Context: an optimization exercise on an open-source flow, tuned for a short achievable clock period and few clock cycles per item. The choices shown serve that exercise and are no tape-out recipe.
Function was checked by simulation only, so behaviour that the tests miss may differ from the original.
Not every run is shown, and edits may drop behaviour that the tests do not exercise.

File: flow/config.mk
export PLATFORM = sky130hd
export DESIGN_NAME = rv32_pipe_cpu
export DESIGN_NICKNAME = rv32_pipe_cpu
export VERILOG_FILES = /design/flow/design.v
export SDC_FILE = /design/flow/constraint.sdc
export NUM_CORES = 8
export LEC_CHECK = 0
export ABC_CLOCK_PERIOD_IN_PS = 2500
export CAP_MARGIN = 20
export CORE_MARGIN = 2
export CORE_UTILIZATION = 55
export CTS_CLUSTER_DIAMETER = 80
export CTS_CLUSTER_SIZE = 20
export GPL_TIMING_DRIVEN = 1
export SLEW_MARGIN = 20
File: flow/constraint.sdc
create_clock -name core_clock -period 10.0 [get_ports {clk}]
set_input_delay 2.0000 -clock core_clock [delete_from_list [all_inputs] [get_ports {clk}]]
set_output_delay 2.0000 -clock core_clock [all_outputs]
set_load 0.01 [all_outputs]
File: flow/design.v
module rv32_pipe_cpu(
    input clk,
    input rst_n,
    output [31:0] imem_addr,
    input  [31:0] imem_rdata,
    output [31:0] dmem_addr,
    output [31:0] dmem_wdata,
    output        dmem_we,
    input  [31:0] dmem_rdata,
    output        debug_wb_have_inst,
    output [31:0] debug_wb_pc,
    output        debug_wb_ena,
    output [4:0]  debug_wb_reg,
    output [31:0] debug_wb_value
);
    localparam OP_R    = 7'b0110011;
    localparam OP_I    = 7'b0010011;
    localparam OP_LW   = 7'b0000011;
    localparam OP_SW   = 7'b0100011;
    localparam OP_BR   = 7'b1100011;
    localparam OP_JAL  = 7'b1101111;
    localparam OP_JALR = 7'b1100111;
    localparam OP_LUI  = 7'b0110111;
    reg  [31:0] pc;
    reg  [31:0] fetch_addr;          
    reg         id_valid;
    reg  [31:0] id_pc;
    reg  [31:0] id_inst;
    reg  [31:0] id_rs1_oh;           
    reg  [31:0] id_rs2_oh;
    reg         id_pred;             
    reg         ex_valid;
    reg  [31:0] ex_pc;
    reg  [31:0] ex_pc4;
    reg  [4:0]  ex_rd;
    reg         ex_rf_we;
    reg         ex_is_load;
    reg         ex_is_store;
    reg         ex_is_branch;
    reg         ex_is_jal;
    reg         ex_is_jalr;
    reg         ex_jal_far;          
    reg  [2:0]  ex_funct3;
    reg         ex_sub;
    reg         ex_sra;
    reg  [7:0]  ex_rsel;             
    reg  [31:0] ex_a;                
    reg  [31:0] ex_b;                
    reg  [31:0] ex_sd;               
    reg  [31:0] ex_target;           
    reg         ex_p_seq;            
    reg         ex_p_tgt;            
    reg  [31:0] ex_pnpc;             
    reg         mem_valid;
    reg  [31:0] mem_pc;
    reg  [4:0]  mem_rd;
    reg         mem_rf_we;
    reg         mem_is_load;
    reg         mem_is_store;
    reg  [31:0] mem_alu;
    reg  [31:0] mem_sd;
    reg         mem_btb_upd;         
    reg         mem_btb_ins;         
    reg         mem_is_branch;
    reg  [31:0] mem_npc;             
    reg         mem_jr_redirect;     
    reg         mem_we;
    reg         wb_valid;
    reg  [31:0] wb_pc;
    reg  [4:0]  wb_rd;
    reg         wb_rf_we;
    reg  [31:0] wb_val;
    reg  [31:0] rf [1:31];
    reg  [7:0]  btb_v;
    reg  [9:0]  btb_tag [0:7];
    reg  [9:0]  btb_tgt [0:7];
    reg  [1:0]  btb_ctr [0:7];
    reg  [2:0]  btb_ptr;             
    function [31:0] ks_add;
        input [31:0] a;
        input [31:0] b;
        input        cin;
        reg   [31:0] g, p, gn, pn;
        integer      i, d;
        begin
            g = a & b;
            p = a ^ b;
            g[0] = g[0] | (p[0] & cin);
            for (d = 1; d < 32; d = d * 2) begin
                gn = g;
                pn = p;
                for (i = d; i < 32; i = i + 1) begin
                    gn[i] = g[i] | (p[i] & g[i-d]);
                    pn[i] = p[i] & p[i-d];
                end
                g = gn;
                p = pn;
            end
            ks_add = (a ^ b) ^ {g[30:0], cin};
        end
    endfunction
    function [31:0] inc4;
        input [31:0] x;
        reg   [31:0] c, cn;
        integer      i, d;
        begin
            c = x;
            for (d = 1; d < 32; d = d * 2) begin
                cn = c;
                for (i = 2 + d; i < 32; i = i + 1)
                    cn[i] = c[i] & c[i-d];
                c = cn;
            end
            inc4 = {x[31:3] ^ c[30:2], ~x[2], x[1:0]};
        end
    endfunction
    reg         f_pred;
    reg  [9:0]  f_tgt;
    integer j;
    always @(*) begin
        f_pred = 1'b0;
        f_tgt  = 10'd0;
        for (j = 0; j < 8; j = j + 1) begin
            if (btb_v[j] && btb_tag[j] == pc[11:2] && btb_ctr[j][1]) begin
                f_pred = 1'b1;
                f_tgt  = f_tgt | btb_tgt[j];
            end
        end
    end
    wire [31:0] f_pc4     = inc4(pc);
    wire [31:0] f_npc     = f_pred ? {pc[31:12], f_tgt, 2'b00} : f_pc4;
    assign imem_addr = fetch_addr;
    wire [31:0] f_rs1_oh = 32'd1 << imem_rdata[19:15];
    wire [31:0] f_rs2_oh = 32'd1 << imem_rdata[24:20];
    wire [6:0]  d_op  = id_inst[6:0];
    wire [4:0]  d_rd  = id_inst[11:7];
    wire [2:0]  d_f3  = id_inst[14:12];
    wire [4:0]  d_rs1 = id_inst[19:15];
    wire [4:0]  d_rs2 = id_inst[24:20];
    wire d_r    = (d_op == OP_R);
    wire d_i    = (d_op == OP_I);
    wire d_lw   = (d_op == OP_LW);
    wire d_sw   = (d_op == OP_SW);
    wire d_br   = (d_op == OP_BR);
    wire d_jal  = (d_op == OP_JAL);
    wire d_jalr = (d_op == OP_JALR);
    wire d_lui  = (d_op == OP_LUI);
    wire d_use1 = d_r | d_i | d_lw | d_sw | d_br | d_jalr;
    wire d_use2 = d_r | d_sw | d_br;
    wire d_wr   = (d_r | d_i | d_lw | d_jal | d_jalr | d_lui) && (d_rd != 5'd0);
    wire [31:0] d_immI = {{20{id_inst[31]}}, id_inst[31:20]};
    wire [31:0] d_immS = {{20{id_inst[31]}}, id_inst[31:25], id_inst[11:7]};
    wire [31:0] d_immB = {{20{id_inst[31]}}, id_inst[7], id_inst[30:25], id_inst[11:8], 1'b0};
    wire [31:0] d_immJ = {{12{id_inst[31]}}, id_inst[19:12], id_inst[20], id_inst[30:21], 1'b0};
    wire [31:0] d_immU = {id_inst[31:12], 12'h000};
    wire [31:0] d_imm = d_sw  ? d_immS :
                        d_lui ? d_immU : d_immI;
    wire [31:0] d_pc4    = inc4(id_pc);
    wire [31:0] d_tgt_j  = ks_add(id_pc, d_immJ, 1'b0);
    wire [31:0] d_tgt_b  = ks_add(id_pc, d_immB, 1'b0);
    wire [31:0] d_target = d_jal ? d_tgt_j : d_tgt_b;
    wire        d_jal_far = d_jal && (d_immJ != 32'd4);
    reg  [31:0] d_rf1, d_rf2;
    integer k;
    always @(*) begin
        d_rf1 = 32'd0;
        d_rf2 = 32'd0;
        for (k = 1; k < 32; k = k + 1) begin
            d_rf1 = d_rf1 | ({32{id_rs1_oh[k]}} & rf[k]);
            d_rf2 = d_rf2 | ({32{id_rs2_oh[k]}} & rf[k]);
        end
    end
    wire d_e1 = ex_valid  && ex_rf_we  && (ex_rd  == d_rs1);
    wire d_e2 = ex_valid  && ex_rf_we  && (ex_rd  == d_rs2);
    wire d_m1 = mem_valid && mem_rf_we && (mem_rd == d_rs1);
    wire d_m2 = mem_valid && mem_rf_we && (mem_rd == d_rs2);
    wire d_w1 = wb_valid  && wb_rf_we  && (wb_rd  == d_rs1);
    wire d_w2 = wb_valid  && wb_rf_we  && (wb_rd  == d_rs2);
    wire d_stall = id_valid && ex_valid && ex_is_load &&
                   ((d_use1 && d_e1) || (d_use2 && d_e2));
    wire d_redirect = id_valid && !d_stall && !id_pred &&
                      (d_jal_far || (d_br && id_inst[31]));
    wire d_alu  = d_r | d_i;
    wire d_add  = (d_alu && d_f3 == 3'b000) | d_lw | d_sw;
    wire d_sub  = d_r && d_f3 == 3'b000 && id_inst[30];
    wire [7:0] d_rsel = {
        d_jal | d_jalr,                       
        d_lui,                                
        d_alu && d_f3 == 3'b101,              
        d_alu && d_f3 == 3'b001,              
        d_alu && d_f3 == 3'b100,              
        d_alu && d_f3 == 3'b110,              
        d_alu && d_f3 == 3'b111,              
        d_add                                 
    };
    wire d_use_imm = d_i | d_lw | d_sw | d_jalr | d_lui;
    wire [31:0] d_timm  = d_jal ? d_immJ : d_immB;
    wire [31:0] d_cs_x  = id_pc ^ d_timm ^ pc;
    wire [31:0] d_cs_c  = (id_pc & d_timm) | ((id_pc | d_timm) & ~pc);
    wire        d_pc_is_tgt = (d_cs_x == {d_cs_c[30:0], 1'b0});
    wire d_p_seq = !d_redirect && !id_pred;
    wire d_p_tgt =  d_redirect || d_pc_is_tgt;
    wire [31:0] x_a = ex_a;
    wire [31:0] x_b = ex_b;
    wire [31:0] x_sum = ks_add(x_a, x_b, ex_sub);
    wire [31:0] x_sll = x_a << x_b[4:0];
    wire [31:0] x_sr  = $signed({ex_sra & x_a[31], x_a}) >>> x_b[4:0];
    wire [31:0] x_res = ({32{ex_rsel[0]}} & x_sum)
                      | ({32{ex_rsel[1]}} & (x_a & x_b))
                      | ({32{ex_rsel[2]}} & (x_a | x_b))
                      | ({32{ex_rsel[3]}} & (x_a ^ x_b))
                      | ({32{ex_rsel[4]}} & x_sll)
                      | ({32{ex_rsel[5]}} & x_sr)
                      | ({32{ex_rsel[6]}} & x_b)
                      | ({32{ex_rsel[7]}} & ex_pc4);
    wire x_eq = (x_a == x_b);
    wire x_lt = ($signed(x_a) < $signed(x_b));
    reg  x_cond;
    always @(*) begin
        case (ex_funct3)
            3'b000:  x_cond = x_eq;
            3'b001:  x_cond = !x_eq;
            3'b100:  x_cond = x_lt;
            3'b101:  x_cond = !x_lt;
            default: x_cond = 1'b0;
        endcase
    end
    wire x_taken = (ex_is_branch && x_cond) || ex_is_jal;
    wire [31:0] x_cs_x = x_a ^ x_b ^ ex_pnpc;
    wire [31:0] x_cs_c = (x_a & x_b) | ((x_a | x_b) & ~ex_pnpc);
    wire x_jalr_ok = (x_cs_x == {x_cs_c[30:0], 1'b0});
    wire x_ok = x_taken ? ex_p_tgt : ex_p_seq;
    wire x_mispredict = ex_valid && !ex_is_jalr && !x_ok;
    wire x_jr_wrong   = ex_valid &&  ex_is_jalr && !x_jalr_ok;
    wire [31:0] x_npc = x_taken ? ex_target : ex_pc4;
    assign dmem_addr  = mem_alu;
    assign dmem_wdata = mem_sd;
    assign dmem_we    = mem_we;
    wire [31:0] m_val = mem_is_load ? dmem_rdata : mem_alu;
    wire [31:0] d_v1 = d_e1 ? x_res : d_m1 ? m_val : d_w1 ? wb_val : d_rf1;
    wire [31:0] d_v2 = d_e2 ? x_res : d_m2 ? m_val : d_w2 ? wb_val : d_rf2;
    assign debug_wb_have_inst = wb_valid;
    assign debug_wb_pc        = wb_pc;
    assign debug_wb_ena       = wb_rf_we;
    assign debug_wb_reg       = wb_rd;
    assign debug_wb_value     = wb_val;
    wire [31:0] pc_id = d_stall    ? pc :
                        d_redirect ? d_target : f_npc;
    wire [31:0] pc_n = mem_jr_redirect ? mem_npc :
                       x_mispredict    ? x_npc   : pc_id;
    always @(posedge clk or negedge rst_n) begin
        if (!rst_n)  pc <= 32'hffff_fffc;
        else         pc <= pc_n;
    end
    always @(posedge clk) begin
        fetch_addr <= rst_n ? pc_n : 32'hffff_fffc;
    end
    always @(posedge clk or negedge rst_n) begin
        if (!rst_n)                           id_valid <= 1'b0;
        else if (mem_jr_redirect || x_mispredict || x_jr_wrong || d_redirect)
                                              id_valid <= 1'b0;
        else if (!d_stall)                    id_valid <= 1'b1;
    end
    always @(posedge clk) begin
        if (!d_stall) begin
            id_pc      <= pc;
            id_inst    <= imem_rdata;
            id_rs1_oh  <= f_rs1_oh;
            id_rs2_oh  <= f_rs2_oh;
            id_pred    <= f_pred;
        end
    end
    always @(posedge clk or negedge rst_n) begin
        if (!rst_n)                          ex_valid <= 1'b0;
        else if (x_mispredict || x_jr_wrong || d_stall)
                                             ex_valid <= 1'b0;
        else                                 ex_valid <= id_valid;
    end
    always @(posedge clk) begin
        ex_pc        <= id_pc;
        ex_pc4       <= d_pc4;
        ex_rd        <= d_rd;
        ex_rf_we     <= d_wr;
        ex_is_load   <= d_lw;
        ex_is_store  <= d_sw;
        ex_is_branch <= d_br;
        ex_is_jal    <= d_jal;
        ex_is_jalr   <= d_jalr;
        ex_jal_far   <= d_jal_far;
        ex_funct3    <= d_f3;
        ex_sub       <= d_sub;
        ex_sra       <= id_inst[30];
        ex_rsel      <= d_rsel;
        ex_a         <= d_v1;
        ex_b         <= d_use_imm ? d_imm : d_sub ? ~d_v2 : d_v2;
        ex_sd        <= d_v2;
        ex_target    <= d_target;
        ex_p_seq     <= d_p_seq;
        ex_p_tgt     <= d_p_tgt;
        ex_pnpc      <= pc;
    end
    always @(posedge clk or negedge rst_n) begin
        if (!rst_n) begin
            mem_valid       <= 1'b0;
            mem_we          <= 1'b0;
            mem_jr_redirect <= 1'b0;
        end else begin
            mem_valid       <= ex_valid;
            mem_we          <= ex_valid && ex_is_store;
            mem_jr_redirect <= x_jr_wrong;
        end
    end
    always @(posedge clk) begin
        mem_pc        <= ex_pc;
        mem_rd        <= ex_rd;
        mem_rf_we     <= ex_rf_we;
        mem_is_load   <= ex_is_load;
        mem_is_store  <= ex_is_store;
        mem_alu       <= x_res;
        mem_sd        <= ex_sd;
        mem_btb_upd   <= ex_is_branch | ex_is_jal | ex_is_jalr;
        mem_btb_ins   <= (ex_is_branch && x_cond) || ex_jal_far || ex_is_jalr;
        mem_is_branch <= ex_is_branch;
        mem_npc       <= ex_is_jalr ? x_sum : x_npc;
    end
    always @(posedge clk or negedge rst_n) begin
        if (!rst_n)  wb_valid <= 1'b0;
        else         wb_valid <= mem_valid;
    end
    always @(posedge clk) begin
        wb_pc    <= mem_pc;
        wb_rd    <= mem_rd;
        wb_rf_we <= mem_rf_we;
        wb_val   <= m_val;
    end
    genvar gi;
    generate
        for (gi = 1; gi < 32; gi = gi + 1) begin : g_rf
            always @(posedge clk or negedge rst_n) begin
                if (!rst_n)
                    rf[gi] <= 32'd0;
                else if (wb_valid && wb_rf_we && (wb_rd == gi))
                    rf[gi] <= wb_val;
            end
        end
    endgenerate
    reg        m_hit;
    reg  [2:0] m_hidx;
    integer    q;
    always @(*) begin
        m_hit  = 1'b0;
        m_hidx = 3'd0;
        for (q = 0; q < 8; q = q + 1) begin
            if (btb_v[q] && btb_tag[q] == mem_pc[11:2]) begin
                m_hit  = 1'b1;
                m_hidx = q;
            end
        end
    end
    wire [1:0] m_ctr = btb_ctr[m_hidx];
    wire [1:0] m_inc = (m_ctr == 2'b11) ? 2'b11 : m_ctr + 2'd1;
    wire [1:0] m_dec = (m_ctr == 2'b00) ? 2'b00 : m_ctr - 2'd1;
    wire m_btb_ins = mem_valid && mem_btb_upd && mem_btb_ins;
    wire m_btb_dec = mem_valid && mem_btb_upd && !mem_btb_ins && mem_is_branch && m_hit;
    wire [2:0] m_widx = m_hit ? m_hidx : btb_ptr;
    always @(posedge clk or negedge rst_n) begin
        if (!rst_n)                      btb_ptr <= 3'd0;
        else if (m_btb_ins && !m_hit)    btb_ptr <= btb_ptr + 3'd1;
    end
    generate
        for (gi = 0; gi < 8; gi = gi + 1) begin : g_btb
            always @(posedge clk or negedge rst_n) begin
                if (!rst_n)
                    btb_v[gi] <= 1'b0;
                else if (m_btb_ins && m_widx == gi)
                    btb_v[gi] <= 1'b1;
            end
            always @(posedge clk) begin
                if (m_btb_ins && m_widx == gi) begin
                    btb_tag[gi] <= mem_pc[11:2];
                    btb_tgt[gi] <= mem_npc[11:2];
                    btb_ctr[gi] <= m_hit ? m_inc : 2'b11;
                end else if (m_btb_dec && m_widx == gi) begin
                    btb_ctr[gi] <= m_dec;
                end
            end
        end
    endgenerate
endmodule
File: flow/flow/run.sh
#!/bin/bash
# The standard layout (standard.sh) with the settings in env.sh:
# environment variables, and make variables in MAKE_ARGS.
set -euo pipefail
MAKE_ARGS=()
source flow/env.sh
bash standard.sh "${MAKE_ARGS[@]}" finish > standard.log 2>&1
File: flow/flow/env.sh
export SETUP_SLACK_MARGIN=7
# Port buffers: a strong buffer instead of the smallest one.
export BUFFER_PORTS_ARGS="-buffer_cell sky130_fd_sc_hd__buf_8"
export ADDER_MAP_FILE=
MAKE_ARGS=("DONT_USE_CELLS= sky130_fd_sc_hd__probe_p_8 sky130_fd_sc_hd__probec_p_8 sky130_fd_sc_hd__lpflow_bleeder_1 sky130_fd_sc_hd__lpflow_clkbufkapwr_1 sky130_fd_sc_hd__lpflow_clkbufkapwr_16 sky130_fd_sc_hd__lpflow_clkbufkapwr_2 sky130_fd_sc_hd__lpflow_clkbufkapwr_4 sky130_fd_sc_hd__lpflow_clkbufkapwr_8 sky130_fd_sc_hd__lpflow_clkinvkapwr_1 sky130_fd_sc_hd__lpflow_clkinvkapwr_16 sky130_fd_sc_hd__lpflow_clkinvkapwr_2 sky130_fd_sc_hd__lpflow_clkinvkapwr_4 sky130_fd_sc_hd__lpflow_clkinvkapwr_8 sky130_fd_sc_hd__lpflow_decapkapwr_12 sky130_fd_sc_hd__lpflow_decapkapwr_3 sky130_fd_sc_hd__lpflow_decapkapwr_4 sky130_fd_sc_hd__lpflow_decapkapwr_6 sky130_fd_sc_hd__lpflow_decapkapwr_8 sky130_fd_sc_hd__lpflow_inputiso0n_1 sky130_fd_sc_hd__lpflow_inputiso0p_1 sky130_fd_sc_hd__lpflow_inputiso1n_1 sky130_fd_sc_hd__lpflow_inputiso1p_1 sky130_fd_sc_hd__lpflow_inputisolatch_1 sky130_fd_sc_hd__lpflow_isobufsrc_1 sky130_fd_sc_hd__lpflow_isobufsrc_16 sky130_fd_sc_hd__lpflow_isobufsrc_2 sky130_fd_sc_hd__lpflow_isobufsrc_4 sky130_fd_sc_hd__lpflow_isobufsrc_8 sky130_fd_sc_hd__lpflow_isobufsrckapwr_16 sky130_fd_sc_hd__lpflow_lsbuf_lh_hl_isowell_tap_1 sky130_fd_sc_hd__lpflow_lsbuf_lh_hl_isowell_tap_2 sky130_fd_sc_hd__lpflow_lsbuf_lh_hl_isowell_tap_4 sky130_fd_sc_hd__lpflow_lsbuf_lh_isowell_4 sky130_fd_sc_hd__lpflow_lsbuf_lh_isowell_tap_1 sky130_fd_sc_hd__lpflow_lsbuf_lh_isowell_tap_2 sky130_fd_sc_hd__lpflow_lsbuf_lh_isowell_tap_4  sky130_fd_sc_hd__or3_* sky130_fd_sc_hd__or3b_* sky130_fd_sc_hd__or4_* sky130_fd_sc_hd__or4b_* sky130_fd_sc_hd__or4bb_* sky130_fd_sc_hd__nor3_* sky130_fd_sc_hd__nor3b_* sky130_fd_sc_hd__nor4_* sky130_fd_sc_hd__nor4b_* sky130_fd_sc_hd__nor4bb_* sky130_fd_sc_hd__o41a_* sky130_fd_sc_hd__o41ai_* sky130_fd_sc_hd__o311a_* sky130_fd_sc_hd__o311ai_* sky130_fd_sc_hd__a2111o_* sky130_fd_sc_hd__a2111oi_* sky130_fd_sc_hd__o32a_* sky130_fd_sc_hd__o32ai_* sky130_fd_sc_hd__maj3_* sky130_fd_sc_hd__fa_* sky130_fd_sc_hd__ha_* sky130_fd_sc_hd__xnor3_* sky130_fd_sc_hd__xor3_* sky130_fd_sc_hd__mux4_* sky130_fd_sc_hd__a211o_* sky130_fd_sc_hd__a211oi_* sky130_fd_sc_hd__o211a_* sky130_fd_sc_hd__o211ai_* sky130_fd_sc_hd__a311o_* sky130_fd_sc_hd__a311oi_* sky130_fd_sc_hd__o31a_* sky130_fd_sc_hd__o31ai_* sky130_fd_sc_hd__a31o_* sky130_fd_sc_hd__a31oi_* sky130_fd_sc_hd__a41o_* sky130_fd_sc_hd__a41oi_* sky130_fd_sc_hd__a32o_* sky130_fd_sc_hd__a32oi_* sky130_fd_sc_hd__o2111a_* sky130_fd_sc_hd__o2111ai_* sky130_fd_sc_hd__a222oi_*")
File: flow/standard.sh
#!/bin/bash
# synth_recipe.tcl (not shown) runs the flow's synth.tcl, then flattens the netlist and writes it again
# the make line also repeats each setting of config.mk as NAME=value (left out here)
make -C /OpenROAD-flow-scripts/flow DESIGN_CONFIG=/design/flow/config.mk WORK_HOME=/design/flow/orfs CLKGATE_MAP_FILE= SYNTH_SCRIPT=/design/flow/synth_recipe.tcl "${@:-finish}"
### Signal metal coverage by tile, run 1

Bar = 100 um. The die is cut into 21 by 21 equal tiles; black is low, pale yellow is high, scaled to the fullest tile. Values are wire area over tile area, all layers added.
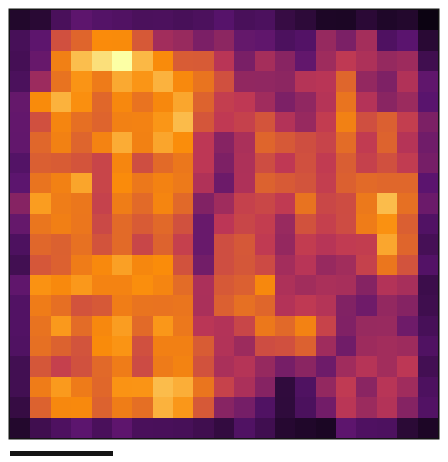
The densest ninth of the die: left middle. The fullest tile reaches 1.0. The mean over all tiles is 0.51. 54% of the tiles are over half the peak.

### The whole layout, all layers, run 1

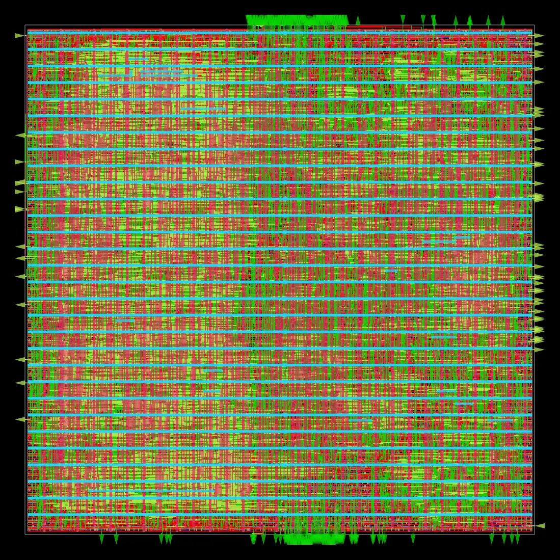
non-filler instance count after layout: 11,823
final design area excluding fillers: 116,000 um2
total wire length after detailed routing: 467 mm

### Path with the least slack, run 1

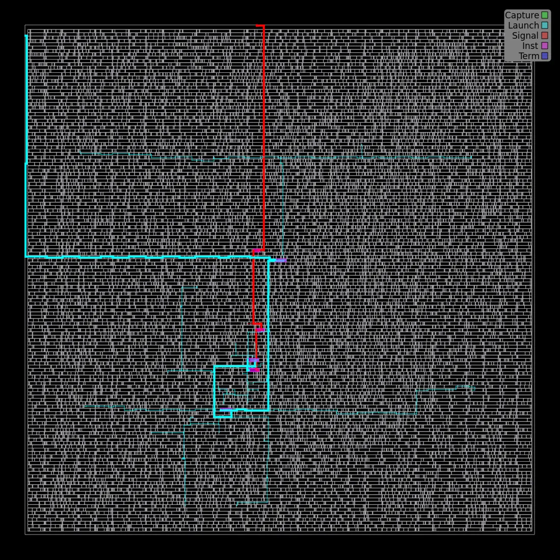
fin util: 68.4%
total negative setup slack: 0 ns
shortest period the worst path allows: 3.48 ns

==> flow_summary_export.csv, run 1 <==
group,metric,value,unit
drt,drt_iter0_drc,15829,
timing,setup-violations-final,0,
final_layout,area_share_nonclk_buffers,11.9,%
min_path,worstHoldStart,"mem_pc[24]",
synth,yosys.area_share.xor_xnor,4.67,%
timing,max_clock_freq,287,MHz
final_layout,multi_input_comb_area,49400,um2
synth,share_of_the_synthesized_area_in_compound_gates_ao_oa_aoi_oai,15.7,%
setup_path,critPathCapture,"debug_wb_value[0]",
synth,synth_area_leader_cell,"dfrtp_1",
synth,post_synth_main_area_contributors,"dfrtp_1 27%, mux2_2 13%, dfxtp_1 10%",
setup_path,regToRegSetupSlack,6.54,ns
final_layout,area_dominant_class,"multi-input gates",
floorplan,starting_density_of_the_core,55.4,%
final_layout,reg_top3,"rf (992), btb_tag (80), btb_tgt (80)",
min_path,holdPathEnd,"wb_pc[24]",
placement,detailed_place_hpwl,272,mm
final_layout,regMostFlops,"rf",
floorplan,core.rowCount,151,
synth,synth_simple_gate_area_share,12.1,%
final_layout,most_common_library_cell_in_the_layout_ignoring_fill_and_taps,"mux2_2",
final_layout,seq-cell-share,39.3,%
setup_path,cpPeakStageDelay,0.37,ns
placement,place_congestion,1.01,
drt,detail_route.first_pass.iterations,17,
final_layout,clock_network_area_share,3.18,%
final_layout,final.signal_buffer_count,1159,
timing,hold_viol,0,
status,outcome,"finished clean",
floorplan,die_x,417,um
clock_tree,clock-root-buffer,"clkbuf_16",
final_layout,largest_register_ff_count,992,
final_layout,final.fill_count,12729,
placement,postPlaceCellArea,99300,um2
setup_path,crit_family,"flip-flops",
synth,post_synth_mux_area_share,15.8,%
synth,synth.yosys.seq_area_share,47.9,%
synth,yosys.area.top_type_share,27.0,%
global_routing,total_routing_usage_reported_by_global_routing,51.3,%
synth,yosys_warnings,5,
final_layout,mostFrequentLayoutCells,"1,041 x mux2_2, 1,009 x dfrtp_1, 993 x a22oi_1",
global_routing,grt_max_degree,149,
global_routing,global_route_track_usage_on_met2,73.6,%
setup_path,timing.critical_path.arrival,1.48,ns
setup_path,critPathBufInv,2,
clock_tree,postCtsResizedCells,1034,
final_layout,comb.multi_input.count,6237,
synth,ys_ff_latch,1832,
drt,met1_length,152,mm
min_path,hp-class,"reg2reg",
timing,worst_slack,6.52,ns
setup_path,worstSetupStartpointType,"register",
global_routing,first_global_vias,82518,
setup_path,critPathLaunch,"wb_val[0]",
drt,viasPerCell,7.48,
drt,routed_wl_met3,66.1,mm
setup_path,slowest_stage,"dfxtp_4",
setup_path,setup.worst_path.class,"reg2out",
floorplan,taps,2218,
global_routing,overflow_left_after_global_routing,0,
Testbench counts for the RTL of run 1, summed over its fixed seeds: cycles 29,289, instrs 26,430.
==> run 2, diff against run 1 <==
--- a/flow/design.v
+++ b/flow/design.v
@@ -40,2 +40,3 @@
     reg         ex_is_jal;
+    reg         ex_is_addi;
     reg         ex_is_jalr;
@@ -66,3 +67,4 @@
     reg         mem_jr_redirect;     
-    reg         mem_we;
+    reg         mem_we;              
+    reg  [31:0] mem_addr_q;          
     reg         wb_valid;
@@ -72,2 +74,6 @@
     reg  [31:0] wb_val;
+    reg         dbg_have;
+    reg         dbg_ena;
+    reg  [4:0]  dbg_reg;
+    reg  [31:0] dbg_val;
     reg  [31:0] rf [1:31];
@@ -116,2 +122,22 @@
     endfunction
+    function lt32;
+        input [31:0] a;
+        input [31:0] b;
+        reg   [31:0] l, e;
+        reg   [31:0] a2, b2;
+        integer      i, w;
+        begin
+            a2 = {~a[31], a[30:0]};      
+            b2 = {~b[31], b[30:0]};
+            l = ~a2 & b2;
+            e = ~(a2 ^ b2);
+            for (w = 1; w < 32; w = w * 2) begin
+                for (i = 0; i < 32; i = i + 2 * w) begin
+                    l[i] = l[i + w] | (e[i + w] & l[i]);
+                    e[i] = e[i + w] & e[i];
+                end
+            end
+            lt32 = l[0];
+        end
+    endfunction
     reg         f_pred;
@@ -180,4 +206,10 @@
                    ((d_use1 && d_e1) || (d_use2 && d_e2));
-    wire d_redirect = id_valid && !d_stall && !id_pred &&
-                      (d_jal_far || (d_br && id_inst[31]));
+    wire x_addi_zero = ((ex_a ^ ex_b) == {ex_a[30:0] | ex_b[30:0], 1'b0});
+    wire d_fused     = d_br && (d_f3[2:1] == 2'b00) && (d_rs2 == 5'd0) &&
+                       ex_valid && ex_is_addi && ex_rf_we && (ex_rd == d_rs1);
+    wire d_fz_taken  = d_f3[0] ^ x_addi_zero;
+    wire d_redir_seq = d_fused && !d_fz_taken;       
+    wire d_redirect  = id_valid && !d_stall &&
+                       (d_fused ? (d_fz_taken != id_pred)
+                                : (!id_pred && (d_jal_far || (d_br && id_inst[31]))));
     wire d_alu  = d_r | d_i;
@@ -200,4 +232,4 @@
     wire        d_pc_is_tgt = (d_cs_x == {d_cs_c[30:0], 1'b0});
-    wire d_p_seq = !d_redirect && !id_pred;
-    wire d_p_tgt =  d_redirect || d_pc_is_tgt;
+    wire d_p_seq = d_redirect ?  d_redir_seq : !id_pred;
+    wire d_p_tgt = d_redirect ? !d_redir_seq : d_pc_is_tgt;
     wire [31:0] x_a = ex_a;
@@ -216,3 +248,3 @@
     wire x_eq = (x_a == x_b);
-    wire x_lt = ($signed(x_a) < $signed(x_b));
+    wire x_lt = lt32(x_a, x_b);
     reg  x_cond;
@@ -235,3 +267,3 @@
     wire [31:0] x_npc = x_taken ? ex_target : ex_pc4;
-    assign dmem_addr  = mem_alu;
+    assign dmem_addr  = mem_addr_q;
     assign dmem_wdata = mem_sd;
@@ -241,9 +273,9 @@
     wire [31:0] d_v2 = d_e2 ? x_res : d_m2 ? m_val : d_w2 ? wb_val : d_rf2;
-    assign debug_wb_have_inst = wb_valid;
+    assign debug_wb_have_inst = dbg_have;
     assign debug_wb_pc        = wb_pc;
-    assign debug_wb_ena       = wb_rf_we;
-    assign debug_wb_reg       = wb_rd;
-    assign debug_wb_value     = wb_val;
+    assign debug_wb_ena       = dbg_ena;
+    assign debug_wb_reg       = dbg_reg;
+    assign debug_wb_value     = dbg_val;
     wire [31:0] pc_id = d_stall    ? pc :
-                        d_redirect ? d_target : f_npc;
+                        d_redirect ? (d_redir_seq ? d_pc4 : d_target) : f_npc;
     wire [31:0] pc_n = mem_jr_redirect ? mem_npc :
@@ -287,2 +319,3 @@
         ex_is_jal    <= d_jal;
+        ex_is_addi   <= d_i && (d_f3 == 3'b000);
         ex_is_jalr   <= d_jalr;
@@ -304,8 +337,8 @@
             mem_valid       <= 1'b0;
-            mem_we          <= 1'b0;
             mem_jr_redirect <= 1'b0;
+            mem_alu         <= 32'd0;
         end else begin
             mem_valid       <= ex_valid;
-            mem_we          <= ex_valid && ex_is_store;
             mem_jr_redirect <= x_jr_wrong;
+            mem_alu         <= x_res;
         end
@@ -313,2 +346,6 @@
     always @(posedge clk) begin
+        mem_we     <= rst_n && ex_valid && ex_is_store;
+        mem_addr_q <= x_res;
+    end
+    always @(posedge clk) begin
         mem_pc        <= ex_pc;
@@ -318,3 +355,2 @@
         mem_is_store  <= ex_is_store;
-        mem_alu       <= x_res;
         mem_sd        <= ex_sd;
@@ -326,4 +362,13 @@
     always @(posedge clk or negedge rst_n) begin
-        if (!rst_n)  wb_valid <= 1'b0;
-        else         wb_valid <= mem_valid;
+        if (!rst_n) begin
+            wb_valid <= 1'b0;
+            wb_rd    <= 5'd0;
+            wb_rf_we <= 1'b0;
+            wb_val   <= 32'd0;
+        end else begin
+            wb_valid <= mem_valid;
+            wb_rd    <= mem_rd;
+            wb_rf_we <= mem_rf_we;
+            wb_val   <= m_val;
+        end
     end
@@ -331,5 +376,6 @@
         wb_pc    <= mem_pc;
-        wb_rd    <= mem_rd;
-        wb_rf_we <= mem_rf_we;
-        wb_val   <= m_val;
+        dbg_have <= rst_n && mem_valid;
+        dbg_ena  <= mem_rf_we;
+        dbg_reg  <= mem_rd;
+        dbg_val  <= m_val;
     end
--- a/flow/flow/env.sh
+++ b/flow/flow/env.sh
@@ -3,3 +3,6 @@
 export BUFFER_PORTS_ARGS="-buffer_cell sky130_fd_sc_hd__buf_8"
+# Leave adders to ABC (no fixed full/half-adder cells in the carry paths).
 export ADDER_MAP_FILE=
+# Make variables: the platform's don't-use cells plus slow cells ABC tends to
+# chain (high-stack OR/NOR and complex AOI/OAI, majority, adder, 3-input XOR).
 MAKE_ARGS=("DONT_USE_CELLS= sky130_fd_sc_hd__probe_p_8 sky130_fd_sc_hd__probec_p_8 sky130_fd_sc_hd__lpflow_bleeder_1 sky130_fd_sc_hd__lpflow_clkbufkapwr_1 sky130_fd_sc_hd__lpflow_clkbufkapwr_16 sky130_fd_sc_hd__lpflow_clkbufkapwr_2 sky130_fd_sc_hd__lpflow_clkbufkapwr_4 sky130_fd_sc_hd__lpflow_clkbufkapwr_8 sky130_fd_sc_hd__lpflow_clkinvkapwr_1 sky130_fd_sc_hd__lpflow_clkinvkapwr_16 sky130_fd_sc_hd__lpflow_clkinvkapwr_2 sky130_fd_sc_hd__lpflow_clkinvkapwr_4 sky130_fd_sc_hd__lpflow_clkinvkapwr_8 sky130_fd_sc_hd__lpflow_decapkapwr_12 sky130_fd_sc_hd__lpflow_decapkapwr_3 sky130_fd_sc_hd__lpflow_decapkapwr_4 sky130_fd_sc_hd__lpflow_decapkapwr_6 sky130_fd_sc_hd__lpflow_decapkapwr_8 sky130_fd_sc_hd__lpflow_inputiso0n_1 sky130_fd_sc_hd__lpflow_inputiso0p_1 sky130_fd_sc_hd__lpflow_inputiso1n_1 sky130_fd_sc_hd__lpflow_inputiso1p_1 sky130_fd_sc_hd__lpflow_inputisolatch_1 sky130_fd_sc_hd__lpflow_isobufsrc_1 sky130_fd_sc_hd__lpflow_isobufsrc_16 sky130_fd_sc_hd__lpflow_isobufsrc_2 sky130_fd_sc_hd__lpflow_isobufsrc_4 sky130_fd_sc_hd__lpflow_isobufsrc_8 sky130_fd_sc_hd__lpflow_isobufsrckapwr_16 sky130_fd_sc_hd__lpflow_lsbuf_lh_hl_isowell_tap_1 sky130_fd_sc_hd__lpflow_lsbuf_lh_hl_isowell_tap_2 sky130_fd_sc_hd__lpflow_lsbuf_lh_hl_isowell_tap_4 sky130_fd_sc_hd__lpflow_lsbuf_lh_isowell_4 sky130_fd_sc_hd__lpflow_lsbuf_lh_isowell_tap_1 sky130_fd_sc_hd__lpflow_lsbuf_lh_isowell_tap_2 sky130_fd_sc_hd__lpflow_lsbuf_lh_isowell_tap_4  sky130_fd_sc_hd__or3_* sky130_fd_sc_hd__or3b_* sky130_fd_sc_hd__or4_* sky130_fd_sc_hd__or4b_* sky130_fd_sc_hd__or4bb_* sky130_fd_sc_hd__nor3_* sky130_fd_sc_hd__nor3b_* sky130_fd_sc_hd__nor4_* sky130_fd_sc_hd__nor4b_* sky130_fd_sc_hd__nor4bb_* sky130_fd_sc_hd__o41a_* sky130_fd_sc_hd__o41ai_* sky130_fd_sc_hd__o311a_* sky130_fd_sc_hd__o311ai_* sky130_fd_sc_hd__a2111o_* sky130_fd_sc_hd__a2111oi_* sky130_fd_sc_hd__o32a_* sky130_fd_sc_hd__o32ai_* sky130_fd_sc_hd__maj3_* sky130_fd_sc_hd__fa_* sky130_fd_sc_hd__ha_* sky130_fd_sc_hd__xnor3_* sky130_fd_sc_hd__xor3_* sky130_fd_sc_hd__mux4_* sky130_fd_sc_hd__a211o_* sky130_fd_sc_hd__a211oi_* sky130_fd_sc_hd__o211a_* sky130_fd_sc_hd__o211ai_* sky130_fd_sc_hd__a311o_* sky130_fd_sc_hd__a311oi_* sky130_fd_sc_hd__o31a_* sky130_fd_sc_hd__o31ai_* sky130_fd_sc_hd__a31o_* sky130_fd_sc_hd__a31oi_* sky130_fd_sc_hd__a41o_* sky130_fd_sc_hd__a41oi_* sky130_fd_sc_hd__a32o_* sky130_fd_sc_hd__a32oi_* sky130_fd_sc_hd__o2111a_* sky130_fd_sc_hd__o2111ai_* sky130_fd_sc_hd__a222oi_*")
==> run 2 against run 1 <==
Count of clock-buffer cells in the layout decreased by 10. Die area increased by 2.4%. Setup slack got worse by 0.015 ns. Non-clock buffer count decreased by 221. Clock skew grew 0.025 ns. Global-route usage shrank 0.65 points. Sequential share of layout area is 2.0 points higher. Utilization down 2.4 points. Synthesized cell count up 2.8%. First-iteration DRC count rose by 1.1%.
==> flow_summary_export.csv, run 2 <==
group,metric,value,unit
final_layout,final.fill_count,13771,
final_layout,stdcell_count,11929,
setup_path,cpPeakStageDelay,0.54,ns
min_path,worstHoldStart,"mem_pc[0]",
synth,ys_ff_latch,1904,
placement,detailed_place_hpwl,287,mm
setup_path,regToRegSetupSlack,6.50,ns
final_layout,final_area,115000,um2
synth,share_of_the_synthesized_area_in_compound_gates_ao_oa_aoi_oai,15.3,%
synth,yosys_warnings,5,
final_layout,insertedDiodeCount,25,
floorplan,fp.dieH,422,um
final_layout,reg_top3,"rf (992), btb_tag (80), btb_tgt (80)",
final_layout,seq-cell-share,41.3,%
synth,post_synth_main_area_contributors,"dfrtp_1 28%, mux2_2 13%, dfxtp_1 10%",
timing,min_period,3.50,ns
setup_path,critPathLaunch,"ex_a[19]",
synth,yosys.area_share.xor_xnor,4.59,%
job,drv_cap,0,
final_layout,drive_above_1_share,32.3,%
global_routing,globalRoute.busiestLayer,"met2",
final_layout,multi_input_comb_area,49300,um2
setup_path,crit_family,"compound AO/OA/AOI/OAI gates",
drt,dr_total_vias,88201,
global_routing,antenna_found_initial,41,
drt,viasPerCell,7.39,
synth,post_synth_mux_area_share,15.6,%
final_layout,largest_register_ff_count,992,
floorplan,starting_density_of_the_core,55.3,%
global_routing,globalRouteMet1Util,62.3,%
drt,routed_wl_met3,69.4,mm
final_layout,regArea,47300,um2
synth,yosys.area.top_type_share,28.1,%
final_layout,area.growth.synth_to_final,19.2,%
synth,synthMostInstantiatedCell,"dfrtp_1",
placement,place_congestion,1.07,
setup_path,setup.worst_path.class,"reg2reg",
setup_path,critPathCapture,"fetch_addr[9]",
floorplan,core.rowCount,153,
final_layout,final.signal_buffer_count,938,
clock_tree,clock-root-buffer,"clkbuf_16",
global_routing,overflow_left_after_global_routing,0,
timing,worst_slew_pin_slew,1.32,ns
global_routing,first_global_vias,81703,
final_layout,clock_network_area_share,3.20,%
final_layout,area_share_nonclk_buffers,9.28,%
floorplan,die_x,422,um
global_routing,total_routing_usage_reported_by_global_routing,50.6,%
clock_tree,cts_inserted_buffers,117,
min_path,hp-class,"reg2reg",
floorplan,boundaryPins,234,
global_routing,grt_max_degree,131,
setup_path,timing.critical_path.arrival,4.24,ns
final_layout,regMostFlops,"rf",
timing,totalNegativeSetupSlack,0,ns
clock_tree,cts.clk_slew.worst_paths,0.08,ns
final_layout,most_common_library_cell_in_the_layout_ignoring_fill_and_taps,"dfrtp_1",
placement,postPlaceCellArea,101000,um2
drt,detail_route.first_pass.iterations,9,
drt,met2_wire_length,190,mm
timing,max_clock_freq,286,MHz
global_routing,global_route_track_usage_on_met2,70.6,%
timing,report.final.slew_viol_count,0,
synth,synth_simple_gate_area_share,12.0,%
setup_path,timing.critical_path.required,10.75,ns
setup_path,critPathBufInv,2,
drt,met1_length,162,mm
status,outcome,"finished clean",
global_routing,grt_first_pass_wirelength,640,mm
floorplan,taps,2325,
drt,wl,471,mm
clock_tree,postCtsResizedCells,959,
setup_path,slowest_stage,"dfxtp_4",
drt,routed.top_layer,"met5",
setup_path,worstSetupStartpointType,"register",
clock_tree,cts_sinks,1904,
final_layout,mostFrequentLayoutCells,"1,075 x dfrtp_1, 1,049 x mux2_2, 1,019 x a22oi_1",
synth,synth_area_leader_cell,"dfrtp_1",
min_path,holdPathEnd,"wb_pc[0]",
final_layout,comb.multi_input.count,6360,
final_layout,area_dominant_class,"multi-input gates",
drt,drt_iter0_drc,15998,
synth,synth.yosys.seq_area_share,48.6,%
timing,worst_slew_margin,11.6,%
floorplan,core_region_area,174000,um2
timing,hold_viol,0,
final_layout,non_clock_inverter_count,175,
timing,setup-violations-final,0,
Testbench counts for the RTL of run 2, summed over its fixed seeds: cycles 28,776, instrs 26,430.
### Placement density heat map, run 2

The die is cut into 21 by 21 equal tiles; black is low, pale yellow is high, 0 to 100% covered.
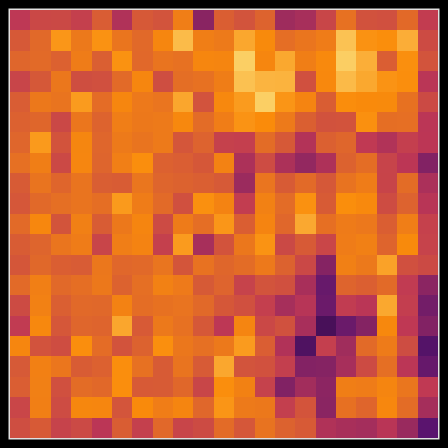
The emptiest ninth of the die: bottom right. The mean over all tiles is 63%. The fullest tile reaches 90%. 11% of the tiles are over 75% full.

### Path with the least slack, run 2

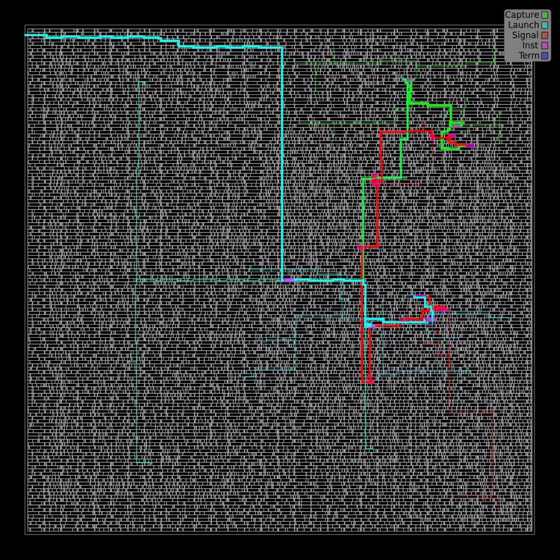
fin util: 65.9%
min setup slack post-route: 6.50 ns

==> run 3, diff against run 2 <==
--- a/flow/design.v
+++ b/flow/design.v
@@ -43,3 +43,8 @@
     reg         ex_jal_far;          
-    reg  [2:0]  ex_funct3;
+    reg         ex_br_lt;            
+    reg         ex_br_inv;           
+    reg         ex_m_always;         
+    reg         ex_m_true;           
+    reg         ex_m_false;          
+    reg         ex_jr_chk;           
     reg         ex_sub;
@@ -51,4 +56,2 @@
     reg  [31:0] ex_target;           
-    reg         ex_p_seq;            
-    reg         ex_p_tgt;            
     reg  [31:0] ex_pnpc;             
@@ -66,2 +69,4 @@
     reg  [31:0] mem_npc;             
+    reg  [31:0] mem_jr_tgt;          
+    reg         mem_is_jalr;
     reg         mem_jr_redirect;     
@@ -249,12 +254,3 @@
     wire x_lt = lt32(x_a, x_b);
-    reg  x_cond;
-    always @(*) begin
-        case (ex_funct3)
-            3'b000:  x_cond = x_eq;
-            3'b001:  x_cond = !x_eq;
-            3'b100:  x_cond = x_lt;
-            3'b101:  x_cond = !x_lt;
-            default: x_cond = 1'b0;
-        endcase
-    end
+    wire x_cond = (ex_br_lt ? x_lt : x_eq) ^ ex_br_inv;
     wire x_taken = (ex_is_branch && x_cond) || ex_is_jal;
@@ -263,5 +259,4 @@
     wire x_jalr_ok = (x_cs_x == {x_cs_c[30:0], 1'b0});
-    wire x_ok = x_taken ? ex_p_tgt : ex_p_seq;
-    wire x_mispredict = ex_valid && !ex_is_jalr && !x_ok;
-    wire x_jr_wrong   = ex_valid &&  ex_is_jalr && !x_jalr_ok;
+    wire x_mispredict = ex_m_always || (x_cond ? ex_m_true : ex_m_false);
+    wire x_jr_wrong   = ex_jr_chk && !x_jalr_ok;
     wire [31:0] x_npc = x_taken ? ex_target : ex_pc4;
@@ -280,3 +275,3 @@
                         d_redirect ? (d_redir_seq ? d_pc4 : d_target) : f_npc;
-    wire [31:0] pc_n = mem_jr_redirect ? mem_npc :
+    wire [31:0] pc_n = mem_jr_redirect ? mem_jr_tgt :
                        x_mispredict    ? x_npc   : pc_id;
@@ -310,2 +305,9 @@
     end
+    wire d_to_ex = rst_n && id_valid && !(x_mispredict || x_jr_wrong || d_stall);
+    always @(posedge clk) begin
+        ex_m_always  <= d_to_ex && !d_br && !d_jalr && (d_jal ? !d_p_tgt : !d_p_seq);
+        ex_m_true    <= d_to_ex && d_br && !d_p_tgt;
+        ex_m_false   <= d_to_ex && d_br && !d_p_seq;
+        ex_jr_chk    <= d_to_ex && d_jalr;
+    end
     always @(posedge clk) begin
@@ -322,3 +324,4 @@
         ex_jal_far   <= d_jal_far;
-        ex_funct3    <= d_f3;
+        ex_br_lt     <= d_f3[2];
+        ex_br_inv    <= d_f3[0];
         ex_sub       <= d_sub;
@@ -330,4 +333,2 @@
         ex_target    <= d_target;
-        ex_p_seq     <= d_p_seq;
-        ex_p_tgt     <= d_p_tgt;
         ex_pnpc      <= pc;
@@ -359,3 +360,5 @@
         mem_is_branch <= ex_is_branch;
-        mem_npc       <= ex_is_jalr ? x_sum : x_npc;
+        mem_npc       <= x_npc;
+        mem_jr_tgt    <= x_sum;
+        mem_is_jalr   <= ex_is_jalr;
     end
@@ -405,5 +408,2 @@
     end
-    wire [1:0] m_ctr = btb_ctr[m_hidx];
-    wire [1:0] m_inc = (m_ctr == 2'b11) ? 2'b11 : m_ctr + 2'd1;
-    wire [1:0] m_dec = (m_ctr == 2'b00) ? 2'b00 : m_ctr - 2'd1;
     wire m_btb_ins = mem_valid && mem_btb_upd && mem_btb_ins;
@@ -426,6 +426,6 @@
                     btb_tag[gi] <= mem_pc[11:2];
-                    btb_tgt[gi] <= mem_npc[11:2];
-                    btb_ctr[gi] <= m_hit ? m_inc : 2'b11;
+                    btb_tgt[gi] <= mem_is_jalr ? mem_jr_tgt[11:2] : mem_npc[11:2];
+                    btb_ctr[gi] <= (m_hit && btb_ctr[gi] != 2'b11) ? btb_ctr[gi] + 2'd1 : 2'b11;
                 end else if (m_btb_dec && m_widx == gi) begin
-                    btb_ctr[gi] <= m_dec;
+                    btb_ctr[gi] <= (btb_ctr[gi] == 2'b00) ? 2'b00 : btb_ctr[gi] - 2'd1;
                 end
==> run 3 against run 2 <==
Maximum frequency shrank 4.0%. Via count decreased by 0.70%. Wire length fell by 0.20%. Area after synthesis down 0.53%. Register-to-register slack worse by 0.15 ns. First-iteration DRC count shrank 0.95%. Sequential share of layout area down 0.43 points. Still clean on timing, DRC and antenna. Die area fell by 0.53%.
==> flow_summary_export.csv, run 3 <==
group,metric,value,unit
floorplan,core_region_area,173000,um2
final_layout,stdcell_count,11888,
global_routing,globalRouteMet1Util,62.0,%
placement,place_congestion,1.02,
setup_path,cpPeakStageDelay,0.50,ns
drt,met2_wire_length,191,mm
timing,worst_slew_pin_slew,1.43,ns
synth,synth_simple_gate_area_share,11.6,%
placement,detailed_place_hpwl,275,mm
clock_tree,postCtsResizedCells,1133,
final_layout,seq-cell-share,40.8,%
final_layout,non_clock_inverter_count,163,
min_path,worstHoldStart,"mem_pc[0]",
status,outcome,"finished clean",
final_layout,largest_register_ff_count,992,
clock_tree,clock-root-buffer,"clkbuf_16",
final_layout,drive_above_1_share,34.6,%
final_layout,mostFrequentLayoutCells,"1,078 x dfrtp_1, 1,033 x mux2_2, 1,003 x a22oi_1",
synth,share_of_the_synthesized_area_in_compound_gates_ao_oa_aoi_oai,15.5,%
setup_path,setup.worst_path.class,"reg2reg",
timing,worst_slack,6.36,ns
min_path,holdPathEnd,"wb_pc[0]",
timing,min_period,3.64,ns
job,drv_cap,0,
final_layout,final.signal_buffer_count,1033,
setup_path,critPathCapture,"fetch_addr[8]",
setup_path,worstSetupStartpointType,"register",
global_routing,overflow_left_after_global_routing,0,
clock_tree,cts_sinks,1916,
global_routing,total_routing_usage_reported_by_global_routing,50.6,%
floorplan,die_x,421,um
clock_tree,cts_inserted_buffers,117,
global_routing,first_global_vias,81464,
timing,max_clock_freq,275,MHz
final_layout,final.fill_count,13153,
synth,post_synth_mux_area_share,15.2,%
drt,met1_length,160,mm
clock_tree,cts.clk_slew.worst_paths,0.09,ns
final_layout,regMostFlops,"rf",
timing,report.final.slew_viol_count,0,
setup_path,critPathLaunch,"ex_a[28]",
drt,drt_iter0_drc,15846,
setup_path,timing.critical_path.required,10.70,ns
final_layout,area_dominant_class,"multi-input gates",
final_layout,comb.multi_input.count,6226,
floorplan,boundaryPins,234,
final_layout,most_common_library_cell_in_the_layout_ignoring_fill_and_taps,"dfrtp_1",
timing,setup-violations-final,0,
final_layout,clock_network_area_share,3.17,%
floorplan,taps,2325,
drt,detail_route.first_pass.iterations,7,
Testbench counts for the RTL of run 3, summed over its fixed seeds: cycles 28,776, instrs 26,430.
### The whole layout, all layers, run 3

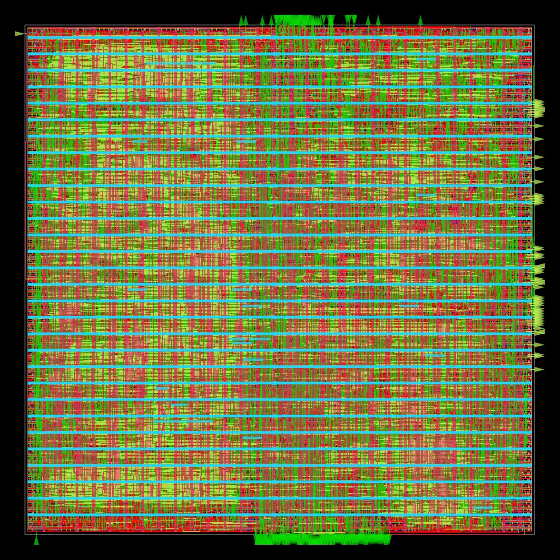
fin util: 67.1%
vertical die dimension: 421 um

### Metal 3, run 3

Bar = 100 um. Cells faint in the background.
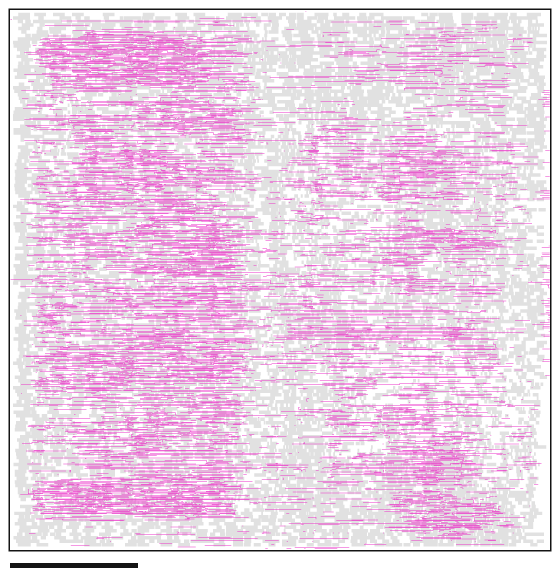
The layer carries 67.7 mm of wire. 1,754 nets have wire on it.
routed via count: 87,582
global-route met3 utilization: 18.5%
total wire length after detailed routing: 470 mm

==> run 4, diff against run 3 <==
--- a/flow/design.v
+++ b/flow/design.v
@@ -56,2 +56,4 @@
     reg  [31:0] ex_target;           
+    reg  [31:0] ex_redir;            
+    reg         ex_m_late;           
     reg  [31:0] ex_pnpc;             
@@ -260,3 +262,3 @@
     wire x_mispredict = ex_m_always || (x_cond ? ex_m_true : ex_m_false);
-    wire x_jr_wrong   = ex_jr_chk && !x_jalr_ok;
+    wire x_jr_wrong   = (ex_jr_chk && !x_jalr_ok) || ex_m_late;
     wire [31:0] x_npc = x_taken ? ex_target : ex_pc4;
@@ -275,4 +277,4 @@
                         d_redirect ? (d_redir_seq ? d_pc4 : d_target) : f_npc;
-    wire [31:0] pc_n = mem_jr_redirect ? mem_jr_tgt :
-                       x_mispredict    ? x_npc   : pc_id;
+    wire [31:0] pc_n = mem_jr_redirect ? (mem_is_jalr ? mem_jr_tgt : mem_npc) :
+                       x_mispredict    ? ex_redir : pc_id;
     always @(posedge clk or negedge rst_n) begin
@@ -308,4 +310,5 @@
         ex_m_always  <= d_to_ex && !d_br && !d_jalr && (d_jal ? !d_p_tgt : !d_p_seq);
-        ex_m_true    <= d_to_ex && d_br && !d_p_tgt;
-        ex_m_false   <= d_to_ex && d_br && !d_p_seq;
+        ex_m_true    <= d_to_ex && d_br && !d_p_tgt && d_p_seq;
+        ex_m_false   <= d_to_ex && d_br && !d_p_seq && d_p_tgt;
+        ex_m_late    <= d_to_ex && d_br && !d_p_seq && !d_p_tgt;
         ex_jr_chk    <= d_to_ex && d_jalr;
@@ -333,2 +336,3 @@
         ex_target    <= d_target;
+        ex_redir     <= (d_jal || (d_br && !d_p_tgt)) ? d_target : d_pc4;
         ex_pnpc      <= pc;
==> run 4 against run 3 <==
Still clean on timing, DRC and antenna. Worst hold slack improved by 0.0050 ns. Count of clock-buffer cells in the layout is 6 lower. Non-clock buffer count up 94. Die area up 1.2%. Flip-flop and latch count up 53. Setup slack got worse by 0.27 ns. Utilization up 1.1 points. Sequential share of layout area about the same. Register-to-register slack worse by 0.27 ns. Cell area increased by 2.3%. Critical path depth increased by 1. Critical endpoint is now ex_redir[28]. Largest cell class unchanged. Highest routed layer unchanged.
==> flow_summary_export.csv, run 4 <==
group,metric,value,unit
timing,hold_viol,0,
synth,synth_simple_gate_area_share,11.1,%
timing,worst_slew_margin,20.9,%
placement,postPlaceCellArea,102000,um2
global_routing,use_met3,17.6,%
final_layout,mostFrequentLayoutCells,"1,073 x dfrtp_1, 1,034 x mux2_2, 1,016 x a22oi_1",
timing,worst_slew_pin_slew,1.19,ns
clock_tree,postCtsResizedCells,1174,
final_layout,clock_network_area_share,3.08,%
drt,viasPerCell,7.37,
synth,yosys.area_share.xor_xnor,4.89,%
placement,place_congestion,1.07,
synth,synth_area_leader_cell,"dfrtp_1",
clock_tree,clock-root-buffer,"clkbuf_16",
synth,synth.yosys.seq_area_share,49.6,%
floorplan,boundaryPins,234,
floorplan,core_region_area,174000,um2
setup_path,regToRegSetupSlack,6.09,ns
timing,min_period,3.91,ns
final_layout,seq-cell-share,40.8,%
min_path,hp-class,"reg2reg",
synth,share_of_the_synthesized_area_in_compound_gates_ao_oa_aoi_oai,15.1,%
synth,post_synth_main_area_contributors,"dfrtp_1 28%, mux2_2 13%, dfxtp_1 12%",
drt,routed_wl_met3,69.2,mm
clock_tree,cts_inserted_buffers,119,
setup_path,critPathLaunch,"id_inst[31]",
final_layout,final.signal_buffer_count,1127,
floorplan,fp.dieH,423,um
setup_path,setup.worst_path.class,"reg2reg",
final_layout,multi_input_comb_area,50000,um2
setup_path,critPathBufInv,3,
drt,dr_total_vias,88869,
drt,detail_route.first_pass.iterations,13,
synth,synthMostInstantiatedCell,"mux2_2",
setup_path,crit_family,"simple AND/OR/NAND/NOR gates",
timing,report.final.slew_viol_count,0,
synth,yosys_warnings,5,
setup_path,slowest_stage,"edfxtp_1",
floorplan,core.rowCount,153,
global_routing,total_routing_usage_reported_by_global_routing,50.2,%
clock_tree,cts.clk_slew.worst_paths,0.09,ns
setup_path,timing.critical_path.arrival,4.64,ns
status,outcome,"finished clean",
setup_path,critPathCapture,"ex_redir[28]",
final_layout,final.fill_count,13229,
min_path,worstHoldStart,"mem_pc[24]",
global_routing,global_route_track_usage_on_met2,71.0,%
final_layout,area_dominant_class,"multi-input gates",
setup_path,cpPeakStageDelay,0.47,ns
final_layout,regArea,48600,um2
global_routing,overflow_left_after_global_routing,0,
drt,met2_wire_length,192,mm
global_routing,globalRoute.busiestLayer,"met2",
final_layout,comb.multi_input.count,6224,
drt,routed.top_layer,"met5",
synth,ys_ff_latch,1969,
timing,totalNegativeSetupSlack,0,ns
global_routing,first_global_vias,82097,
final_layout,final_area,119000,um2
job,drv_cap,0,
final_layout,insertedDiodeCount,23,
global_routing,antenna_found_initial,41,
final_layout,regMostFlops,"rf",
final_layout,utilization,68.2,%
synth,yosys.area.top_type_share,27.9,%
final_layout,reg_top3,"rf (992), btb_tag (80), btb_tgt (80)",
clock_tree,cts_sinks,1969,
synth,post_synth_mux_area_share,15.3,%
Testbench counts for the RTL of run 4, summed over its fixed seeds: cycles 28,776, instrs 26,430.
### Metal 3, run 4

Bar = 100 um. Cells faint in the background.
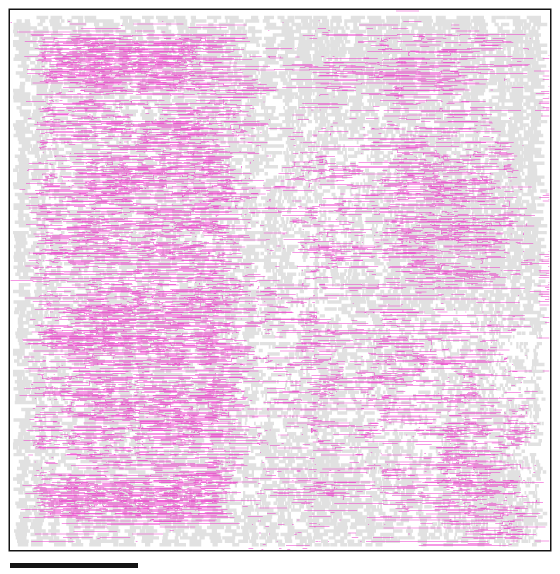
The wires run mostly horizontal. 1,785 nets have wire on it. The longest straight run is 156 um.

### Path with the least slack, run 4

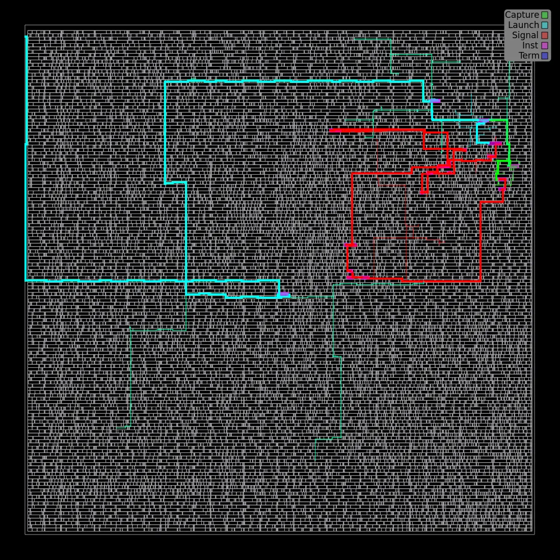
non-filler instance count after layout: 12,052
min setup slack post-route: 6.09 ns

==> run 5, diff against run 4 <==
--- a/flow/design.v
+++ b/flow/design.v
@@ -56,3 +56,3 @@
     reg  [31:0] ex_target;           
-    reg  [31:0] ex_redir;            
+    reg         ex_redir_t;          
     reg         ex_m_late;           
@@ -278,3 +278,3 @@
     wire [31:0] pc_n = mem_jr_redirect ? (mem_is_jalr ? mem_jr_tgt : mem_npc) :
-                       x_mispredict    ? ex_redir : pc_id;
+                       x_mispredict    ? (ex_redir_t ? ex_target : ex_pc4) : pc_id;
     always @(posedge clk or negedge rst_n) begin
@@ -336,3 +336,3 @@
         ex_target    <= d_target;
-        ex_redir     <= (d_jal || (d_br && !d_p_tgt)) ? d_target : d_pc4;
+        ex_redir_t   <= d_jal || (d_br && !(d_redirect ? !d_redir_seq : id_pred));
         ex_pnpc      <= pc;
==> run 5 against run 4 <==
Critical path depth decreased by 13. Wire length rose by 1.3%. First-iteration DRC count up 4.7%. Critical endpoint is now debug_wb_value[30]. Maximum frequency grew 13%.
==> flow_summary_export.csv, run 5 <==
group,metric,value,unit
status,outcome,"finished clean",
min_path,worstHoldStart,"mem_pc[30]",
synth,post_synth_main_area_contributors,"dfrtp_1 28%, mux2_2 13%, dfxtp_1 11%",
clock_tree,cts.clk_slew.worst_paths,0.08,ns
drt,met2_wire_length,194,mm
synth,ys_ff_latch,1939,
floorplan,fp.dieH,423,um
drt,detail_route.first_pass.iterations,11,
global_routing,grt_max_degree,159,
clock_tree,clock-root-buffer,"clkbuf_16",
synth,yosys.area.top_type_share,28.0,%
floorplan,taps,2325,
final_layout,seq-cell-share,40.3,%
setup_path,cpPeakStageDelay,0.46,ns
timing,worst_slew_margin,4.87,%
timing,hold_viol,0,
global_routing,antenna_found_initial,53,
synth,synth_simple_gate_area_share,11.1,%
placement,postPlaceCellArea,102000,um2
final_layout,mostFrequentLayoutCells,"1,075 x dfrtp_1, 1,071 x mux2_2, 797 x a22oi_1",
setup_path,crit_family,"flip-flops",
floorplan,core_region_area,174000,um2
synth,yosys_warnings,5,
setup_path,critPathBufInv,1,
final_layout,largest_register_ff_count,992,
setup_path,slowest_stage,"dfxtp_4",
timing,totalNegativeSetupSlack,0,ns
setup_path,timing.critical_path.arrival,1.46,ns
final_layout,drive_above_1_share,36.9,%
final_layout,area_dominant_class,"multi-input gates",
setup_path,critPathCapture,"debug_wb_value[30]",
drt,viasPerCell,7.46,
timing,report.final.slew_viol_count,0,
timing,setup-violations-final,0,
global_routing,total_routing_usage_reported_by_global_routing,51.4,%
timing,worst_slew_pin_slew,1.42,ns
drt,routed_wl_met3,70.3,mm
drt,drt_iter0_drc,16441,
final_layout,stdcell_count,11937,
synth,yosys.area_share.xor_xnor,4.74,%
final_layout,clock_network_area_share,3.15,%
final_layout,reg_top3,"rf (992), btb_tag (80), btb_tgt (80)",
setup_path,setup.worst_path.class,"reg2out",
setup_path,regToRegSetupSlack,6.57,ns
global_routing,grt_first_pass_wirelength,649,mm
setup_path,worstSetupStartpointType,"register",
min_path,holdPathEnd,"wb_pc[30]",
final_layout,non_clock_inverter_count,165,
floorplan,die_x,423,um
clock_tree,cts_sinks,1939,
min_path,hp-class,"reg2reg",
placement,place_congestion,1.06,
synth,synth_area_leader_cell,"dfrtp_1",
timing,max_clock_freq,289,MHz
floorplan,core.rowCount,153,
drt,routed.top_layer,"met5",
global_routing,globalRouteMet1Util,61.2,%
final_layout,final.signal_buffer_count,1119,
final_layout,area.growth.synth_to_final,23.5,%
synth,share_of_the_synthesized_area_in_compound_gates_ao_oa_aoi_oai,15.5,%
drt,met1_length,159,mm
Testbench counts for the RTL of run 5, summed over its fixed seeds: cycles 28,776, instrs 26,430.
### Placement density heat map, run 5

The die is cut into 21 by 21 equal tiles; black is low, pale yellow is high, 0 to 100% covered.
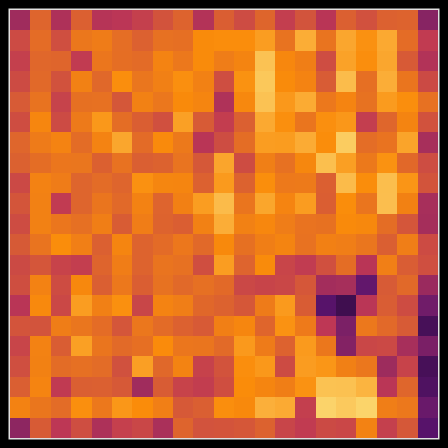
fin util: 68.4%
starting density of the core: 55.4%

### Metal 3, run 5

Bar = 100 um. Cells faint in the background.
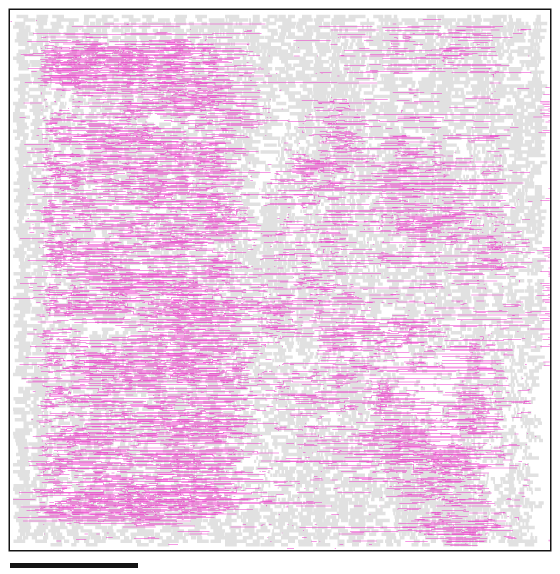
The longest straight run is 182 um. The layer holds 15% of the routed length. 1,832 nets have wire on it. The layer carries 70.3 mm of wire.
routed via count: 89,099
global-route met3 utilization: 20.9%
total wire length after detailed routing: 479 mm

==> run 6, diff against run 5 <==
--- a/flow/design.v
+++ b/flow/design.v
@@ -29,3 +29,5 @@
     reg  [31:0] id_rs1_oh;           
-    reg  [31:0] id_rs2_oh;
+    reg  [31:0] id_rs2_oh;           
+    reg  [31:0] id_rs1_ohn;          
+    reg  [31:0] id_rs2_ohn;          
     reg         id_pred;             
@@ -201,4 +203,4 @@
         for (k = 1; k < 32; k = k + 1) begin
-            d_rf1 = d_rf1 | ({32{id_rs1_oh[k]}} & rf[k]);
-            d_rf2 = d_rf2 | ({32{id_rs2_oh[k]}} & rf[k]);
+            d_rf1 = d_rf1 | ({{16{!id_rs1_ohn[k]}}, {16{id_rs1_oh[k]}}} & rf[k]);
+            d_rf2 = d_rf2 | ({{16{!id_rs2_ohn[k]}}, {16{id_rs2_oh[k]}}} & rf[k]);
         end
@@ -298,2 +300,4 @@
             id_rs2_oh  <= f_rs2_oh;
+            id_rs1_ohn <= ~f_rs1_oh;
+            id_rs2_ohn <= ~f_rs2_oh;
             id_pred    <= f_pred;
==> run 6 against run 5 <==
Still clean. First-iteration DRC count decreased by 2.2%. Utilization is 0.82 points lower. Critical path depth grew 11. Area after synthesis rose by 0.71%. Global-route usage down 0.82 points. Final cell count down 0.24%. Die area increased by 0.71%. Synthesized cell count decreased by 1.1%. Critical endpoint is now ex_b[29]. Highest routed layer unchanged.
==> flow_summary_export.csv, run 6 <==
group,metric,value,unit
global_routing,antenna_found_initial,40,
status,outcome,"finished clean",
final_layout,drive_above_1_share,36.0,%
final_layout,regArea,49900,um2
global_routing,total_routing_usage_reported_by_global_routing,50.6,%
floorplan,boundaryPins,234,
synth,post_synth_mux_area_share,14.6,%
final_layout,stdcell_count,11908,
final_layout,seq-cell-share,42.0,%
placement,place_congestion,1.05,
global_routing,global_route_track_usage_on_met2,70.2,%
clock_tree,clock-root-buffer,"clkbuf_16",
final_layout,insertedDiodeCount,22,
global_routing,globalRoute.busiestLayer,"met2",
timing,worst_slew_pin_slew,1.27,ns
clock_tree,cts.clk_slew.worst_paths,0.09,ns
setup_path,critPathLaunch,"id_rs2_ohn[8]",
timing,worst_slack,6.21,ns
final_layout,reg_top3,"rf (992), btb_tag (80), btb_tgt (80)",
floorplan,core.rowCount,154,
drt,met2_wire_length,191,mm
floorplan,fp.dieH,424,um
final_layout,final.fill_count,13328,
timing,worst_slew_margin,15.4,%
timing,max_clock_freq,264,MHz
drt,routed.top_layer,"met5",
placement,detailed_place_hpwl,287,mm
setup_path,setup.worst_path.class,"reg2reg",
final_layout,final_area,119000,um2
setup_path,regToRegSetupSlack,6.21,ns
job,drv_cap,0,
final_layout,comb.multi_input.count,5890,
drt,met1_length,160,mm
min_path,hp-class,"reg2reg",
global_routing,overflow_left_after_global_routing,0,
synth,synth_simple_gate_area_share,9.49,%
timing,setup-violations-final,0,
final_layout,non_clock_inverter_count,285,
synth,synth_area_leader_cell,"dfrtp_1",
synth,yosys_warnings,5,
synth,ys_ff_latch,2002,
synth,post_synth_main_area_contributors,"dfrtp_1 28%, mux2_2 13%, edfxtp_1 11%",
synth,yosys.area_share.xor_xnor,4.68,%
final_layout,largest_register_ff_count,992,
placement,postPlaceCellArea,103000,um2
final_layout,mostFrequentLayoutCells,"1,074 x mux2_2, 1,074 x dfrtp_1, 681 x buf_4",
final_layout,regMostFlops,"rf",
Testbench counts for the RTL of run 6, summed over its fixed seeds: cycles 28,776, instrs 26,430.
### Metal 3, run 6

Bar = 100 um. Cells faint in the background.
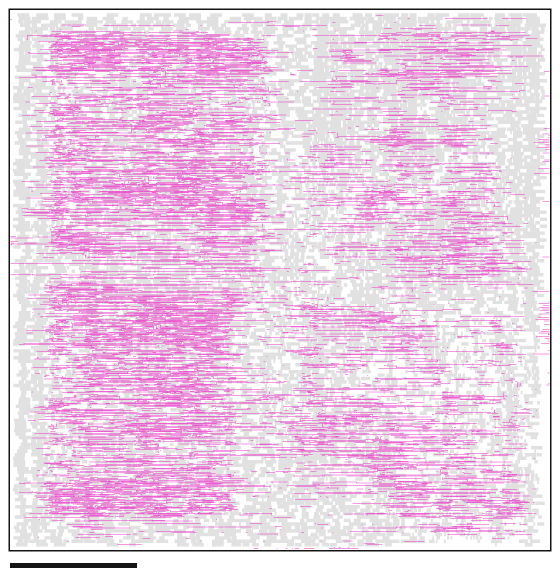
total wire length after detailed routing: 475 mm
routed via count: 87,596
global-route met3 utilization: 19.9%

### Placement density heat map, run 6

The die is cut into 21 by 21 equal tiles; black is low, pale yellow is high, 0 to 100% covered.
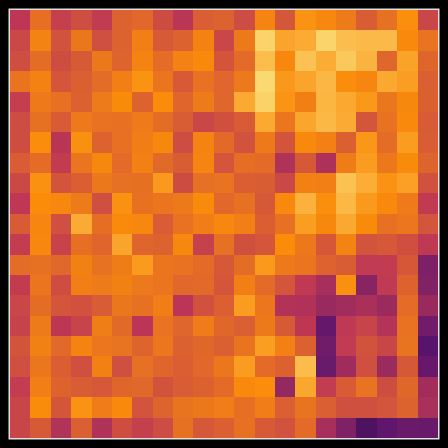
starting density of the core: 55.2%
fin util: 67.6%
core region area: 176,000 um2

==> run 7, diff against run 6 <==
--- a/flow/design.v
+++ b/flow/design.v
@@ -25,2 +25,3 @@
     reg  [31:0] fetch_addr;          
+    reg  [11:2] pc_tag;              
     reg         id_valid;
@@ -158,3 +159,3 @@
         for (j = 0; j < 8; j = j + 1) begin
-            if (btb_v[j] && btb_tag[j] == pc[11:2] && btb_ctr[j][1]) begin
+            if (btb_v[j] && btb_tag[j] == pc_tag && btb_ctr[j][1]) begin
                 f_pred = 1'b1;
@@ -287,2 +288,9 @@
         fetch_addr <= rst_n ? pc_n : 32'hffff_fffc;
+        pc_tag     <= pc_n[11:2];
+    end
+    always @(posedge clk) begin
+        id_rs1_oh  <= d_stall ?  (32'd1 << d_rs1) :  f_rs1_oh;
+        id_rs2_oh  <= d_stall ?  (32'd1 << d_rs2) :  f_rs2_oh;
+        id_rs1_ohn <= d_stall ? ~(32'd1 << d_rs1) : ~f_rs1_oh;
+        id_rs2_ohn <= d_stall ? ~(32'd1 << d_rs2) : ~f_rs2_oh;
     end
@@ -298,6 +306,2 @@
             id_inst    <= imem_rdata;
-            id_rs1_oh  <= f_rs1_oh;
-            id_rs2_oh  <= f_rs2_oh;
-            id_rs1_ohn <= ~f_rs1_oh;
-            id_rs2_ohn <= ~f_rs2_oh;
             id_pred    <= f_pred;
==> run 7 against run 6 <==
The layout now fails its checks (capacitance limit). Synthesized cell count increased by 3.5%. Worst hold slack got worse by 0.0043 ns. Wire length is 1.6% higher. Die area is 1.1% higher. Maximum frequency up 0.21%. Via count grew 2.8%. Setup slack gained 0.0078 ns. Critical path depth is 8 lower. Utilization grew 0.13 points. Flip-flop and latch count grew 10. Cell area grew 1.4%. Final cell count up 1.9%.
==> flow_summary_export.csv, run 7 <==
group,metric,value,unit
global_routing,use_met3,20.2,%
synth,synth_simple_gate_area_share,10.8,%
setup_path,crit_family,"multiplexers",
final_layout,drive_above_1_share,36.6,%
floorplan,starting_density_of_the_core,55.2,%
setup_path,setup.worst_path.class,"in2reg",
min_path,holdPathEnd,"mem_sd[13]",
drt,drt_iter0_drc,16729,
synth,yosys_warnings,5,
final_layout,seq-cell-share,40.6,%
clock_tree,cts.clk_slew.worst_paths,0.08,ns
global_routing,grt_first_pass_wirelength,648,mm
timing,setup-violations-final,0,
final_layout,most_common_library_cell_in_the_layout_ignoring_fill_and_taps,"dfrtp_1",
final_layout,multi_input_area_share,42.5,%
final_layout,non_clock_inverter_count,300,
timing,hold_viol,0,
floorplan,fp.dieH,427,um
global_routing,overflow_left_after_global_routing,0,
final_layout,multi_input_comb_area,51100,um2
synth,share_of_the_synthesized_area_in_compound_gates_ao_oa_aoi_oai,15.6,%
synth,synth.yosys.seq_area_share,49.2,%
setup_path,slowest_stage,"mux2i_1",
final_layout,regMostFlops,"rf",
status,outcome,"failed layout checks",
synth,yosys.area.top_type_share,27.5,%
floorplan,boundaryPins,234,
global_routing,globalRoute.busiestLayer,"met2",
setup_path,critPathBufInv,1,
clock_tree,cts_inserted_buffers,130,
final_layout,mostFrequentLayoutCells,"1,073 x dfrtp_1, 1,061 x mux2_2, 594 x buf_4",
drt,routed.top_layer,"met5",
clock_tree,cts_sinks,2012,
setup_path,regToRegSetupSlack,6.45,ns
timing,totalNegativeSetupSlack,0,ns
synth,synthMostInstantiatedCell,"mux2_2",
timing,report.final.slew_viol_count,4,
drt,wl,483,mm
min_path,hp-class,"reg2reg",
clock_tree,clock-root-buffer,"clkbuf_16",
timing,worst_slew_pin_slew,1.51,ns
drt,viasPerCell,7.42,
placement,detailed_place_hpwl,290,mm
final_layout,regArea,48800,um2
global_routing,antenna_found_initial,40,
final_layout,final.fill_count,13348,
final_layout,area_share_nonclk_buffers,9.98,%
final_layout,area.growth.synth_to_final,22.7,%
timing,max_clock_freq,265,MHz
timing,fin_crit_sh,37.8,%
setup_path,timing.critical_path.arrival,4.51,ns
synth,post_synth_main_area_contributors,"dfrtp_1 28%, dfxtp_1 13%, mux2_2 13%",
synth,yosys.area_share.xor_xnor,4.54,%
setup_path,critPathLaunch,"dmem_rdata[10]",
timing,min_period,3.78,ns
setup_path,critPathCapture,"ex_a[10]",
clock_tree,postCtsResizedCells,1179,
final_layout,insertedDiodeCount,31,
floorplan,die_x,427,um
global_routing,first_global_vias,82499,
drt,met1_length,164,mm
global_routing,global_route_track_usage_on_met2,71.0,%
drt,met2_wire_length,194,mm
placement,postPlaceCellArea,104000,um2
placement,place_congestion,1.06,
global_routing,grt_max_degree,152,
status,violatedChecks,"capacitance limit",
drt,routed_wl_met3,70.9,mm
synth,synth_area,98200,um2
min_path,worstHoldStart,"ex_sd[13]",
setup_path,cpPeakStageDelay,1.16,ns
floorplan,core_region_area,178000,um2
synth,post_synth_mux_area_share,15.5,%
final_layout,area_dominant_class,"multi-input gates",
final_layout,reg_top3,"rf (992), btb_tag (80), btb_tgt (80)",
setup_path,worstSetupStartpointType,"primary input",
final_layout,final.signal_buffer_count,1067,
floorplan,taps,2355,
drt,detail_route.first_pass.iterations,11,
synth,ys_ff_latch,2012,
final_layout,largest_register_ff_count,992,
job,drv_cap,1,
final_layout,comb.multi_input.count,6138,
final_layout,clock_network_area_share,3.48,%
final_layout,final_area,120000,um2
timing,worst_clock_skew,0.0438,ns
timing,worst_slew_margin,-3.87,%
Testbench counts for the RTL of run 7, summed over its fixed seeds: cycles 28,776, instrs 26,430.
### Signal metal coverage by tile, run 7

Bar = 100 um. The die is cut into 21 by 21 equal tiles; black is low, pale yellow is high, scaled to the fullest tile. Values are wire area over tile area, all layers added.
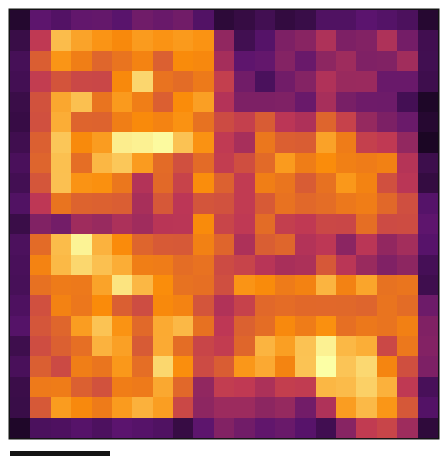
detailed-route wire length per cell: 39.8 um
routed via count: 90,069
total routing usage reported by global routing: 50.9%

### Metal 3, run 7

Bar = 100 um. Cells faint in the background.
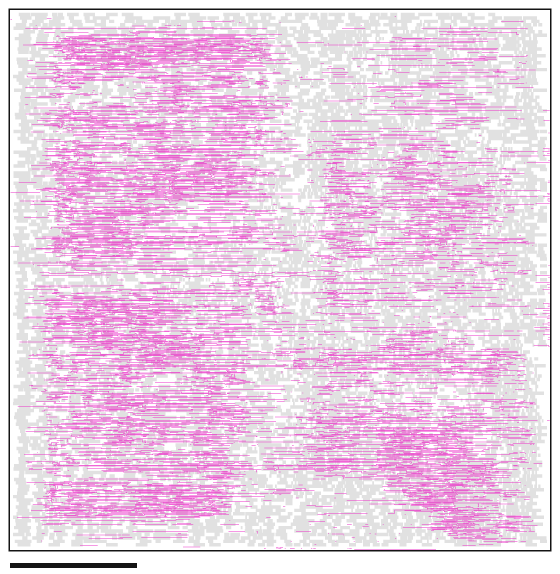
The layer holds 15% of the routed length. The layer carries 70.9 mm of wire. 1,919 nets have wire on it. The longest straight run is 190 um. The wires run mostly horizontal.

==> run 8, diff against run 7 <==
--- a/flow/config.mk
+++ b/flow/config.mk
@@ -8,3 +8,3 @@
 export ABC_CLOCK_PERIOD_IN_PS = 2500
-export CAP_MARGIN = 20
+export CAP_MARGIN = 30
 export CORE_MARGIN = 2
@@ -14,2 +14,2 @@
 export GPL_TIMING_DRIVEN = 1
-export SLEW_MARGIN = 20
+export SLEW_MARGIN = 30
==> run 8 against run 7 <==
The run now finishes clean. First-iteration DRC count is 4.1% lower. Die area unchanged. Register-to-register slack better by 0.05 ns. Clock skew up 0.00071 ns. Count of clock-buffer cells in the layout is 7 lower. Utilization about the same. Sequential share of layout area barely moved. Maximum frequency increased by 7.9%. Wire length fell by 0.28%. Critical path depth is 9 higher. Non-clock buffer count up 2.
==> flow_summary_export.csv, run 8 <==
group,metric,value,unit
clock_tree,postCtsResizedCells,1168,
final_layout,largest_register_ff_count,992,
clock_tree,cts_sinks,2012,
setup_path,critPathCapture,"ex_b[23]",
drt,dr_total_vias,89818,
global_routing,use_met3,20.4,%
final_layout,multi_input_comb_area,51200,um2
final_layout,seq-cell-share,40.6,%
timing,setup-violations-final,0,
setup_path,critPathBufInv,2,
final_layout,area.growth.synth_to_final,22.6,%
final_layout,final.fill_count,13238,
global_routing,first_global_vias,82952,
final_layout,area_share_nonclk_buffers,10.1,%
final_layout,drive_above_1_share,37.0,%
global_routing,grt_first_pass_wirelength,651,mm
timing,totalNegativeSetupSlack,0,ns
timing,worst_slew_pin_slew,1.23,ns
synth,ys_ff_latch,2012,
synth,synthMostInstantiatedCell,"mux2_2",
final_layout,final.signal_buffer_count,1069,
clock_tree,cts_inserted_buffers,130,
setup_path,regToRegSetupSlack,6.50,ns
final_layout,regMostFlops,"rf",
global_routing,globalRouteMet1Util,62.0,%
min_path,hp-class,"reg2reg",
drt,avgRoutedWirePerCell,39.7,um
clock_tree,clock-root-buffer,"clkbuf_16",
drt,viasPerCell,7.41,
floorplan,core.rowCount,155,
setup_path,critPathLaunch,"ex_a[17]",
drt,drt_iter0_drc,16044,
final_layout,clock_network_area_share,3.36,%
synth,synth_top_family_by_area,"compound AO/OA/AOI/OAI gates",
final_layout,final_area,120000,um2
global_routing,antenna_found_initial,38,
setup_path,setup.worst_path.class,"reg2reg",
final_layout,reg_top3,"rf (992), btb_tag (80), btb_tgt (80)",
drt,met2_wire_length,192,mm
synth,share_of_the_synthesized_area_in_compound_gates_ao_oa_aoi_oai,15.6,%
setup_path,r2r.worst_path.cells,13,
synth,synth_simple_gate_area_share,10.8,%
final_layout,area_dominant_class,"multi-input gates",
final_layout,non_clock_inverter_count,300,
global_routing,total_routing_usage_reported_by_global_routing,51.1,%
final_layout,insertedDiodeCount,23,
timing,worst_slack,6.50,ns
timing,worst_slew_margin,17.7,%
final_layout,regArea,48900,um2
drt,routed.top_layer,"met5",
min_path,worstHoldStart,"ex_sd[7]",
synth,post_synth_main_area_contributors,"dfrtp_1 28%, dfxtp_1 13%, mux2_2 13%",
synth,synth_area_leader_cell,"dfrtp_1",
min_path,holdPathEnd,"mem_sd[7]",
final_layout,mostFrequentLayoutCells,"1,062 x mux2_2, 1,050 x dfrtp_1, 595 x buf_4",
floorplan,boundaryPins,234,
drt,wl,481,mm
setup_path,crit_family,"simple AND/OR/NAND/NOR gates",
job,drv_cap,0,
status,outcome,"finished clean",
global_routing,grt_max_degree,183,
synth,synth_area,98200,um2
timing,fin_crit_sh,35.0,%
final_layout,comb.multi_input.count,6139,
timing,hold_viol,0,
setup_path,timing.critical_path.arrival,4.01,ns
timing,report.final.slew_viol_count,0,
global_routing,global_route_track_usage_on_met2,70.6,%
clock_tree,cts.clk_slew.worst_paths,0.09,ns
setup_path,cpPeakStageDelay,0.44,ns
drt,routed_wl_met3,70.4,mm
timing,worst_clock_skew,0.0445,ns
synth,yosys.area_share.xor_xnor,4.54,%
synth,synth.yosys.seq_area_share,49.2,%
setup_path,slowest_stage,"nand4_1",
final_layout,multi_input_area_share,42.5,%
floorplan,taps,2355,
final_layout,most_common_library_cell_in_the_layout_ignoring_fill_and_taps,"mux2_2",
drt,met1_length,163,mm
placement,place_congestion,1.06,
drt,detail_route.first_pass.iterations,21,
global_routing,overflow_left_after_global_routing,0,
### The whole layout, all layers, run 8

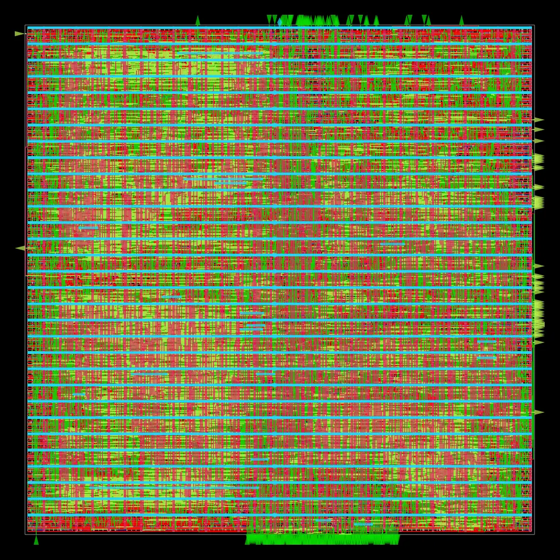
die width: 427 um
Die Footprint: 182,000 um2
fin util: 67.7%

### Placement density heat map, run 8

The die is cut into 21 by 21 equal tiles; black is low, pale yellow is high, 0 to 100% covered.
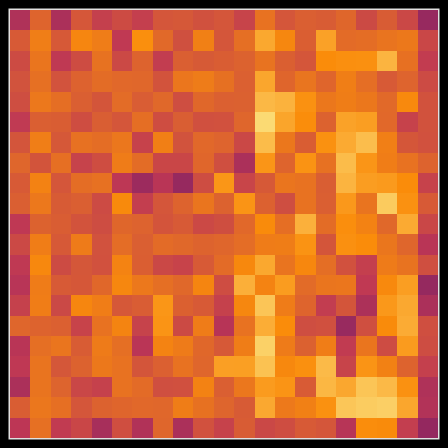
core region area: 178,000 um2
starting density of the core: 55.2%

==> run 9, diff against run 8 <==
--- a/flow/design.v
+++ b/flow/design.v
@@ -221,5 +221,9 @@
     wire d_redir_seq = d_fused && !d_fz_taken;       
-    wire d_redirect  = id_valid && !d_stall &&
+    wire d_br_redirect = id_valid && !d_stall &&
                        (d_fused ? (d_fz_taken != id_pred)
                                 : (!id_pred && (d_jal_far || (d_br && id_inst[31]))));
+    wire        d_jr_fuse = d_jalr && ex_valid && ex_is_jal && ex_rf_we && (ex_rd == d_rs1);
+    wire [31:0] d_jr_tgt  = ks_add(ex_pc4, d_immI, 1'b0);
+    wire        d_jr_redirect = id_valid && d_jr_fuse && !id_pred;
+    wire        d_redirect    = d_br_redirect || d_jr_redirect;
     wire d_alu  = d_r | d_i;
@@ -278,4 +282,5 @@
     assign debug_wb_value     = dbg_val;
-    wire [31:0] pc_id = d_stall    ? pc :
-                        d_redirect ? (d_redir_seq ? d_pc4 : d_target) : f_npc;
+    wire [31:0] pc_id = d_stall       ? pc :
+                        d_jr_redirect ? d_jr_tgt :
+                        d_br_redirect ? (d_redir_seq ? d_pc4 : d_target) : f_npc;
     wire [31:0] pc_n = mem_jr_redirect ? (mem_is_jalr ? mem_jr_tgt : mem_npc) :
@@ -345,3 +350,3 @@
         ex_redir_t   <= d_jal || (d_br && !(d_redirect ? !d_redir_seq : id_pred));
-        ex_pnpc      <= pc;
+        ex_pnpc      <= d_jr_redirect ? d_jr_tgt : pc;
     end
==> run 9 against run 8 <==
Still clean. Sequential share of layout area decreased by 0.86 points. Non-clock buffer count is 5 lower. Maximum frequency down 3.6%. Via count up 4.4%. Critical path depth is 2 lower. Global-route usage rose by 0.71 points. Wire length up 4.9%. Die area grew 2.5%. Area after synthesis rose by 2.5%. Final cell count is 3.4% higher.
==> flow_summary_export.csv, run 9 <==
group,metric,value,unit
setup_path,slowest_stage,"edfxtp_1",
floorplan,starting_density_of_the_core,55.2,%
min_path,holdPathEnd,"mem_sd[30]",
job,drv_cap,0,
drt,viasPerCell,7.49,
timing,fin_crit_sh,36.4,%
synth,yosys.area_share.xor_xnor,4.91,%
floorplan,die_x,432,um
synth,synth.yosys.seq_area_share,48.0,%
drt,met1_length,171,mm
setup_path,r2r.worst_path.cells,11,
synth,synth_simple_gate_area_share,11.5,%
setup_path,critPathLaunch,"id_inst[11]",
global_routing,grt_max_degree,166,
drt,routed.top_layer,"met5",
drt,wl,505,mm
global_routing,global_route_track_usage_on_met2,71.5,%
global_routing,grt_first_pass_wirelength,677,mm
synth,post_synth_mux_area_share,15.3,%
min_path,hp-class,"reg2reg",
synth,synth_area,101000,um2
global_routing,total_routing_usage_reported_by_global_routing,51.8,%
timing,hold_viol,0,
timing,worst_clock_skew,0.0785,ns
timing,max_clock_freq,275,MHz
timing,min_period,3.64,ns
floorplan,core.rowCount,157,
final_layout,multi_input_comb_area,53400,um2
status,outcome,"finished clean",
timing,report.final.slew_viol_count,0,
synth,ys_ff_latch,2012,
final_layout,multi_input_area_share,43.4,%
setup_path,critPathBufInv,1,
final_layout,area_dominant_class,"multi-input gates",
floorplan,die_footprint,186000,um2
synth,yosys_warnings,5,
clock_tree,cts.clk_slew.worst_paths,0.09,ns
global_routing,antenna_found_initial,46,
synth,synth_area_leader_cell,"dfrtp_1",
drt,met2_wire_length,202,mm
min_path,worstHoldStart,"ex_sd[30]",
final_layout,regMostFlops,"rf",
global_routing,use_met3,21.5,%
drt,routed_wl_met3,75.7,mm
clock_tree,postCtsResizedCells,1155,
final_layout,comb.multi_input.count,6528,
setup_path,timing.critical_path.arrival,4.31,ns
setup_path,critPathCapture,"fetch_addr[18]",
setup_path,regToRegSetupSlack,6.36,ns
global_routing,overflow_left_after_global_routing,0,
timing,totalNegativeSetupSlack,0,ns
global_routing,globalRouteMet1Util,62.6,%
drt,drt_iter0_drc,17275,
setup_path,setup.worst_path.class,"reg2reg",
timing,worst_slew_margin,21.2,%
synth,share_of_the_synthesized_area_in_compound_gates_ao_oa_aoi_oai,16.2,%
drt,avgRoutedWirePerCell,40.3,um
final_layout,final.fill_count,13789,
placement,place_congestion,1.07,
drt,dr_total_vias,93802,
final_layout,mostFrequentLayoutCells,"1,054 x dfrtp_1, 1,053 x mux2_2, 578 x buf_4",
final_layout,stdcell_count,12530,
final_layout,drive_above_1_share,35.0,%
floorplan,fp.dieH,432,um
final_layout,clock_network_area_share,3.60,%
timing,worst_slack,6.36,ns
final_layout,reg_top3,"rf (992), btb_tag (80), btb_tgt (80)",
clock_tree,cts_sinks,2012,
setup_path,cpPeakStageDelay,0.66,ns
final_layout,utilization,67.4,%
final_layout,insertedDiodeCount,30,
synth,synthMostInstantiatedCell,"mux2_2",
synth,yosys.area.top_type_share,26.8,%
timing,worst_slew_pin_slew,1.18,ns
final_layout,non_clock_inverter_count,270,
final_layout,final_area,123000,um2
final_layout,seq-cell-share,39.7,%
Testbench counts for the RTL of run 9, summed over its fixed seeds: cycles 28,528, instrs 26,430.
### Placement density heat map, run 9

The die is cut into 22 by 22 equal tiles; black is low, pale yellow is high, 0 to 100% covered.
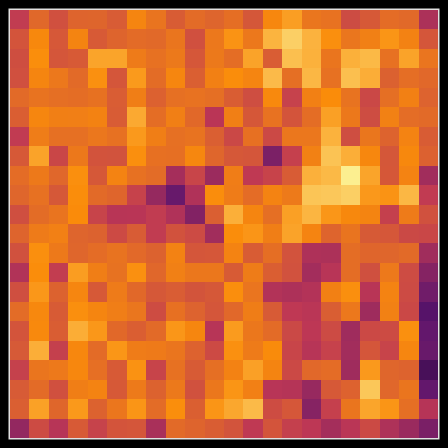
The mean over all tiles is 64%. The emptiest ninth of the die: bottom right. 17% of the tiles are over 75% full. The fullest tile reaches 97%.

### Signal metal coverage by tile, run 9

Bar = 100 um. The die is cut into 22 by 22 equal tiles; black is low, pale yellow is high, scaled to the fullest tile. Values are wire area over tile area, all layers added.
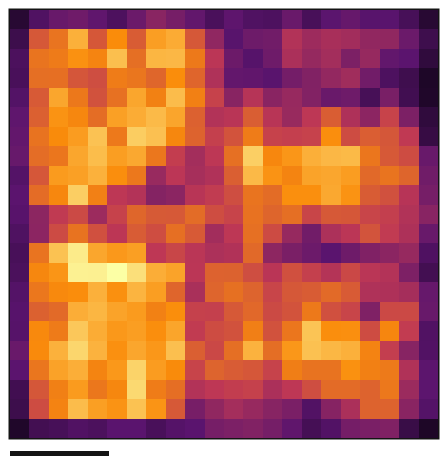
The mean over all tiles is 0.51. 59% of the tiles are over half the peak. The fullest tile reaches 0.94. The emptiest ninth of the die: top right.

==> run 10, diff against run 9 <==
--- a/flow/design.v
+++ b/flow/design.v
@@ -59,3 +59,2 @@
     reg  [31:0] ex_target;           
-    reg         ex_redir_t;          
     reg         ex_m_late;           
@@ -73,3 +72,5 @@
     reg         mem_is_branch;
-    reg  [31:0] mem_npc;             
+    reg  [31:0] mem_target;          
+    reg  [31:0] mem_pc4;
+    reg         mem_taken;
     reg  [31:0] mem_jr_tgt;          
@@ -270,3 +271,2 @@
     wire x_jr_wrong   = (ex_jr_chk && !x_jalr_ok) || ex_m_late;
-    wire [31:0] x_npc = x_taken ? ex_target : ex_pc4;
     assign dmem_addr  = mem_addr_q;
@@ -285,4 +285,4 @@
                         d_br_redirect ? (d_redir_seq ? d_pc4 : d_target) : f_npc;
-    wire [31:0] pc_n = mem_jr_redirect ? (mem_is_jalr ? mem_jr_tgt : mem_npc) :
-                       x_mispredict    ? (ex_redir_t ? ex_target : ex_pc4) : pc_id;
+    wire [31:0] pc_n = mem_jr_redirect ? (mem_is_jalr ? mem_jr_tgt :
+                                          mem_taken   ? mem_target : mem_pc4) : pc_id;
     always @(posedge clk or negedge rst_n) begin
@@ -349,3 +349,2 @@
         ex_target    <= d_target;
-        ex_redir_t   <= d_jal || (d_br && !(d_redirect ? !d_redir_seq : id_pred));
         ex_pnpc      <= d_jr_redirect ? d_jr_tgt : pc;
@@ -359,3 +358,3 @@
             mem_valid       <= ex_valid;
-            mem_jr_redirect <= x_jr_wrong;
+            mem_jr_redirect <= x_jr_wrong || x_mispredict;
             mem_alu         <= x_res;
@@ -377,3 +376,5 @@
         mem_is_branch <= ex_is_branch;
-        mem_npc       <= x_npc;
+        mem_target    <= ex_target;
+        mem_pc4       <= ex_pc4;
+        mem_taken     <= x_taken;
         mem_jr_tgt    <= x_sum;
@@ -443,3 +444,3 @@
                     btb_tag[gi] <= mem_pc[11:2];
-                    btb_tgt[gi] <= mem_is_jalr ? mem_jr_tgt[11:2] : mem_npc[11:2];
+                    btb_tgt[gi] <= mem_is_jalr ? mem_jr_tgt[11:2] : mem_target[11:2];
                     btb_ctr[gi] <= (m_hit && btb_ctr[gi] != 2'b11) ? btb_ctr[gi] + 2'd1 : 2'b11;
==> run 10 against run 9 <==
Largest cell class unchanged. Die area hardly changed. Non-clock buffer count is 144 higher. Cell area up 2.0%. Clock skew shrank 0.011 ns. Still clean. Area after synthesis hardly changed. Highest routed layer unchanged. Final cell count grew 1.1%.
==> flow_summary_export.csv, run 10 <==
group,metric,value,unit
synth,synth.yosys.seq_area_share,48.5,%
timing,totalNegativeSetupSlack,0,ns
synth,synth_area_leader_cell,"dfrtp_1",
clock_tree,cts_sinks,2041,
min_path,hp-class,"reg2reg",
floorplan,die_footprint,186000,um2
global_routing,total_routing_usage_reported_by_global_routing,52.2,%
drt,routed_wl_met3,78.0,mm
final_layout,multi_input_area_share,43.1,%
drt,met2_wire_length,202,mm
timing,min_period,3.42,ns
floorplan,boundaryPins,234,
timing,max_clock_freq,293,MHz
setup_path,timing.critical_path.required,8.00,ns
drt,viasPerCell,7.45,
setup_path,setup.worst_path.class,"reg2out",
global_routing,antenna_found_initial,45,
global_routing,overflow_left_after_global_routing,0,
synth,share_of_the_synthesized_area_in_compound_gates_ao_oa_aoi_oai,16.2,%
timing,hold_viol,0,
final_layout,seq-cell-share,39.5,%
final_layout,stdcell_count,12664,
final_layout,insertedDiodeCount,27,
placement,postPlaceCellArea,106000,um2
drt,routed.top_layer,"met5",
final_layout,final_area,125000,um2
final_layout,final.signal_buffer_count,1208,
global_routing,grt_max_degree,167,
floorplan,fp.dieH,432,um
global_routing,globalRoute.busiestLayer,"met2",
clock_tree,cts.clk_slew.worst_paths,0.09,ns
final_layout,area_share_nonclk_buffers,10.9,%
floorplan,die_x,432,um
clock_tree,cts_inserted_buffers,131,
placement,detailed_place_hpwl,306,mm
final_layout,area.growth.synth_to_final,24.6,%
setup_path,critPathBufInv,1,
synth,yosys_warnings,5,
final_layout,clock_network_area_share,3.20,%
status,outcome,"finished clean",
setup_path,regToRegSetupSlack,6.59,ns
synth,post_synth_mux_area_share,14.7,%
synth,synth_fa_ha_area_share,0,%
setup_path,cpPeakStageDelay,0.43,ns
timing,worst_slew_margin,17.5,%
clock_tree,clock-root-buffer,"clkbuf_16",
final_layout,drive_above_1_share,37.3,%
setup_path,timing.critical_path.arrival,1.42,ns
final_layout,comb.multi_input.count,6498,
drt,met1_length,171,mm
clock_tree,htreeDepth,4,
final_layout,area_dominant_class,"multi-input gates",
setup_path,worstSetupStartpointType,"register",
floorplan,core.rowCount,157,
timing,fin_crit_sh,34.2,%
final_layout,multi_input_comb_area,54000,um2
final_layout,most_common_library_cell_in_the_layout_ignoring_fill_and_taps,"dfrtp_1",
min_path,worstHoldStart,"ex_pc[24]",
drt,avgRoutedWirePerCell,40.2,um
final_layout,largest_register_ff_count,992,
synth,synthMostInstantiatedCell,"mux2_2",
floorplan,taps,2385,
synth,synth_top_family_by_area,"compound AO/OA/AOI/OAI gates",
job,drv_cap,0,
global_routing,grt_first_pass_wirelength,683,mm
min_path,holdPathEnd,"mem_pc[24]",
final_layout,mostFrequentLayoutCells,"1,055 x dfrtp_1, 1,054 x mux2_2, 679 x buf_4",
setup_path,critPathCapture,"imem_addr[15]",
timing,worst_slack,6.58,ns
drt,drt_iter0_drc,17566,
global_routing,first_global_vias,87094,
synth,synth_simple_gate_area_share,11.4,%
setup_path,critPathLaunch,"fetch_addr[15]",
global_routing,globalRouteMet1Util,61.8,%
timing,setup-violations-final,0,
global_routing,global_route_track_usage_on_met2,71.8,%
final_layout,reg_top3,"rf (992), btb_tag (80), btb_tgt (80)",
clock_tree,clkLatencyLatePin,0.89,ns
setup_path,slowest_stage,"dfxtp_4",
synth,synth_area,101000,um2
synth,yosys.area.top_type_share,26.8,%
Testbench counts for the RTL of run 10, summed over its fixed seeds: cycles 28,768, instrs 26,430.
### Placement density heat map, run 10

The die is cut into 22 by 22 equal tiles; black is low, pale yellow is high, 0 to 100% covered.
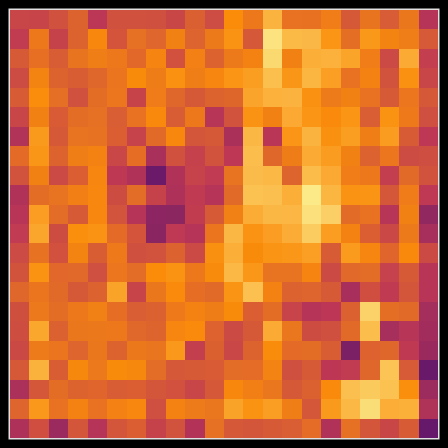
21% of the tiles are over 75% full. The fullest tile reaches 96%. The mean over all tiles is 66%.
starting density of the core: 55.2%
fin util: 68.7%
core region area: 182,000 um2

### Metal 3, run 10

Bar = 100 um. Cells faint in the background.
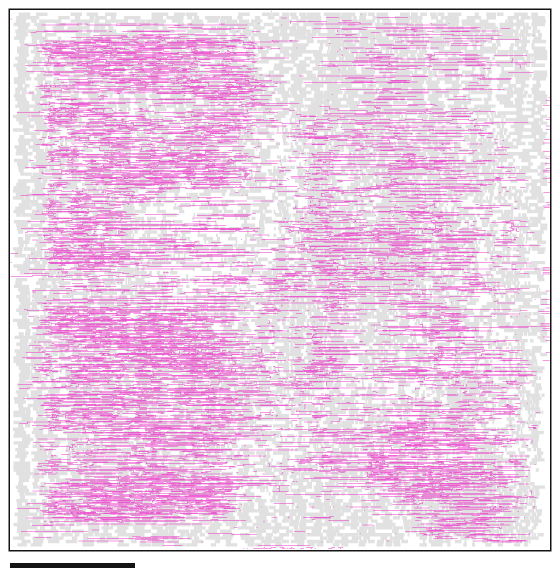
The layer holds 15% of the routed length. The longest straight run is 173 um. 2,043 nets have wire on it. The wires run mostly horizontal. The layer carries 78.0 mm of wire.
global-route met3 utilization: 23.2%
routed via count: 94,373
total wire length after detailed routing: 509 mm

==> run 11, diff against run 10 <==
--- a/flow/design.v
+++ b/flow/design.v
@@ -222,5 +222,9 @@
     wire d_redir_seq = d_fused && !d_fz_taken;       
+    wire d_same      = (d_rs1 == d_rs2);
+    wire d_fwd_take  = (d_f3 == 3'b000) ?  d_same :
+                       (d_f3 == 3'b001) ? !d_same :
+                       (d_f3 == 3'b101) ?  d_same : 1'b0;
     wire d_br_redirect = id_valid && !d_stall &&
                        (d_fused ? (d_fz_taken != id_pred)
-                                : (!id_pred && (d_jal_far || (d_br && id_inst[31]))));
+                                : (!id_pred && (d_jal_far || (d_br && (id_inst[31] || d_fwd_take)))));
     wire        d_jr_fuse = d_jalr && ex_valid && ex_is_jal && ex_rf_we && (ex_rd == d_rs1);
==> run 11 against run 10 <==
Global-route usage down 0.23 points. Critical path depth unchanged. Synthesized cell count down 1.2%. Cell area down 1.4%. Register-to-register slack better by 0.06 ns. Sequential share of layout area up 0.54 points. Setup slack worse by 0.035 ns. Via count down 1.2%. Critical path type unchanged.
==> flow_summary_export.csv, run 11 <==
group,metric,value,unit
global_routing,grt_first_pass_wirelength,677,mm
synth,share_of_the_synthesized_area_in_compound_gates_ao_oa_aoi_oai,16.0,%
clock_tree,clock-root-buffer,"clkbuf_16",
final_layout,reg_top3,"rf (992), btb_tag (80), btb_tgt (80)",
final_layout,drive_above_1_share,36.3,%
floorplan,starting_density_of_the_core,55.4,%
clock_tree,clkLatencyLatePin,0.91,ns
timing,worst_slew_pin_slew,1.20,ns
final_layout,regMostFlops,"rf",
min_path,holdPathEnd,"mem_sd[27]",
setup_path,r2r.worst_path.cells,16,
final_layout,multi_input_area_share,42.9,%
setup_path,setup.worst_path.class,"reg2out",
timing,worst_slack,6.55,ns
final_layout,comb.multi_input.count,6401,
global_routing,overflow_left_after_global_routing,0,
min_path,hp-class,"reg2reg",
drt,routed_wl_met3,76.6,mm
global_routing,first_global_vias,86089,
setup_path,slowest_stage,"dfxtp_4",
clock_tree,cts_inserted_buffers,133,
floorplan,taps,2370,
drt,viasPerCell,7.48,
drt,avgRoutedWirePerCell,40.5,um
final_layout,area.growth.synth_to_final,23.6,%
synth,synth_area,100000,um2
job,drv_cap,0,
final_layout,clock_network_area_share,3.40,%
timing,totalNegativeSetupSlack,0,ns
setup_path,crit_family,"flip-flops",
synth,synth_fa_ha_area_share,0,%
setup_path,timing.critical_path.required,8.00,ns
final_layout,mostFrequentLayoutCells,"1,060 x dfrtp_1, 1,052 x mux2_2, 639 x buf_4",
setup_path,worstSetupStartpointType,"register",
synth,post_synth_main_area_contributors,"dfrtp_1 27%, dfxtp_1 14%, mux2_2 12%",
clock_tree,cts_sinks,2041,
final_layout,most_common_library_cell_in_the_layout_ignoring_fill_and_taps,"dfrtp_1",
synth,synth.yosys.seq_area_share,48.8,%
synth,ys_ff_latch,2041,
global_routing,globalRouteMet1Util,62.5,%
final_layout,area_share_nonclk_buffers,10.4,%
synth,synth_top_family_by_area,"compound AO/OA/AOI/OAI gates",
final_layout,insertedDiodeCount,27,
global_routing,total_routing_usage_reported_by_global_routing,52.0,%
setup_path,cpPeakStageDelay,0.43,ns
synth,yosys_warnings,5,
final_layout,final_area,124000,um2
final_layout,area_dominant_class,"multi-input gates",
setup_path,critPathLaunch,"fetch_addr[12]",
synth,post_synth_mux_area_share,14.8,%
synth,synth_simple_gate_area_share,11.2,%
timing,report.final.slew_viol_count,0,
final_layout,multi_input_comb_area,53000,um2
setup_path,regToRegSetupSlack,6.65,ns
final_layout,non_clock_inverter_count,271,
global_routing,antenna_found_initial,43,
synth,yosys.area_share.xor_xnor,5.05,%
setup_path,critPathBufInv,1,
timing,max_clock_freq,290,MHz
timing,setup-violations-final,0,
placement,postPlaceCellArea,106000,um2
final_layout,final.fill_count,13654,
placement,detailed_place_hpwl,304,mm
setup_path,timing.critical_path.arrival,1.45,ns
global_routing,grt_max_degree,83,
placement,place_congestion,1.07,
floorplan,fp.dieH,430,um
floorplan,die_x,430,um
clock_tree,holdBufCountCts,0,
status,outcome,"finished clean",
clock_tree,postCtsResizedCells,1171,
min_path,worstHoldStart,"ex_sd[27]",
timing,hold_viol,0,
synth,synth_area_leader_cell,"dfrtp_1",
timing,min_period,3.45,ns
timing,worst_slew_margin,19.9,%
synth,synthMostInstantiatedCell,"mux2_2",
drt,drc,0,
global_routing,globalRoute.busiestLayer,"met2",
floorplan,core_region_area,181000,um2
global_routing,global_route_track_usage_on_met2,71.5,%
timing,worst_clock_skew,0.0435,ns
drt,drt_iter0_drc,17710,
floorplan,core.rowCount,156,
final_layout,final.signal_buffer_count,1122,
synth,yosys.area.top_type_share,27.0,%
final_layout,largest_register_ff_count,992,
Testbench counts for the RTL of run 11, summed over its fixed seeds: cycles 28,562, instrs 26,430.
### Metal 3, run 11

Bar = 100 um. Cells faint in the background.
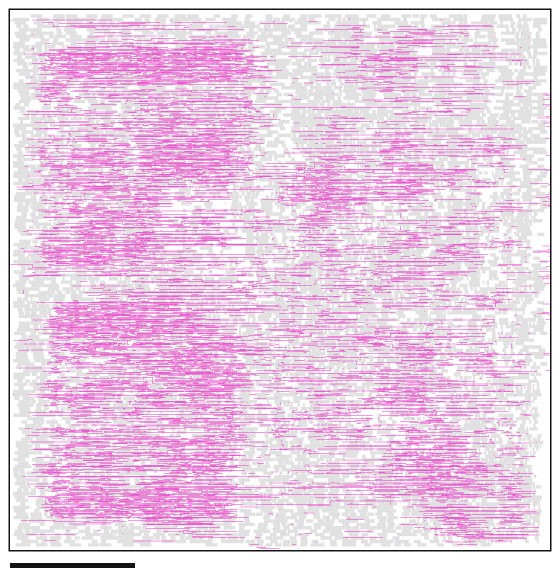
total wire length after detailed routing: 505 mm
routed via count: 93,211
global-route met3 utilization: 22.0%

### The whole layout, all layers, run 11

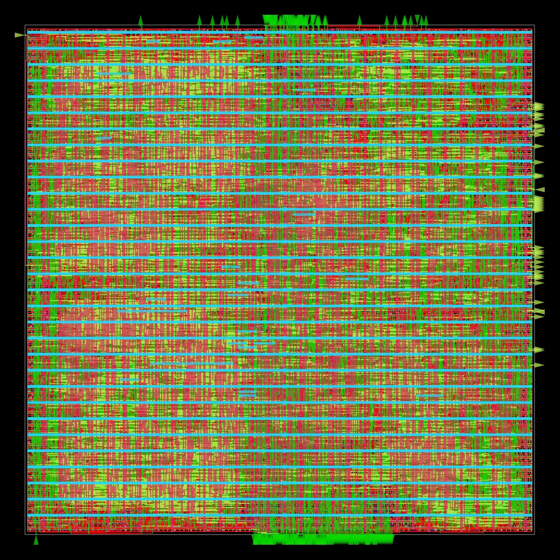
non-filler instance count after layout: 12,468
# IOs: 234

==> run 12, diff against run 11 <==
--- a/flow/design.v
+++ b/flow/design.v
@@ -226,9 +226,5 @@
                        (d_f3 == 3'b101) ?  d_same : 1'b0;
-    wire d_br_redirect = id_valid && !d_stall &&
+    wire d_redirect  = id_valid && !d_stall &&
                        (d_fused ? (d_fz_taken != id_pred)
                                 : (!id_pred && (d_jal_far || (d_br && (id_inst[31] || d_fwd_take)))));
-    wire        d_jr_fuse = d_jalr && ex_valid && ex_is_jal && ex_rf_we && (ex_rd == d_rs1);
-    wire [31:0] d_jr_tgt  = ks_add(ex_pc4, d_immI, 1'b0);
-    wire        d_jr_redirect = id_valid && d_jr_fuse && !id_pred;
-    wire        d_redirect    = d_br_redirect || d_jr_redirect;
     wire d_alu  = d_r | d_i;
@@ -286,5 +282,4 @@
     assign debug_wb_value     = dbg_val;
-    wire [31:0] pc_id = d_stall       ? pc :
-                        d_jr_redirect ? d_jr_tgt :
-                        d_br_redirect ? (d_redir_seq ? d_pc4 : d_target) : f_npc;
+    wire [31:0] pc_id = d_stall    ? pc :
+                        d_redirect ? (d_redir_seq ? d_pc4 : d_target) : f_npc;
     wire [31:0] pc_n = mem_jr_redirect ? (mem_is_jalr ? mem_jr_tgt :
@@ -353,3 +348,3 @@
         ex_target    <= d_target;
-        ex_pnpc      <= d_jr_redirect ? d_jr_tgt : pc;
+        ex_pnpc      <= pc;
     end
==> run 12 against run 11 <==
Still clean. Setup slack got worse by 0.033 ns. Area after synthesis decreased by 2.5%. Sequential share of layout area increased by 1.3 points. Register-to-register slack got worse by 0.13 ns. Maximum frequency decreased by 0.94%. Final cell count decreased by 3.8%. Die area decreased by 2.5%. Highest routed layer unchanged.
==> flow_summary_export.csv, run 12 <==
group,metric,value,unit
status,outcome,"finished clean",
final_layout,final.signal_buffer_count,1081,
final_layout,largest_register_ff_count,992,
setup_path,setup.worst_path.class,"reg2reg",
setup_path,critPathLaunch,"ex_b[21]",
final_layout,final_area,120000,um2
timing,fin_crit_sh,34.8,%
synth,synth_fa_ha_area_share,0,%
clock_tree,postCtsResizedCells,1219,
drt,met2_wire_length,190,mm
timing,setup-violations-final,0,
synth,synthMostInstantiatedCell,"mux2_2",
timing,totalNegativeSetupSlack,0,ns
global_routing,first_global_vias,82827,
floorplan,starting_density_of_the_core,55.4,%
final_layout,seq-cell-share,41.3,%
synth,synth_simple_gate_area_share,9.74,%
clock_tree,cts_sinks,2041,
synth,post_synth_main_area_contributors,"dfrtp_1 28%, dfxtp_1 14%, mux2_2 13%",
drt,detail_route.first_pass.iterations,12,
timing,worst_slack,6.52,ns
final_layout,regArea,49600,um2
clock_tree,cts_inserted_buffers,132,
global_routing,grt_max_degree,153,
synth,share_of_the_synthesized_area_in_compound_gates_ao_oa_aoi_oai,16.2,%
timing,hold_viol,0,
drt,drc,0,
final_layout,regMostFlops,"rf",
final_layout,multi_input_area_share,41.5,%
final_layout,stdcell_count,12000,
synth,synth_area,97500,um2
setup_path,cpPeakStageDelay,0.41,ns
drt,dr_total_vias,88934,
clock_tree,holdBufCountCts,0,
min_path,hp-class,"reg2reg",
clock_tree,clkLatencyLatePin,0.87,ns
synth,yosys_warnings,5,
final_layout,drive_above_1_share,36.7,%
global_routing,total_routing_usage_reported_by_global_routing,50.9,%
drt,routed_wl_met3,70.1,mm
synth,synth.yosys.seq_area_share,50.1,%
job,drv_cap,0,
drt,routed.top_layer,"met5",
final_layout,area_share_nonclk_buffers,9.99,%
drt,avgRoutedWirePerCell,39.8,um
final_layout,reg_top3,"rf (992), btb_tag (80), btb_tgt (80)",
Testbench counts for the RTL of run 12, summed over its fixed seeds: cycles 28,810, instrs 26,430.
### The whole layout, all layers, run 12

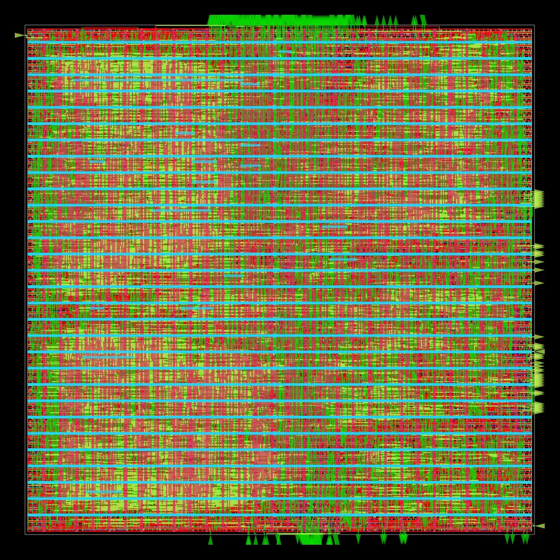
Die Footprint: 181,000 um2
vertical die dimension: 425 um

### Signal metal coverage by tile, run 12

Bar = 100 um. The die is cut into 21 by 21 equal tiles; black is low, pale yellow is high, scaled to the fullest tile. Values are wire area over tile area, all layers added.
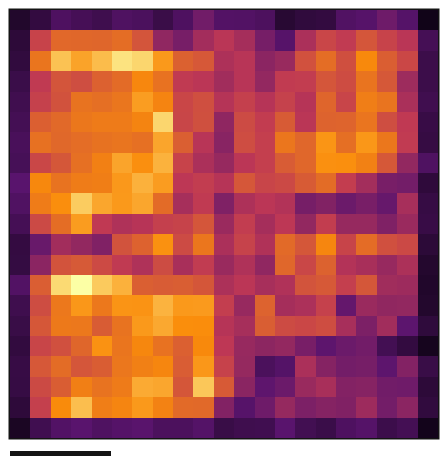
The fullest tile reaches 1.0. The mean over all tiles is 0.50. The emptiest ninth of the die: bottom right. 53% of the tiles are over half the peak.

==> run 13, diff against run 12 <==
--- a/flow/design.v
+++ b/flow/design.v
@@ -222,9 +222,5 @@
     wire d_redir_seq = d_fused && !d_fz_taken;       
-    wire d_same      = (d_rs1 == d_rs2);
-    wire d_fwd_take  = (d_f3 == 3'b000) ?  d_same :
-                       (d_f3 == 3'b001) ? !d_same :
-                       (d_f3 == 3'b101) ?  d_same : 1'b0;
     wire d_redirect  = id_valid && !d_stall &&
                        (d_fused ? (d_fz_taken != id_pred)
-                                : (!id_pred && (d_jal_far || (d_br && (id_inst[31] || d_fwd_take)))));
+                                : (!id_pred && (d_jal_far || (d_br && id_inst[31]))));
     wire d_alu  = d_r | d_i;
==> run 13 against run 12 <==
Critical path depth is 12 lower. Die area is 0.95% higher. Utilization is 1.2 points lower. Synthesized cell count is 0.66% higher. Sequential share of layout area is 0.17 points higher. Flip-flop and latch count stayed put. Via count is 0.30% lower. Critical path type is now reg2out. Critical endpoint is now dmem_addr[18]. Highest routed layer unchanged.
==> flow_summary_export.csv, run 13 <==
group,metric,value,unit
clock_tree,clkLatencyLatePin,0.86,ns
clock_tree,holdBufCountCts,0,
timing,worst_slack,6.61,ns
final_layout,area_share_nonclk_buffers,9.84,%
clock_tree,htreeDepth,3,
setup_path,regToRegSetupSlack,6.73,ns
timing,worst_slew_pin_slew,1.19,ns
global_routing,globalRouteMet1Util,62.9,%
synth,yosys_warnings,5,
setup_path,setup.worst_path.class,"reg2out",
min_path,hp-class,"reg2reg",
setup_path,critPathBufInv,1,
drt,routed_wl_met3,69.1,mm
drt,met2_wire_length,191,mm
synth,yosys.area_share.xor_xnor,4.74,%
status,outcome,"finished clean",
placement,place_congestion,1.06,
drt,drt_iter0_drc,16323,
final_layout,reg_top3,"rf (992), btb_tag (80), btb_tgt (80)",
floorplan,die_footprint,182000,um2
global_routing,globalRoute.busiestLayer,"met2",
global_routing,grt_first_pass_wirelength,646,mm
final_layout,largest_register_ff_count,992,
final_layout,final.signal_buffer_count,1038,
final_layout,insertedDiodeCount,18,
final_layout,comb.multi_input.count,6069,
final_layout,regArea,49500,um2
timing,fin_crit_sh,33.9,%
final_layout,regMostFlops,"rf",
timing,setup-violations-final,0,
placement,postPlaceCellArea,104000,um2
synth,synth_simple_gate_area_share,10.6,%
min_path,worstHoldStart,"ex_pc[29]",
clock_tree,cts.clk_slew.worst_paths,0.09,ns
clock_tree,postCtsResizedCells,975,
drt,met1_length,166,mm
drt,detail_route.first_pass.iterations,8,
final_layout,non_clock_inverter_count,261,
drt,drc,0,
timing,min_period,3.39,ns
drt,viasPerCell,7.39,
drt,routed.top_layer,"met5",
synth,post_synth_mux_area_share,14.9,%
final_layout,seq-cell-share,41.5,%
min_path,holdPathEnd,"mem_pc[29]",
placement,detailed_place_hpwl,290,mm
final_layout,final_area,119000,um2
floorplan,die_x,427,um
timing,worst_slew_margin,20.8,%
synth,synth.yosys.seq_area_share,49.6,%
setup_path,worstSetupStartpointType,"register",
synth,post_synth_main_area_contributors,"dfrtp_1 27%, dfxtp_1 14%, mux2_2 12%",
timing,hold_viol,0,
floorplan,boundaryPins,234,
global_routing,grt_max_degree,160,
final_layout,multi_input_area_share,42.1,%
global_routing,use_met3,18.9,%
setup_path,critPathLaunch,"mem_addr_q[18]",
clock_tree,cts_sinks,2041,
synth,ys_ff_latch,2041,
global_routing,antenna_found_initial,36,
floorplan,core_region_area,178000,um2
timing,max_clock_freq,295,MHz
setup_path,r2r.worst_path.cells,14,
global_routing,global_route_track_usage_on_met2,69.8,%
job,drv_cap,0,
setup_path,cpPeakStageDelay,0.42,ns
synth,synth_area_leader_cell,"dfrtp_1",
clock_tree,cts_inserted_buffers,121,
final_layout,area_dominant_class,"multi-input gates",
synth,synth_fa_ha_area_share,0,%
timing,worst_clock_skew,0.0370,ns
synth,share_of_the_synthesized_area_in_compound_gates_ao_oa_aoi_oai,16.0,%
final_layout,most_common_library_cell_in_the_layout_ignoring_fill_and_taps,"mux2_2",
final_layout,area.growth.synth_to_final,21.0,%
Testbench counts for the RTL of run 13, summed over its fixed seeds: cycles 29,016, instrs 26,430.
### The whole layout, all layers, run 13

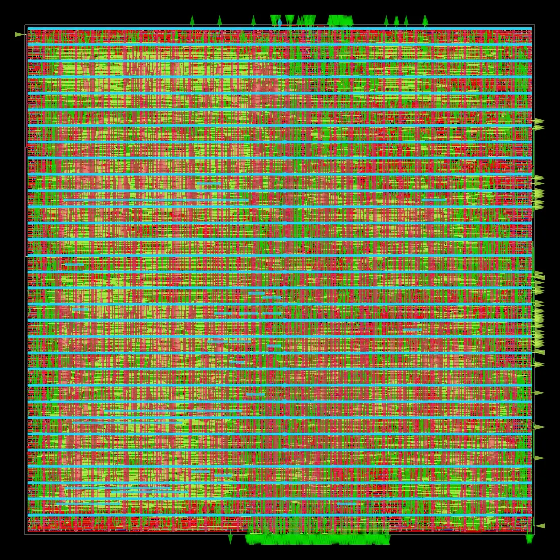
vertical die dimension: 427 um
non-filler instance count after layout: 12,004
fin util: 66.9%
total number of placement rows: 155

### Routed metal, one color a layer, run 13

Bar = 100 um. Two of the layers only.
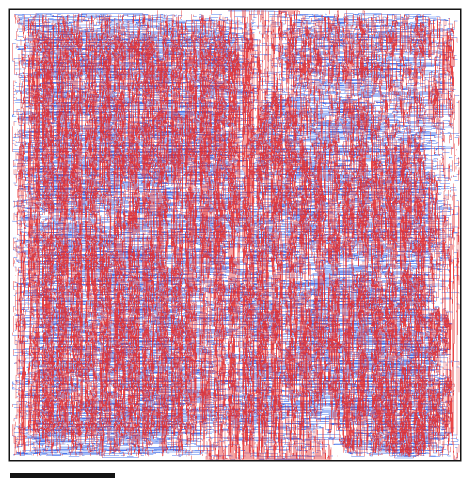
Key: M1 = blue [wire length 166 mm]; M2 = red [wire length 191 mm]
total wire length after detailed routing: 479 mm
detailed-route wire length per cell: 39.9 um
total routing usage reported by global routing: 50.6%
routed via count: 88,663

==> run 14, diff against run 13 <==
--- a/flow/config.mk
+++ b/flow/config.mk
@@ -14,2 +14,3 @@
 export GPL_TIMING_DRIVEN = 1
+export PLACE_DENSITY = 0.75
 export SLEW_MARGIN = 30
==> run 14 against run 13 <==
Still clean. Sequential share of layout area fell by 0.19 points. Global-route usage fell by 1.6 points. Critical path depth grew 12. Utilization increased by 0.19 points. Cell area rose by 0.29%. Setup slack lost 0.013 ns. Synthesized cell count unchanged. Register-to-register slack got worse by 0.13 ns.
==> flow_summary_export.csv, run 14 <==
group,metric,value,unit
global_routing,globalRouteMet1Util,56.5,%
global_routing,total_routing_usage_reported_by_global_routing,49.0,%
timing,totalNegativeSetupSlack,0,ns
min_path,holdPathEnd,"mem_pc[9]",
global_routing,globalRoute.busiestLayer,"met2",
final_layout,multi_input_area_share,42.3,%
clock_tree,clkLatencyLatePin,0.87,ns
timing,setup-violations-final,0,
final_layout,area.growth.synth_to_final,21.4,%
clock_tree,postCtsResizedCells,992,
timing,max_clock_freq,294,MHz
timing,worst_clock_skew,0.0471,ns
floorplan,core.rowCount,155,
status,outcome,"finished clean",
final_layout,final_area,120000,um2
synth,synth_simple_gate_area_share,10.6,%
setup_path,r2r.worst_path.cells,13,
drt,drt_iter0_drc,17777,
final_layout,most_common_library_cell_in_the_layout_ignoring_fill_and_taps,"mux2_2",
synth,synthMostInstantiatedCell,"mux2_2",
timing,fin_crit_sh,34.0,%
synth,synth_fa_ha_area_share,0,%
setup_path,slowest_stage,"edfxtp_1",
timing,hold_viol,0,
synth,post_synth_main_area_contributors,"dfrtp_1 27%, dfxtp_1 14%, mux2_2 12%",
setup_path,critPathLaunch,"id_pc[1]",
final_layout,reg_top3,"rf (992), btb_tag (80), btb_tgt (80)",
drt,drc,0,
drt,routed.top_layer,"met5",
synth,synth_top_family_by_area,"compound AO/OA/AOI/OAI gates",
global_routing,overflow_left_after_global_routing,0,
timing,min_period,3.40,ns
final_layout,regArea,49400,um2
final_layout,non_clock_inverter_count,260,
setup_path,critPathCapture,"fetch_addr[30]",
setup_path,crit_family,"compound AO/OA/AOI/OAI gates",
final_layout,insertedDiodeCount,37,
clock_tree,htreeDepth,4,
### Placement density heat map, run 14

The die is cut into 21 by 21 equal tiles; black is low, pale yellow is high, 0 to 100% covered.
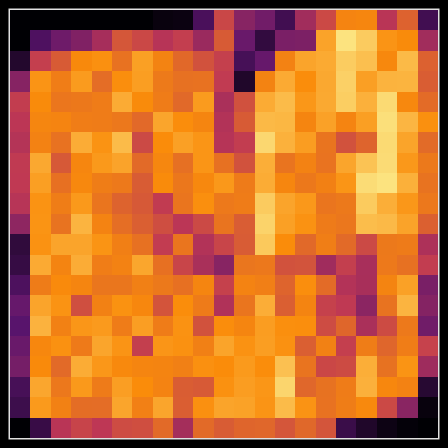
33% of the tiles are over 75% full. The mean over all tiles is 64%. The fullest tile reaches 94%. 2.5% of the tiles are nearly empty.
starting density of the core: 55.2%
fin util: 67.1%

### Metal 3, run 14

Bar = 100 um. Cells faint in the background.
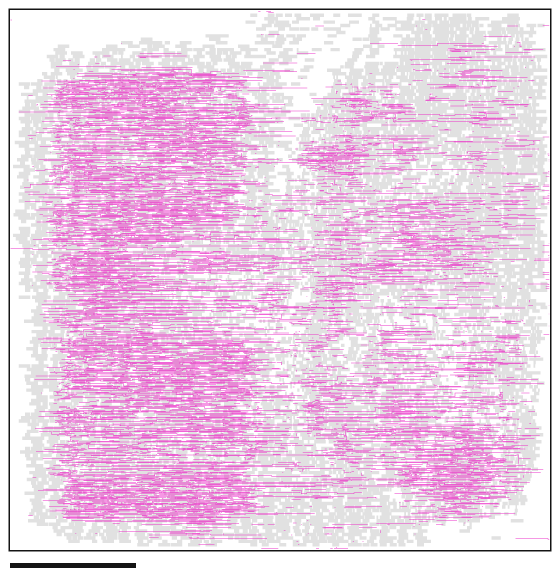
The wires run mostly horizontal. The longest straight run is 157 um. The layer carries 75.0 mm of wire. 1,972 nets have wire on it.

==> run 15, diff against run 14 <==
--- a/flow/config.mk
+++ b/flow/config.mk
@@ -10,3 +10,3 @@
 export CORE_MARGIN = 2
-export CORE_UTILIZATION = 55
+export CORE_UTILIZATION = 62
 export CTS_CLUSTER_DIAMETER = 80
@@ -14,3 +14,3 @@
 export GPL_TIMING_DRIVEN = 1
-export PLACE_DENSITY = 0.75
+export PLACE_DENSITY = 0.7
 export SLEW_MARGIN = 30
==> run 15 against run 14 <==
Still clean on timing, DRC and antenna. Via count up 1.6%. Critical path depth is 12 lower. Utilization is 8.3 points higher. Synthesized cell count unchanged. Wire length grew 0.95%. Critical path type is now reg2out. Critical endpoint is now debug_wb_value[13].
==> flow_summary_export.csv, run 15 <==
group,metric,value,unit
final_layout,area.growth.synth_to_final,20.9,%
timing,worst_slew_pin_slew,1.17,ns
synth,yosys.area_share.xor_xnor,4.74,%
synth,synth_top_family_by_area,"compound AO/OA/AOI/OAI gates",
final_layout,non_clock_inverter_count,260,
floorplan,die_x,403,um
synth,synth_simple_gate_area_share,10.6,%
global_routing,globalRouteMet1Util,66.4,%
final_layout,reg_top3,"rf (992), btb_tag (80), btb_tgt (80)",
synth,synth_area,98500,um2
floorplan,core_region_area,158000,um2
placement,postPlaceCellArea,104000,um2
timing,fin_crit_sh,34.0,%
final_layout,area_share_nonclk_buffers,9.81,%
setup_path,critPathLaunch,"dbg_val[13]",
setup_path,critPathCapture,"debug_wb_value[13]",
min_path,worstHoldStart,"ex_target[12]",
final_layout,most_common_library_cell_in_the_layout_ignoring_fill_and_taps,"mux2_2",
floorplan,fp.dieH,403,um
global_routing,antenna_found_initial,54,
setup_path,crit_family,"flip-flops",
final_layout,mostFrequentLayoutCells,"1,060 x mux2_2, 1,056 x dfrtp_1, 630 x buf_4",
setup_path,slowest_stage,"dfxtp_4",
global_routing,globalRoute.busiestLayer,"met2",
drt,met2_wire_length,180,mm
drt,drt_iter0_drc,17073,
final_layout,regArea,49500,um2
final_layout,multi_input_area_share,42.2,%
clock_tree,clock-root-buffer,"clkbuf_16",
synth,synth.yosys.seq_area_share,49.6,%
floorplan,starting_density_of_the_core,62.3,%
final_layout,final_area,119000,um2
clock_tree,postCtsResizedCells,925,
final_layout,multi_input_comb_area,50300,um2
timing,max_clock_freq,294,MHz
timing,min_period,3.40,ns
job,drv_cap,0,
final_layout,area_dominant_class,"multi-input gates",
placement,place_congestion,1.06,
global_routing,total_routing_usage_reported_by_global_routing,55.2,%
status,outcome,"finished clean",
setup_path,cpPeakStageDelay,0.43,ns
synth,share_of_the_synthesized_area_in_compound_gates_ao_oa_aoi_oai,16.0,%
floorplan,taps,2072,
final_layout,stdcell_count,11769,
drt,viasPerCell,7.74,
clock_tree,cts.clk_slew.worst_paths,0.09,ns
clock_tree,cts_sinks,2041,
final_layout,drive_above_1_share,35.4,%
synth,post_synth_main_area_contributors,"dfrtp_1 27%, dfxtp_1 14%, mux2_2 12%",
clock_tree,htreeDepth,3,
timing,report.final.slew_viol_count,0,
placement,detailed_place_hpwl,282,mm
### Metal 3, run 15

Bar = 100 um. Cells faint in the background.
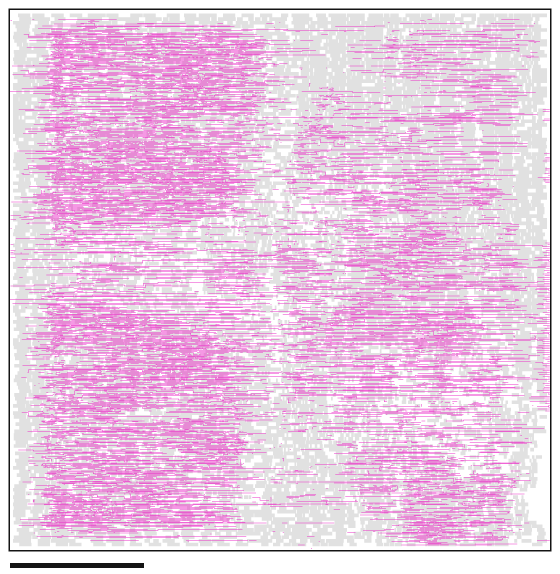
total wire length after detailed routing: 470 mm
routed via count: 91,120
global-route met3 utilization: 28.1%

### Placement density heat map, run 15

The die is cut into 20 by 20 equal tiles; black is low, pale yellow is high, 0 to 100% covered.
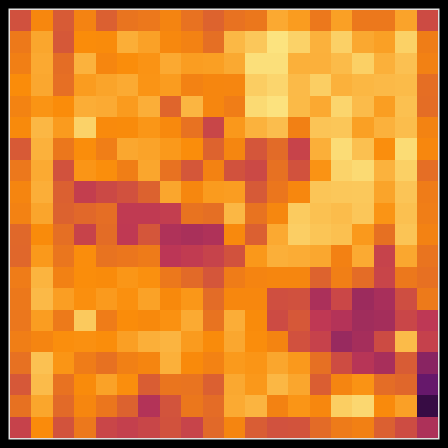
43% of the tiles are over 75% full. The emptiest ninth of the die: bottom right. The fullest tile reaches 94%. The mean over all tiles is 72%.

==> port drivers added, routing unchanged <==
The results above use ideal ports. As a check the final layouts listed here were re-extracted and re-timed, cells and wires unchanged.
Step 1: set_driving_cell puts a clkbuf_16 on clk and a buf_2 on each other input, an assumption about the parent block.
Step 2, shift: input delay + t, output delay - t, t = (earliest + latest rising clock arrival at the registers) / 2. This alone moves slack from input paths to output paths.
a / b / c = ideal ports / drivers / drivers and shift; a / b = the first two.
run	shift t [ns]	setup WS [ns]	hold slack, ns	worst data-port slew with drivers (ns)
run 1	0.923	6.518 / 6.427 / 5.956	0.319 / 0.319 / 0.319	0.10
run 2	0.922	6.503 / 6.479 / 6.131	0.328 / 0.328 / 0.328	0.18
run 3	0.914	6.357 / 6.357 / 5.935	0.319 / 0.319 / 0.319	0.18
run 4	0.935	6.090 / 6.090 / 6.090	0.324 / 0.324 / 0.324	0.14
run 5	0.943	6.541 / 6.448 / 6.167	0.324 / 0.324 / 0.324	0.21
run 6	0.918	6.213 / 6.213 / 5.934	0.322 / 0.322 / 0.322	0.27
run 7	0.932	6.220 / 6.267 / 5.335	0.318 / 0.318 / 0.318	0.28
run 8	0.917	6.496 / 6.496 / 6.099	0.324 / 0.324 / 0.324	0.20
run 9	0.952	6.364 / 6.364 / 5.941	0.324 / 0.324 / 0.324	0.24
run 10	0.942	6.584 / 6.495 / 5.925	0.316 / 0.316 / 0.316	0.22
run 11	0.974	6.549 / 6.460 / 5.852	0.311 / 0.311 / 0.311	0.23
run 12	0.946	6.516 / 6.436 / 6.068	0.323 / 0.323 / 0.323	0.30
run 13	0.933	6.608 / 6.522 / 6.222	0.315 / 0.315 / 0.315	0.25
run 14	0.925	6.596 / 6.549 / 5.930	0.319 / 0.319 / 0.319	0.26
run 15	0.920	6.599 / 6.508 / 6.154	0.281 / 0.281 / 0.281	0.27
The setup slack of run 7, which loses most, moves by +0.047 ns with the drivers and by -0.885 ns with both steps.
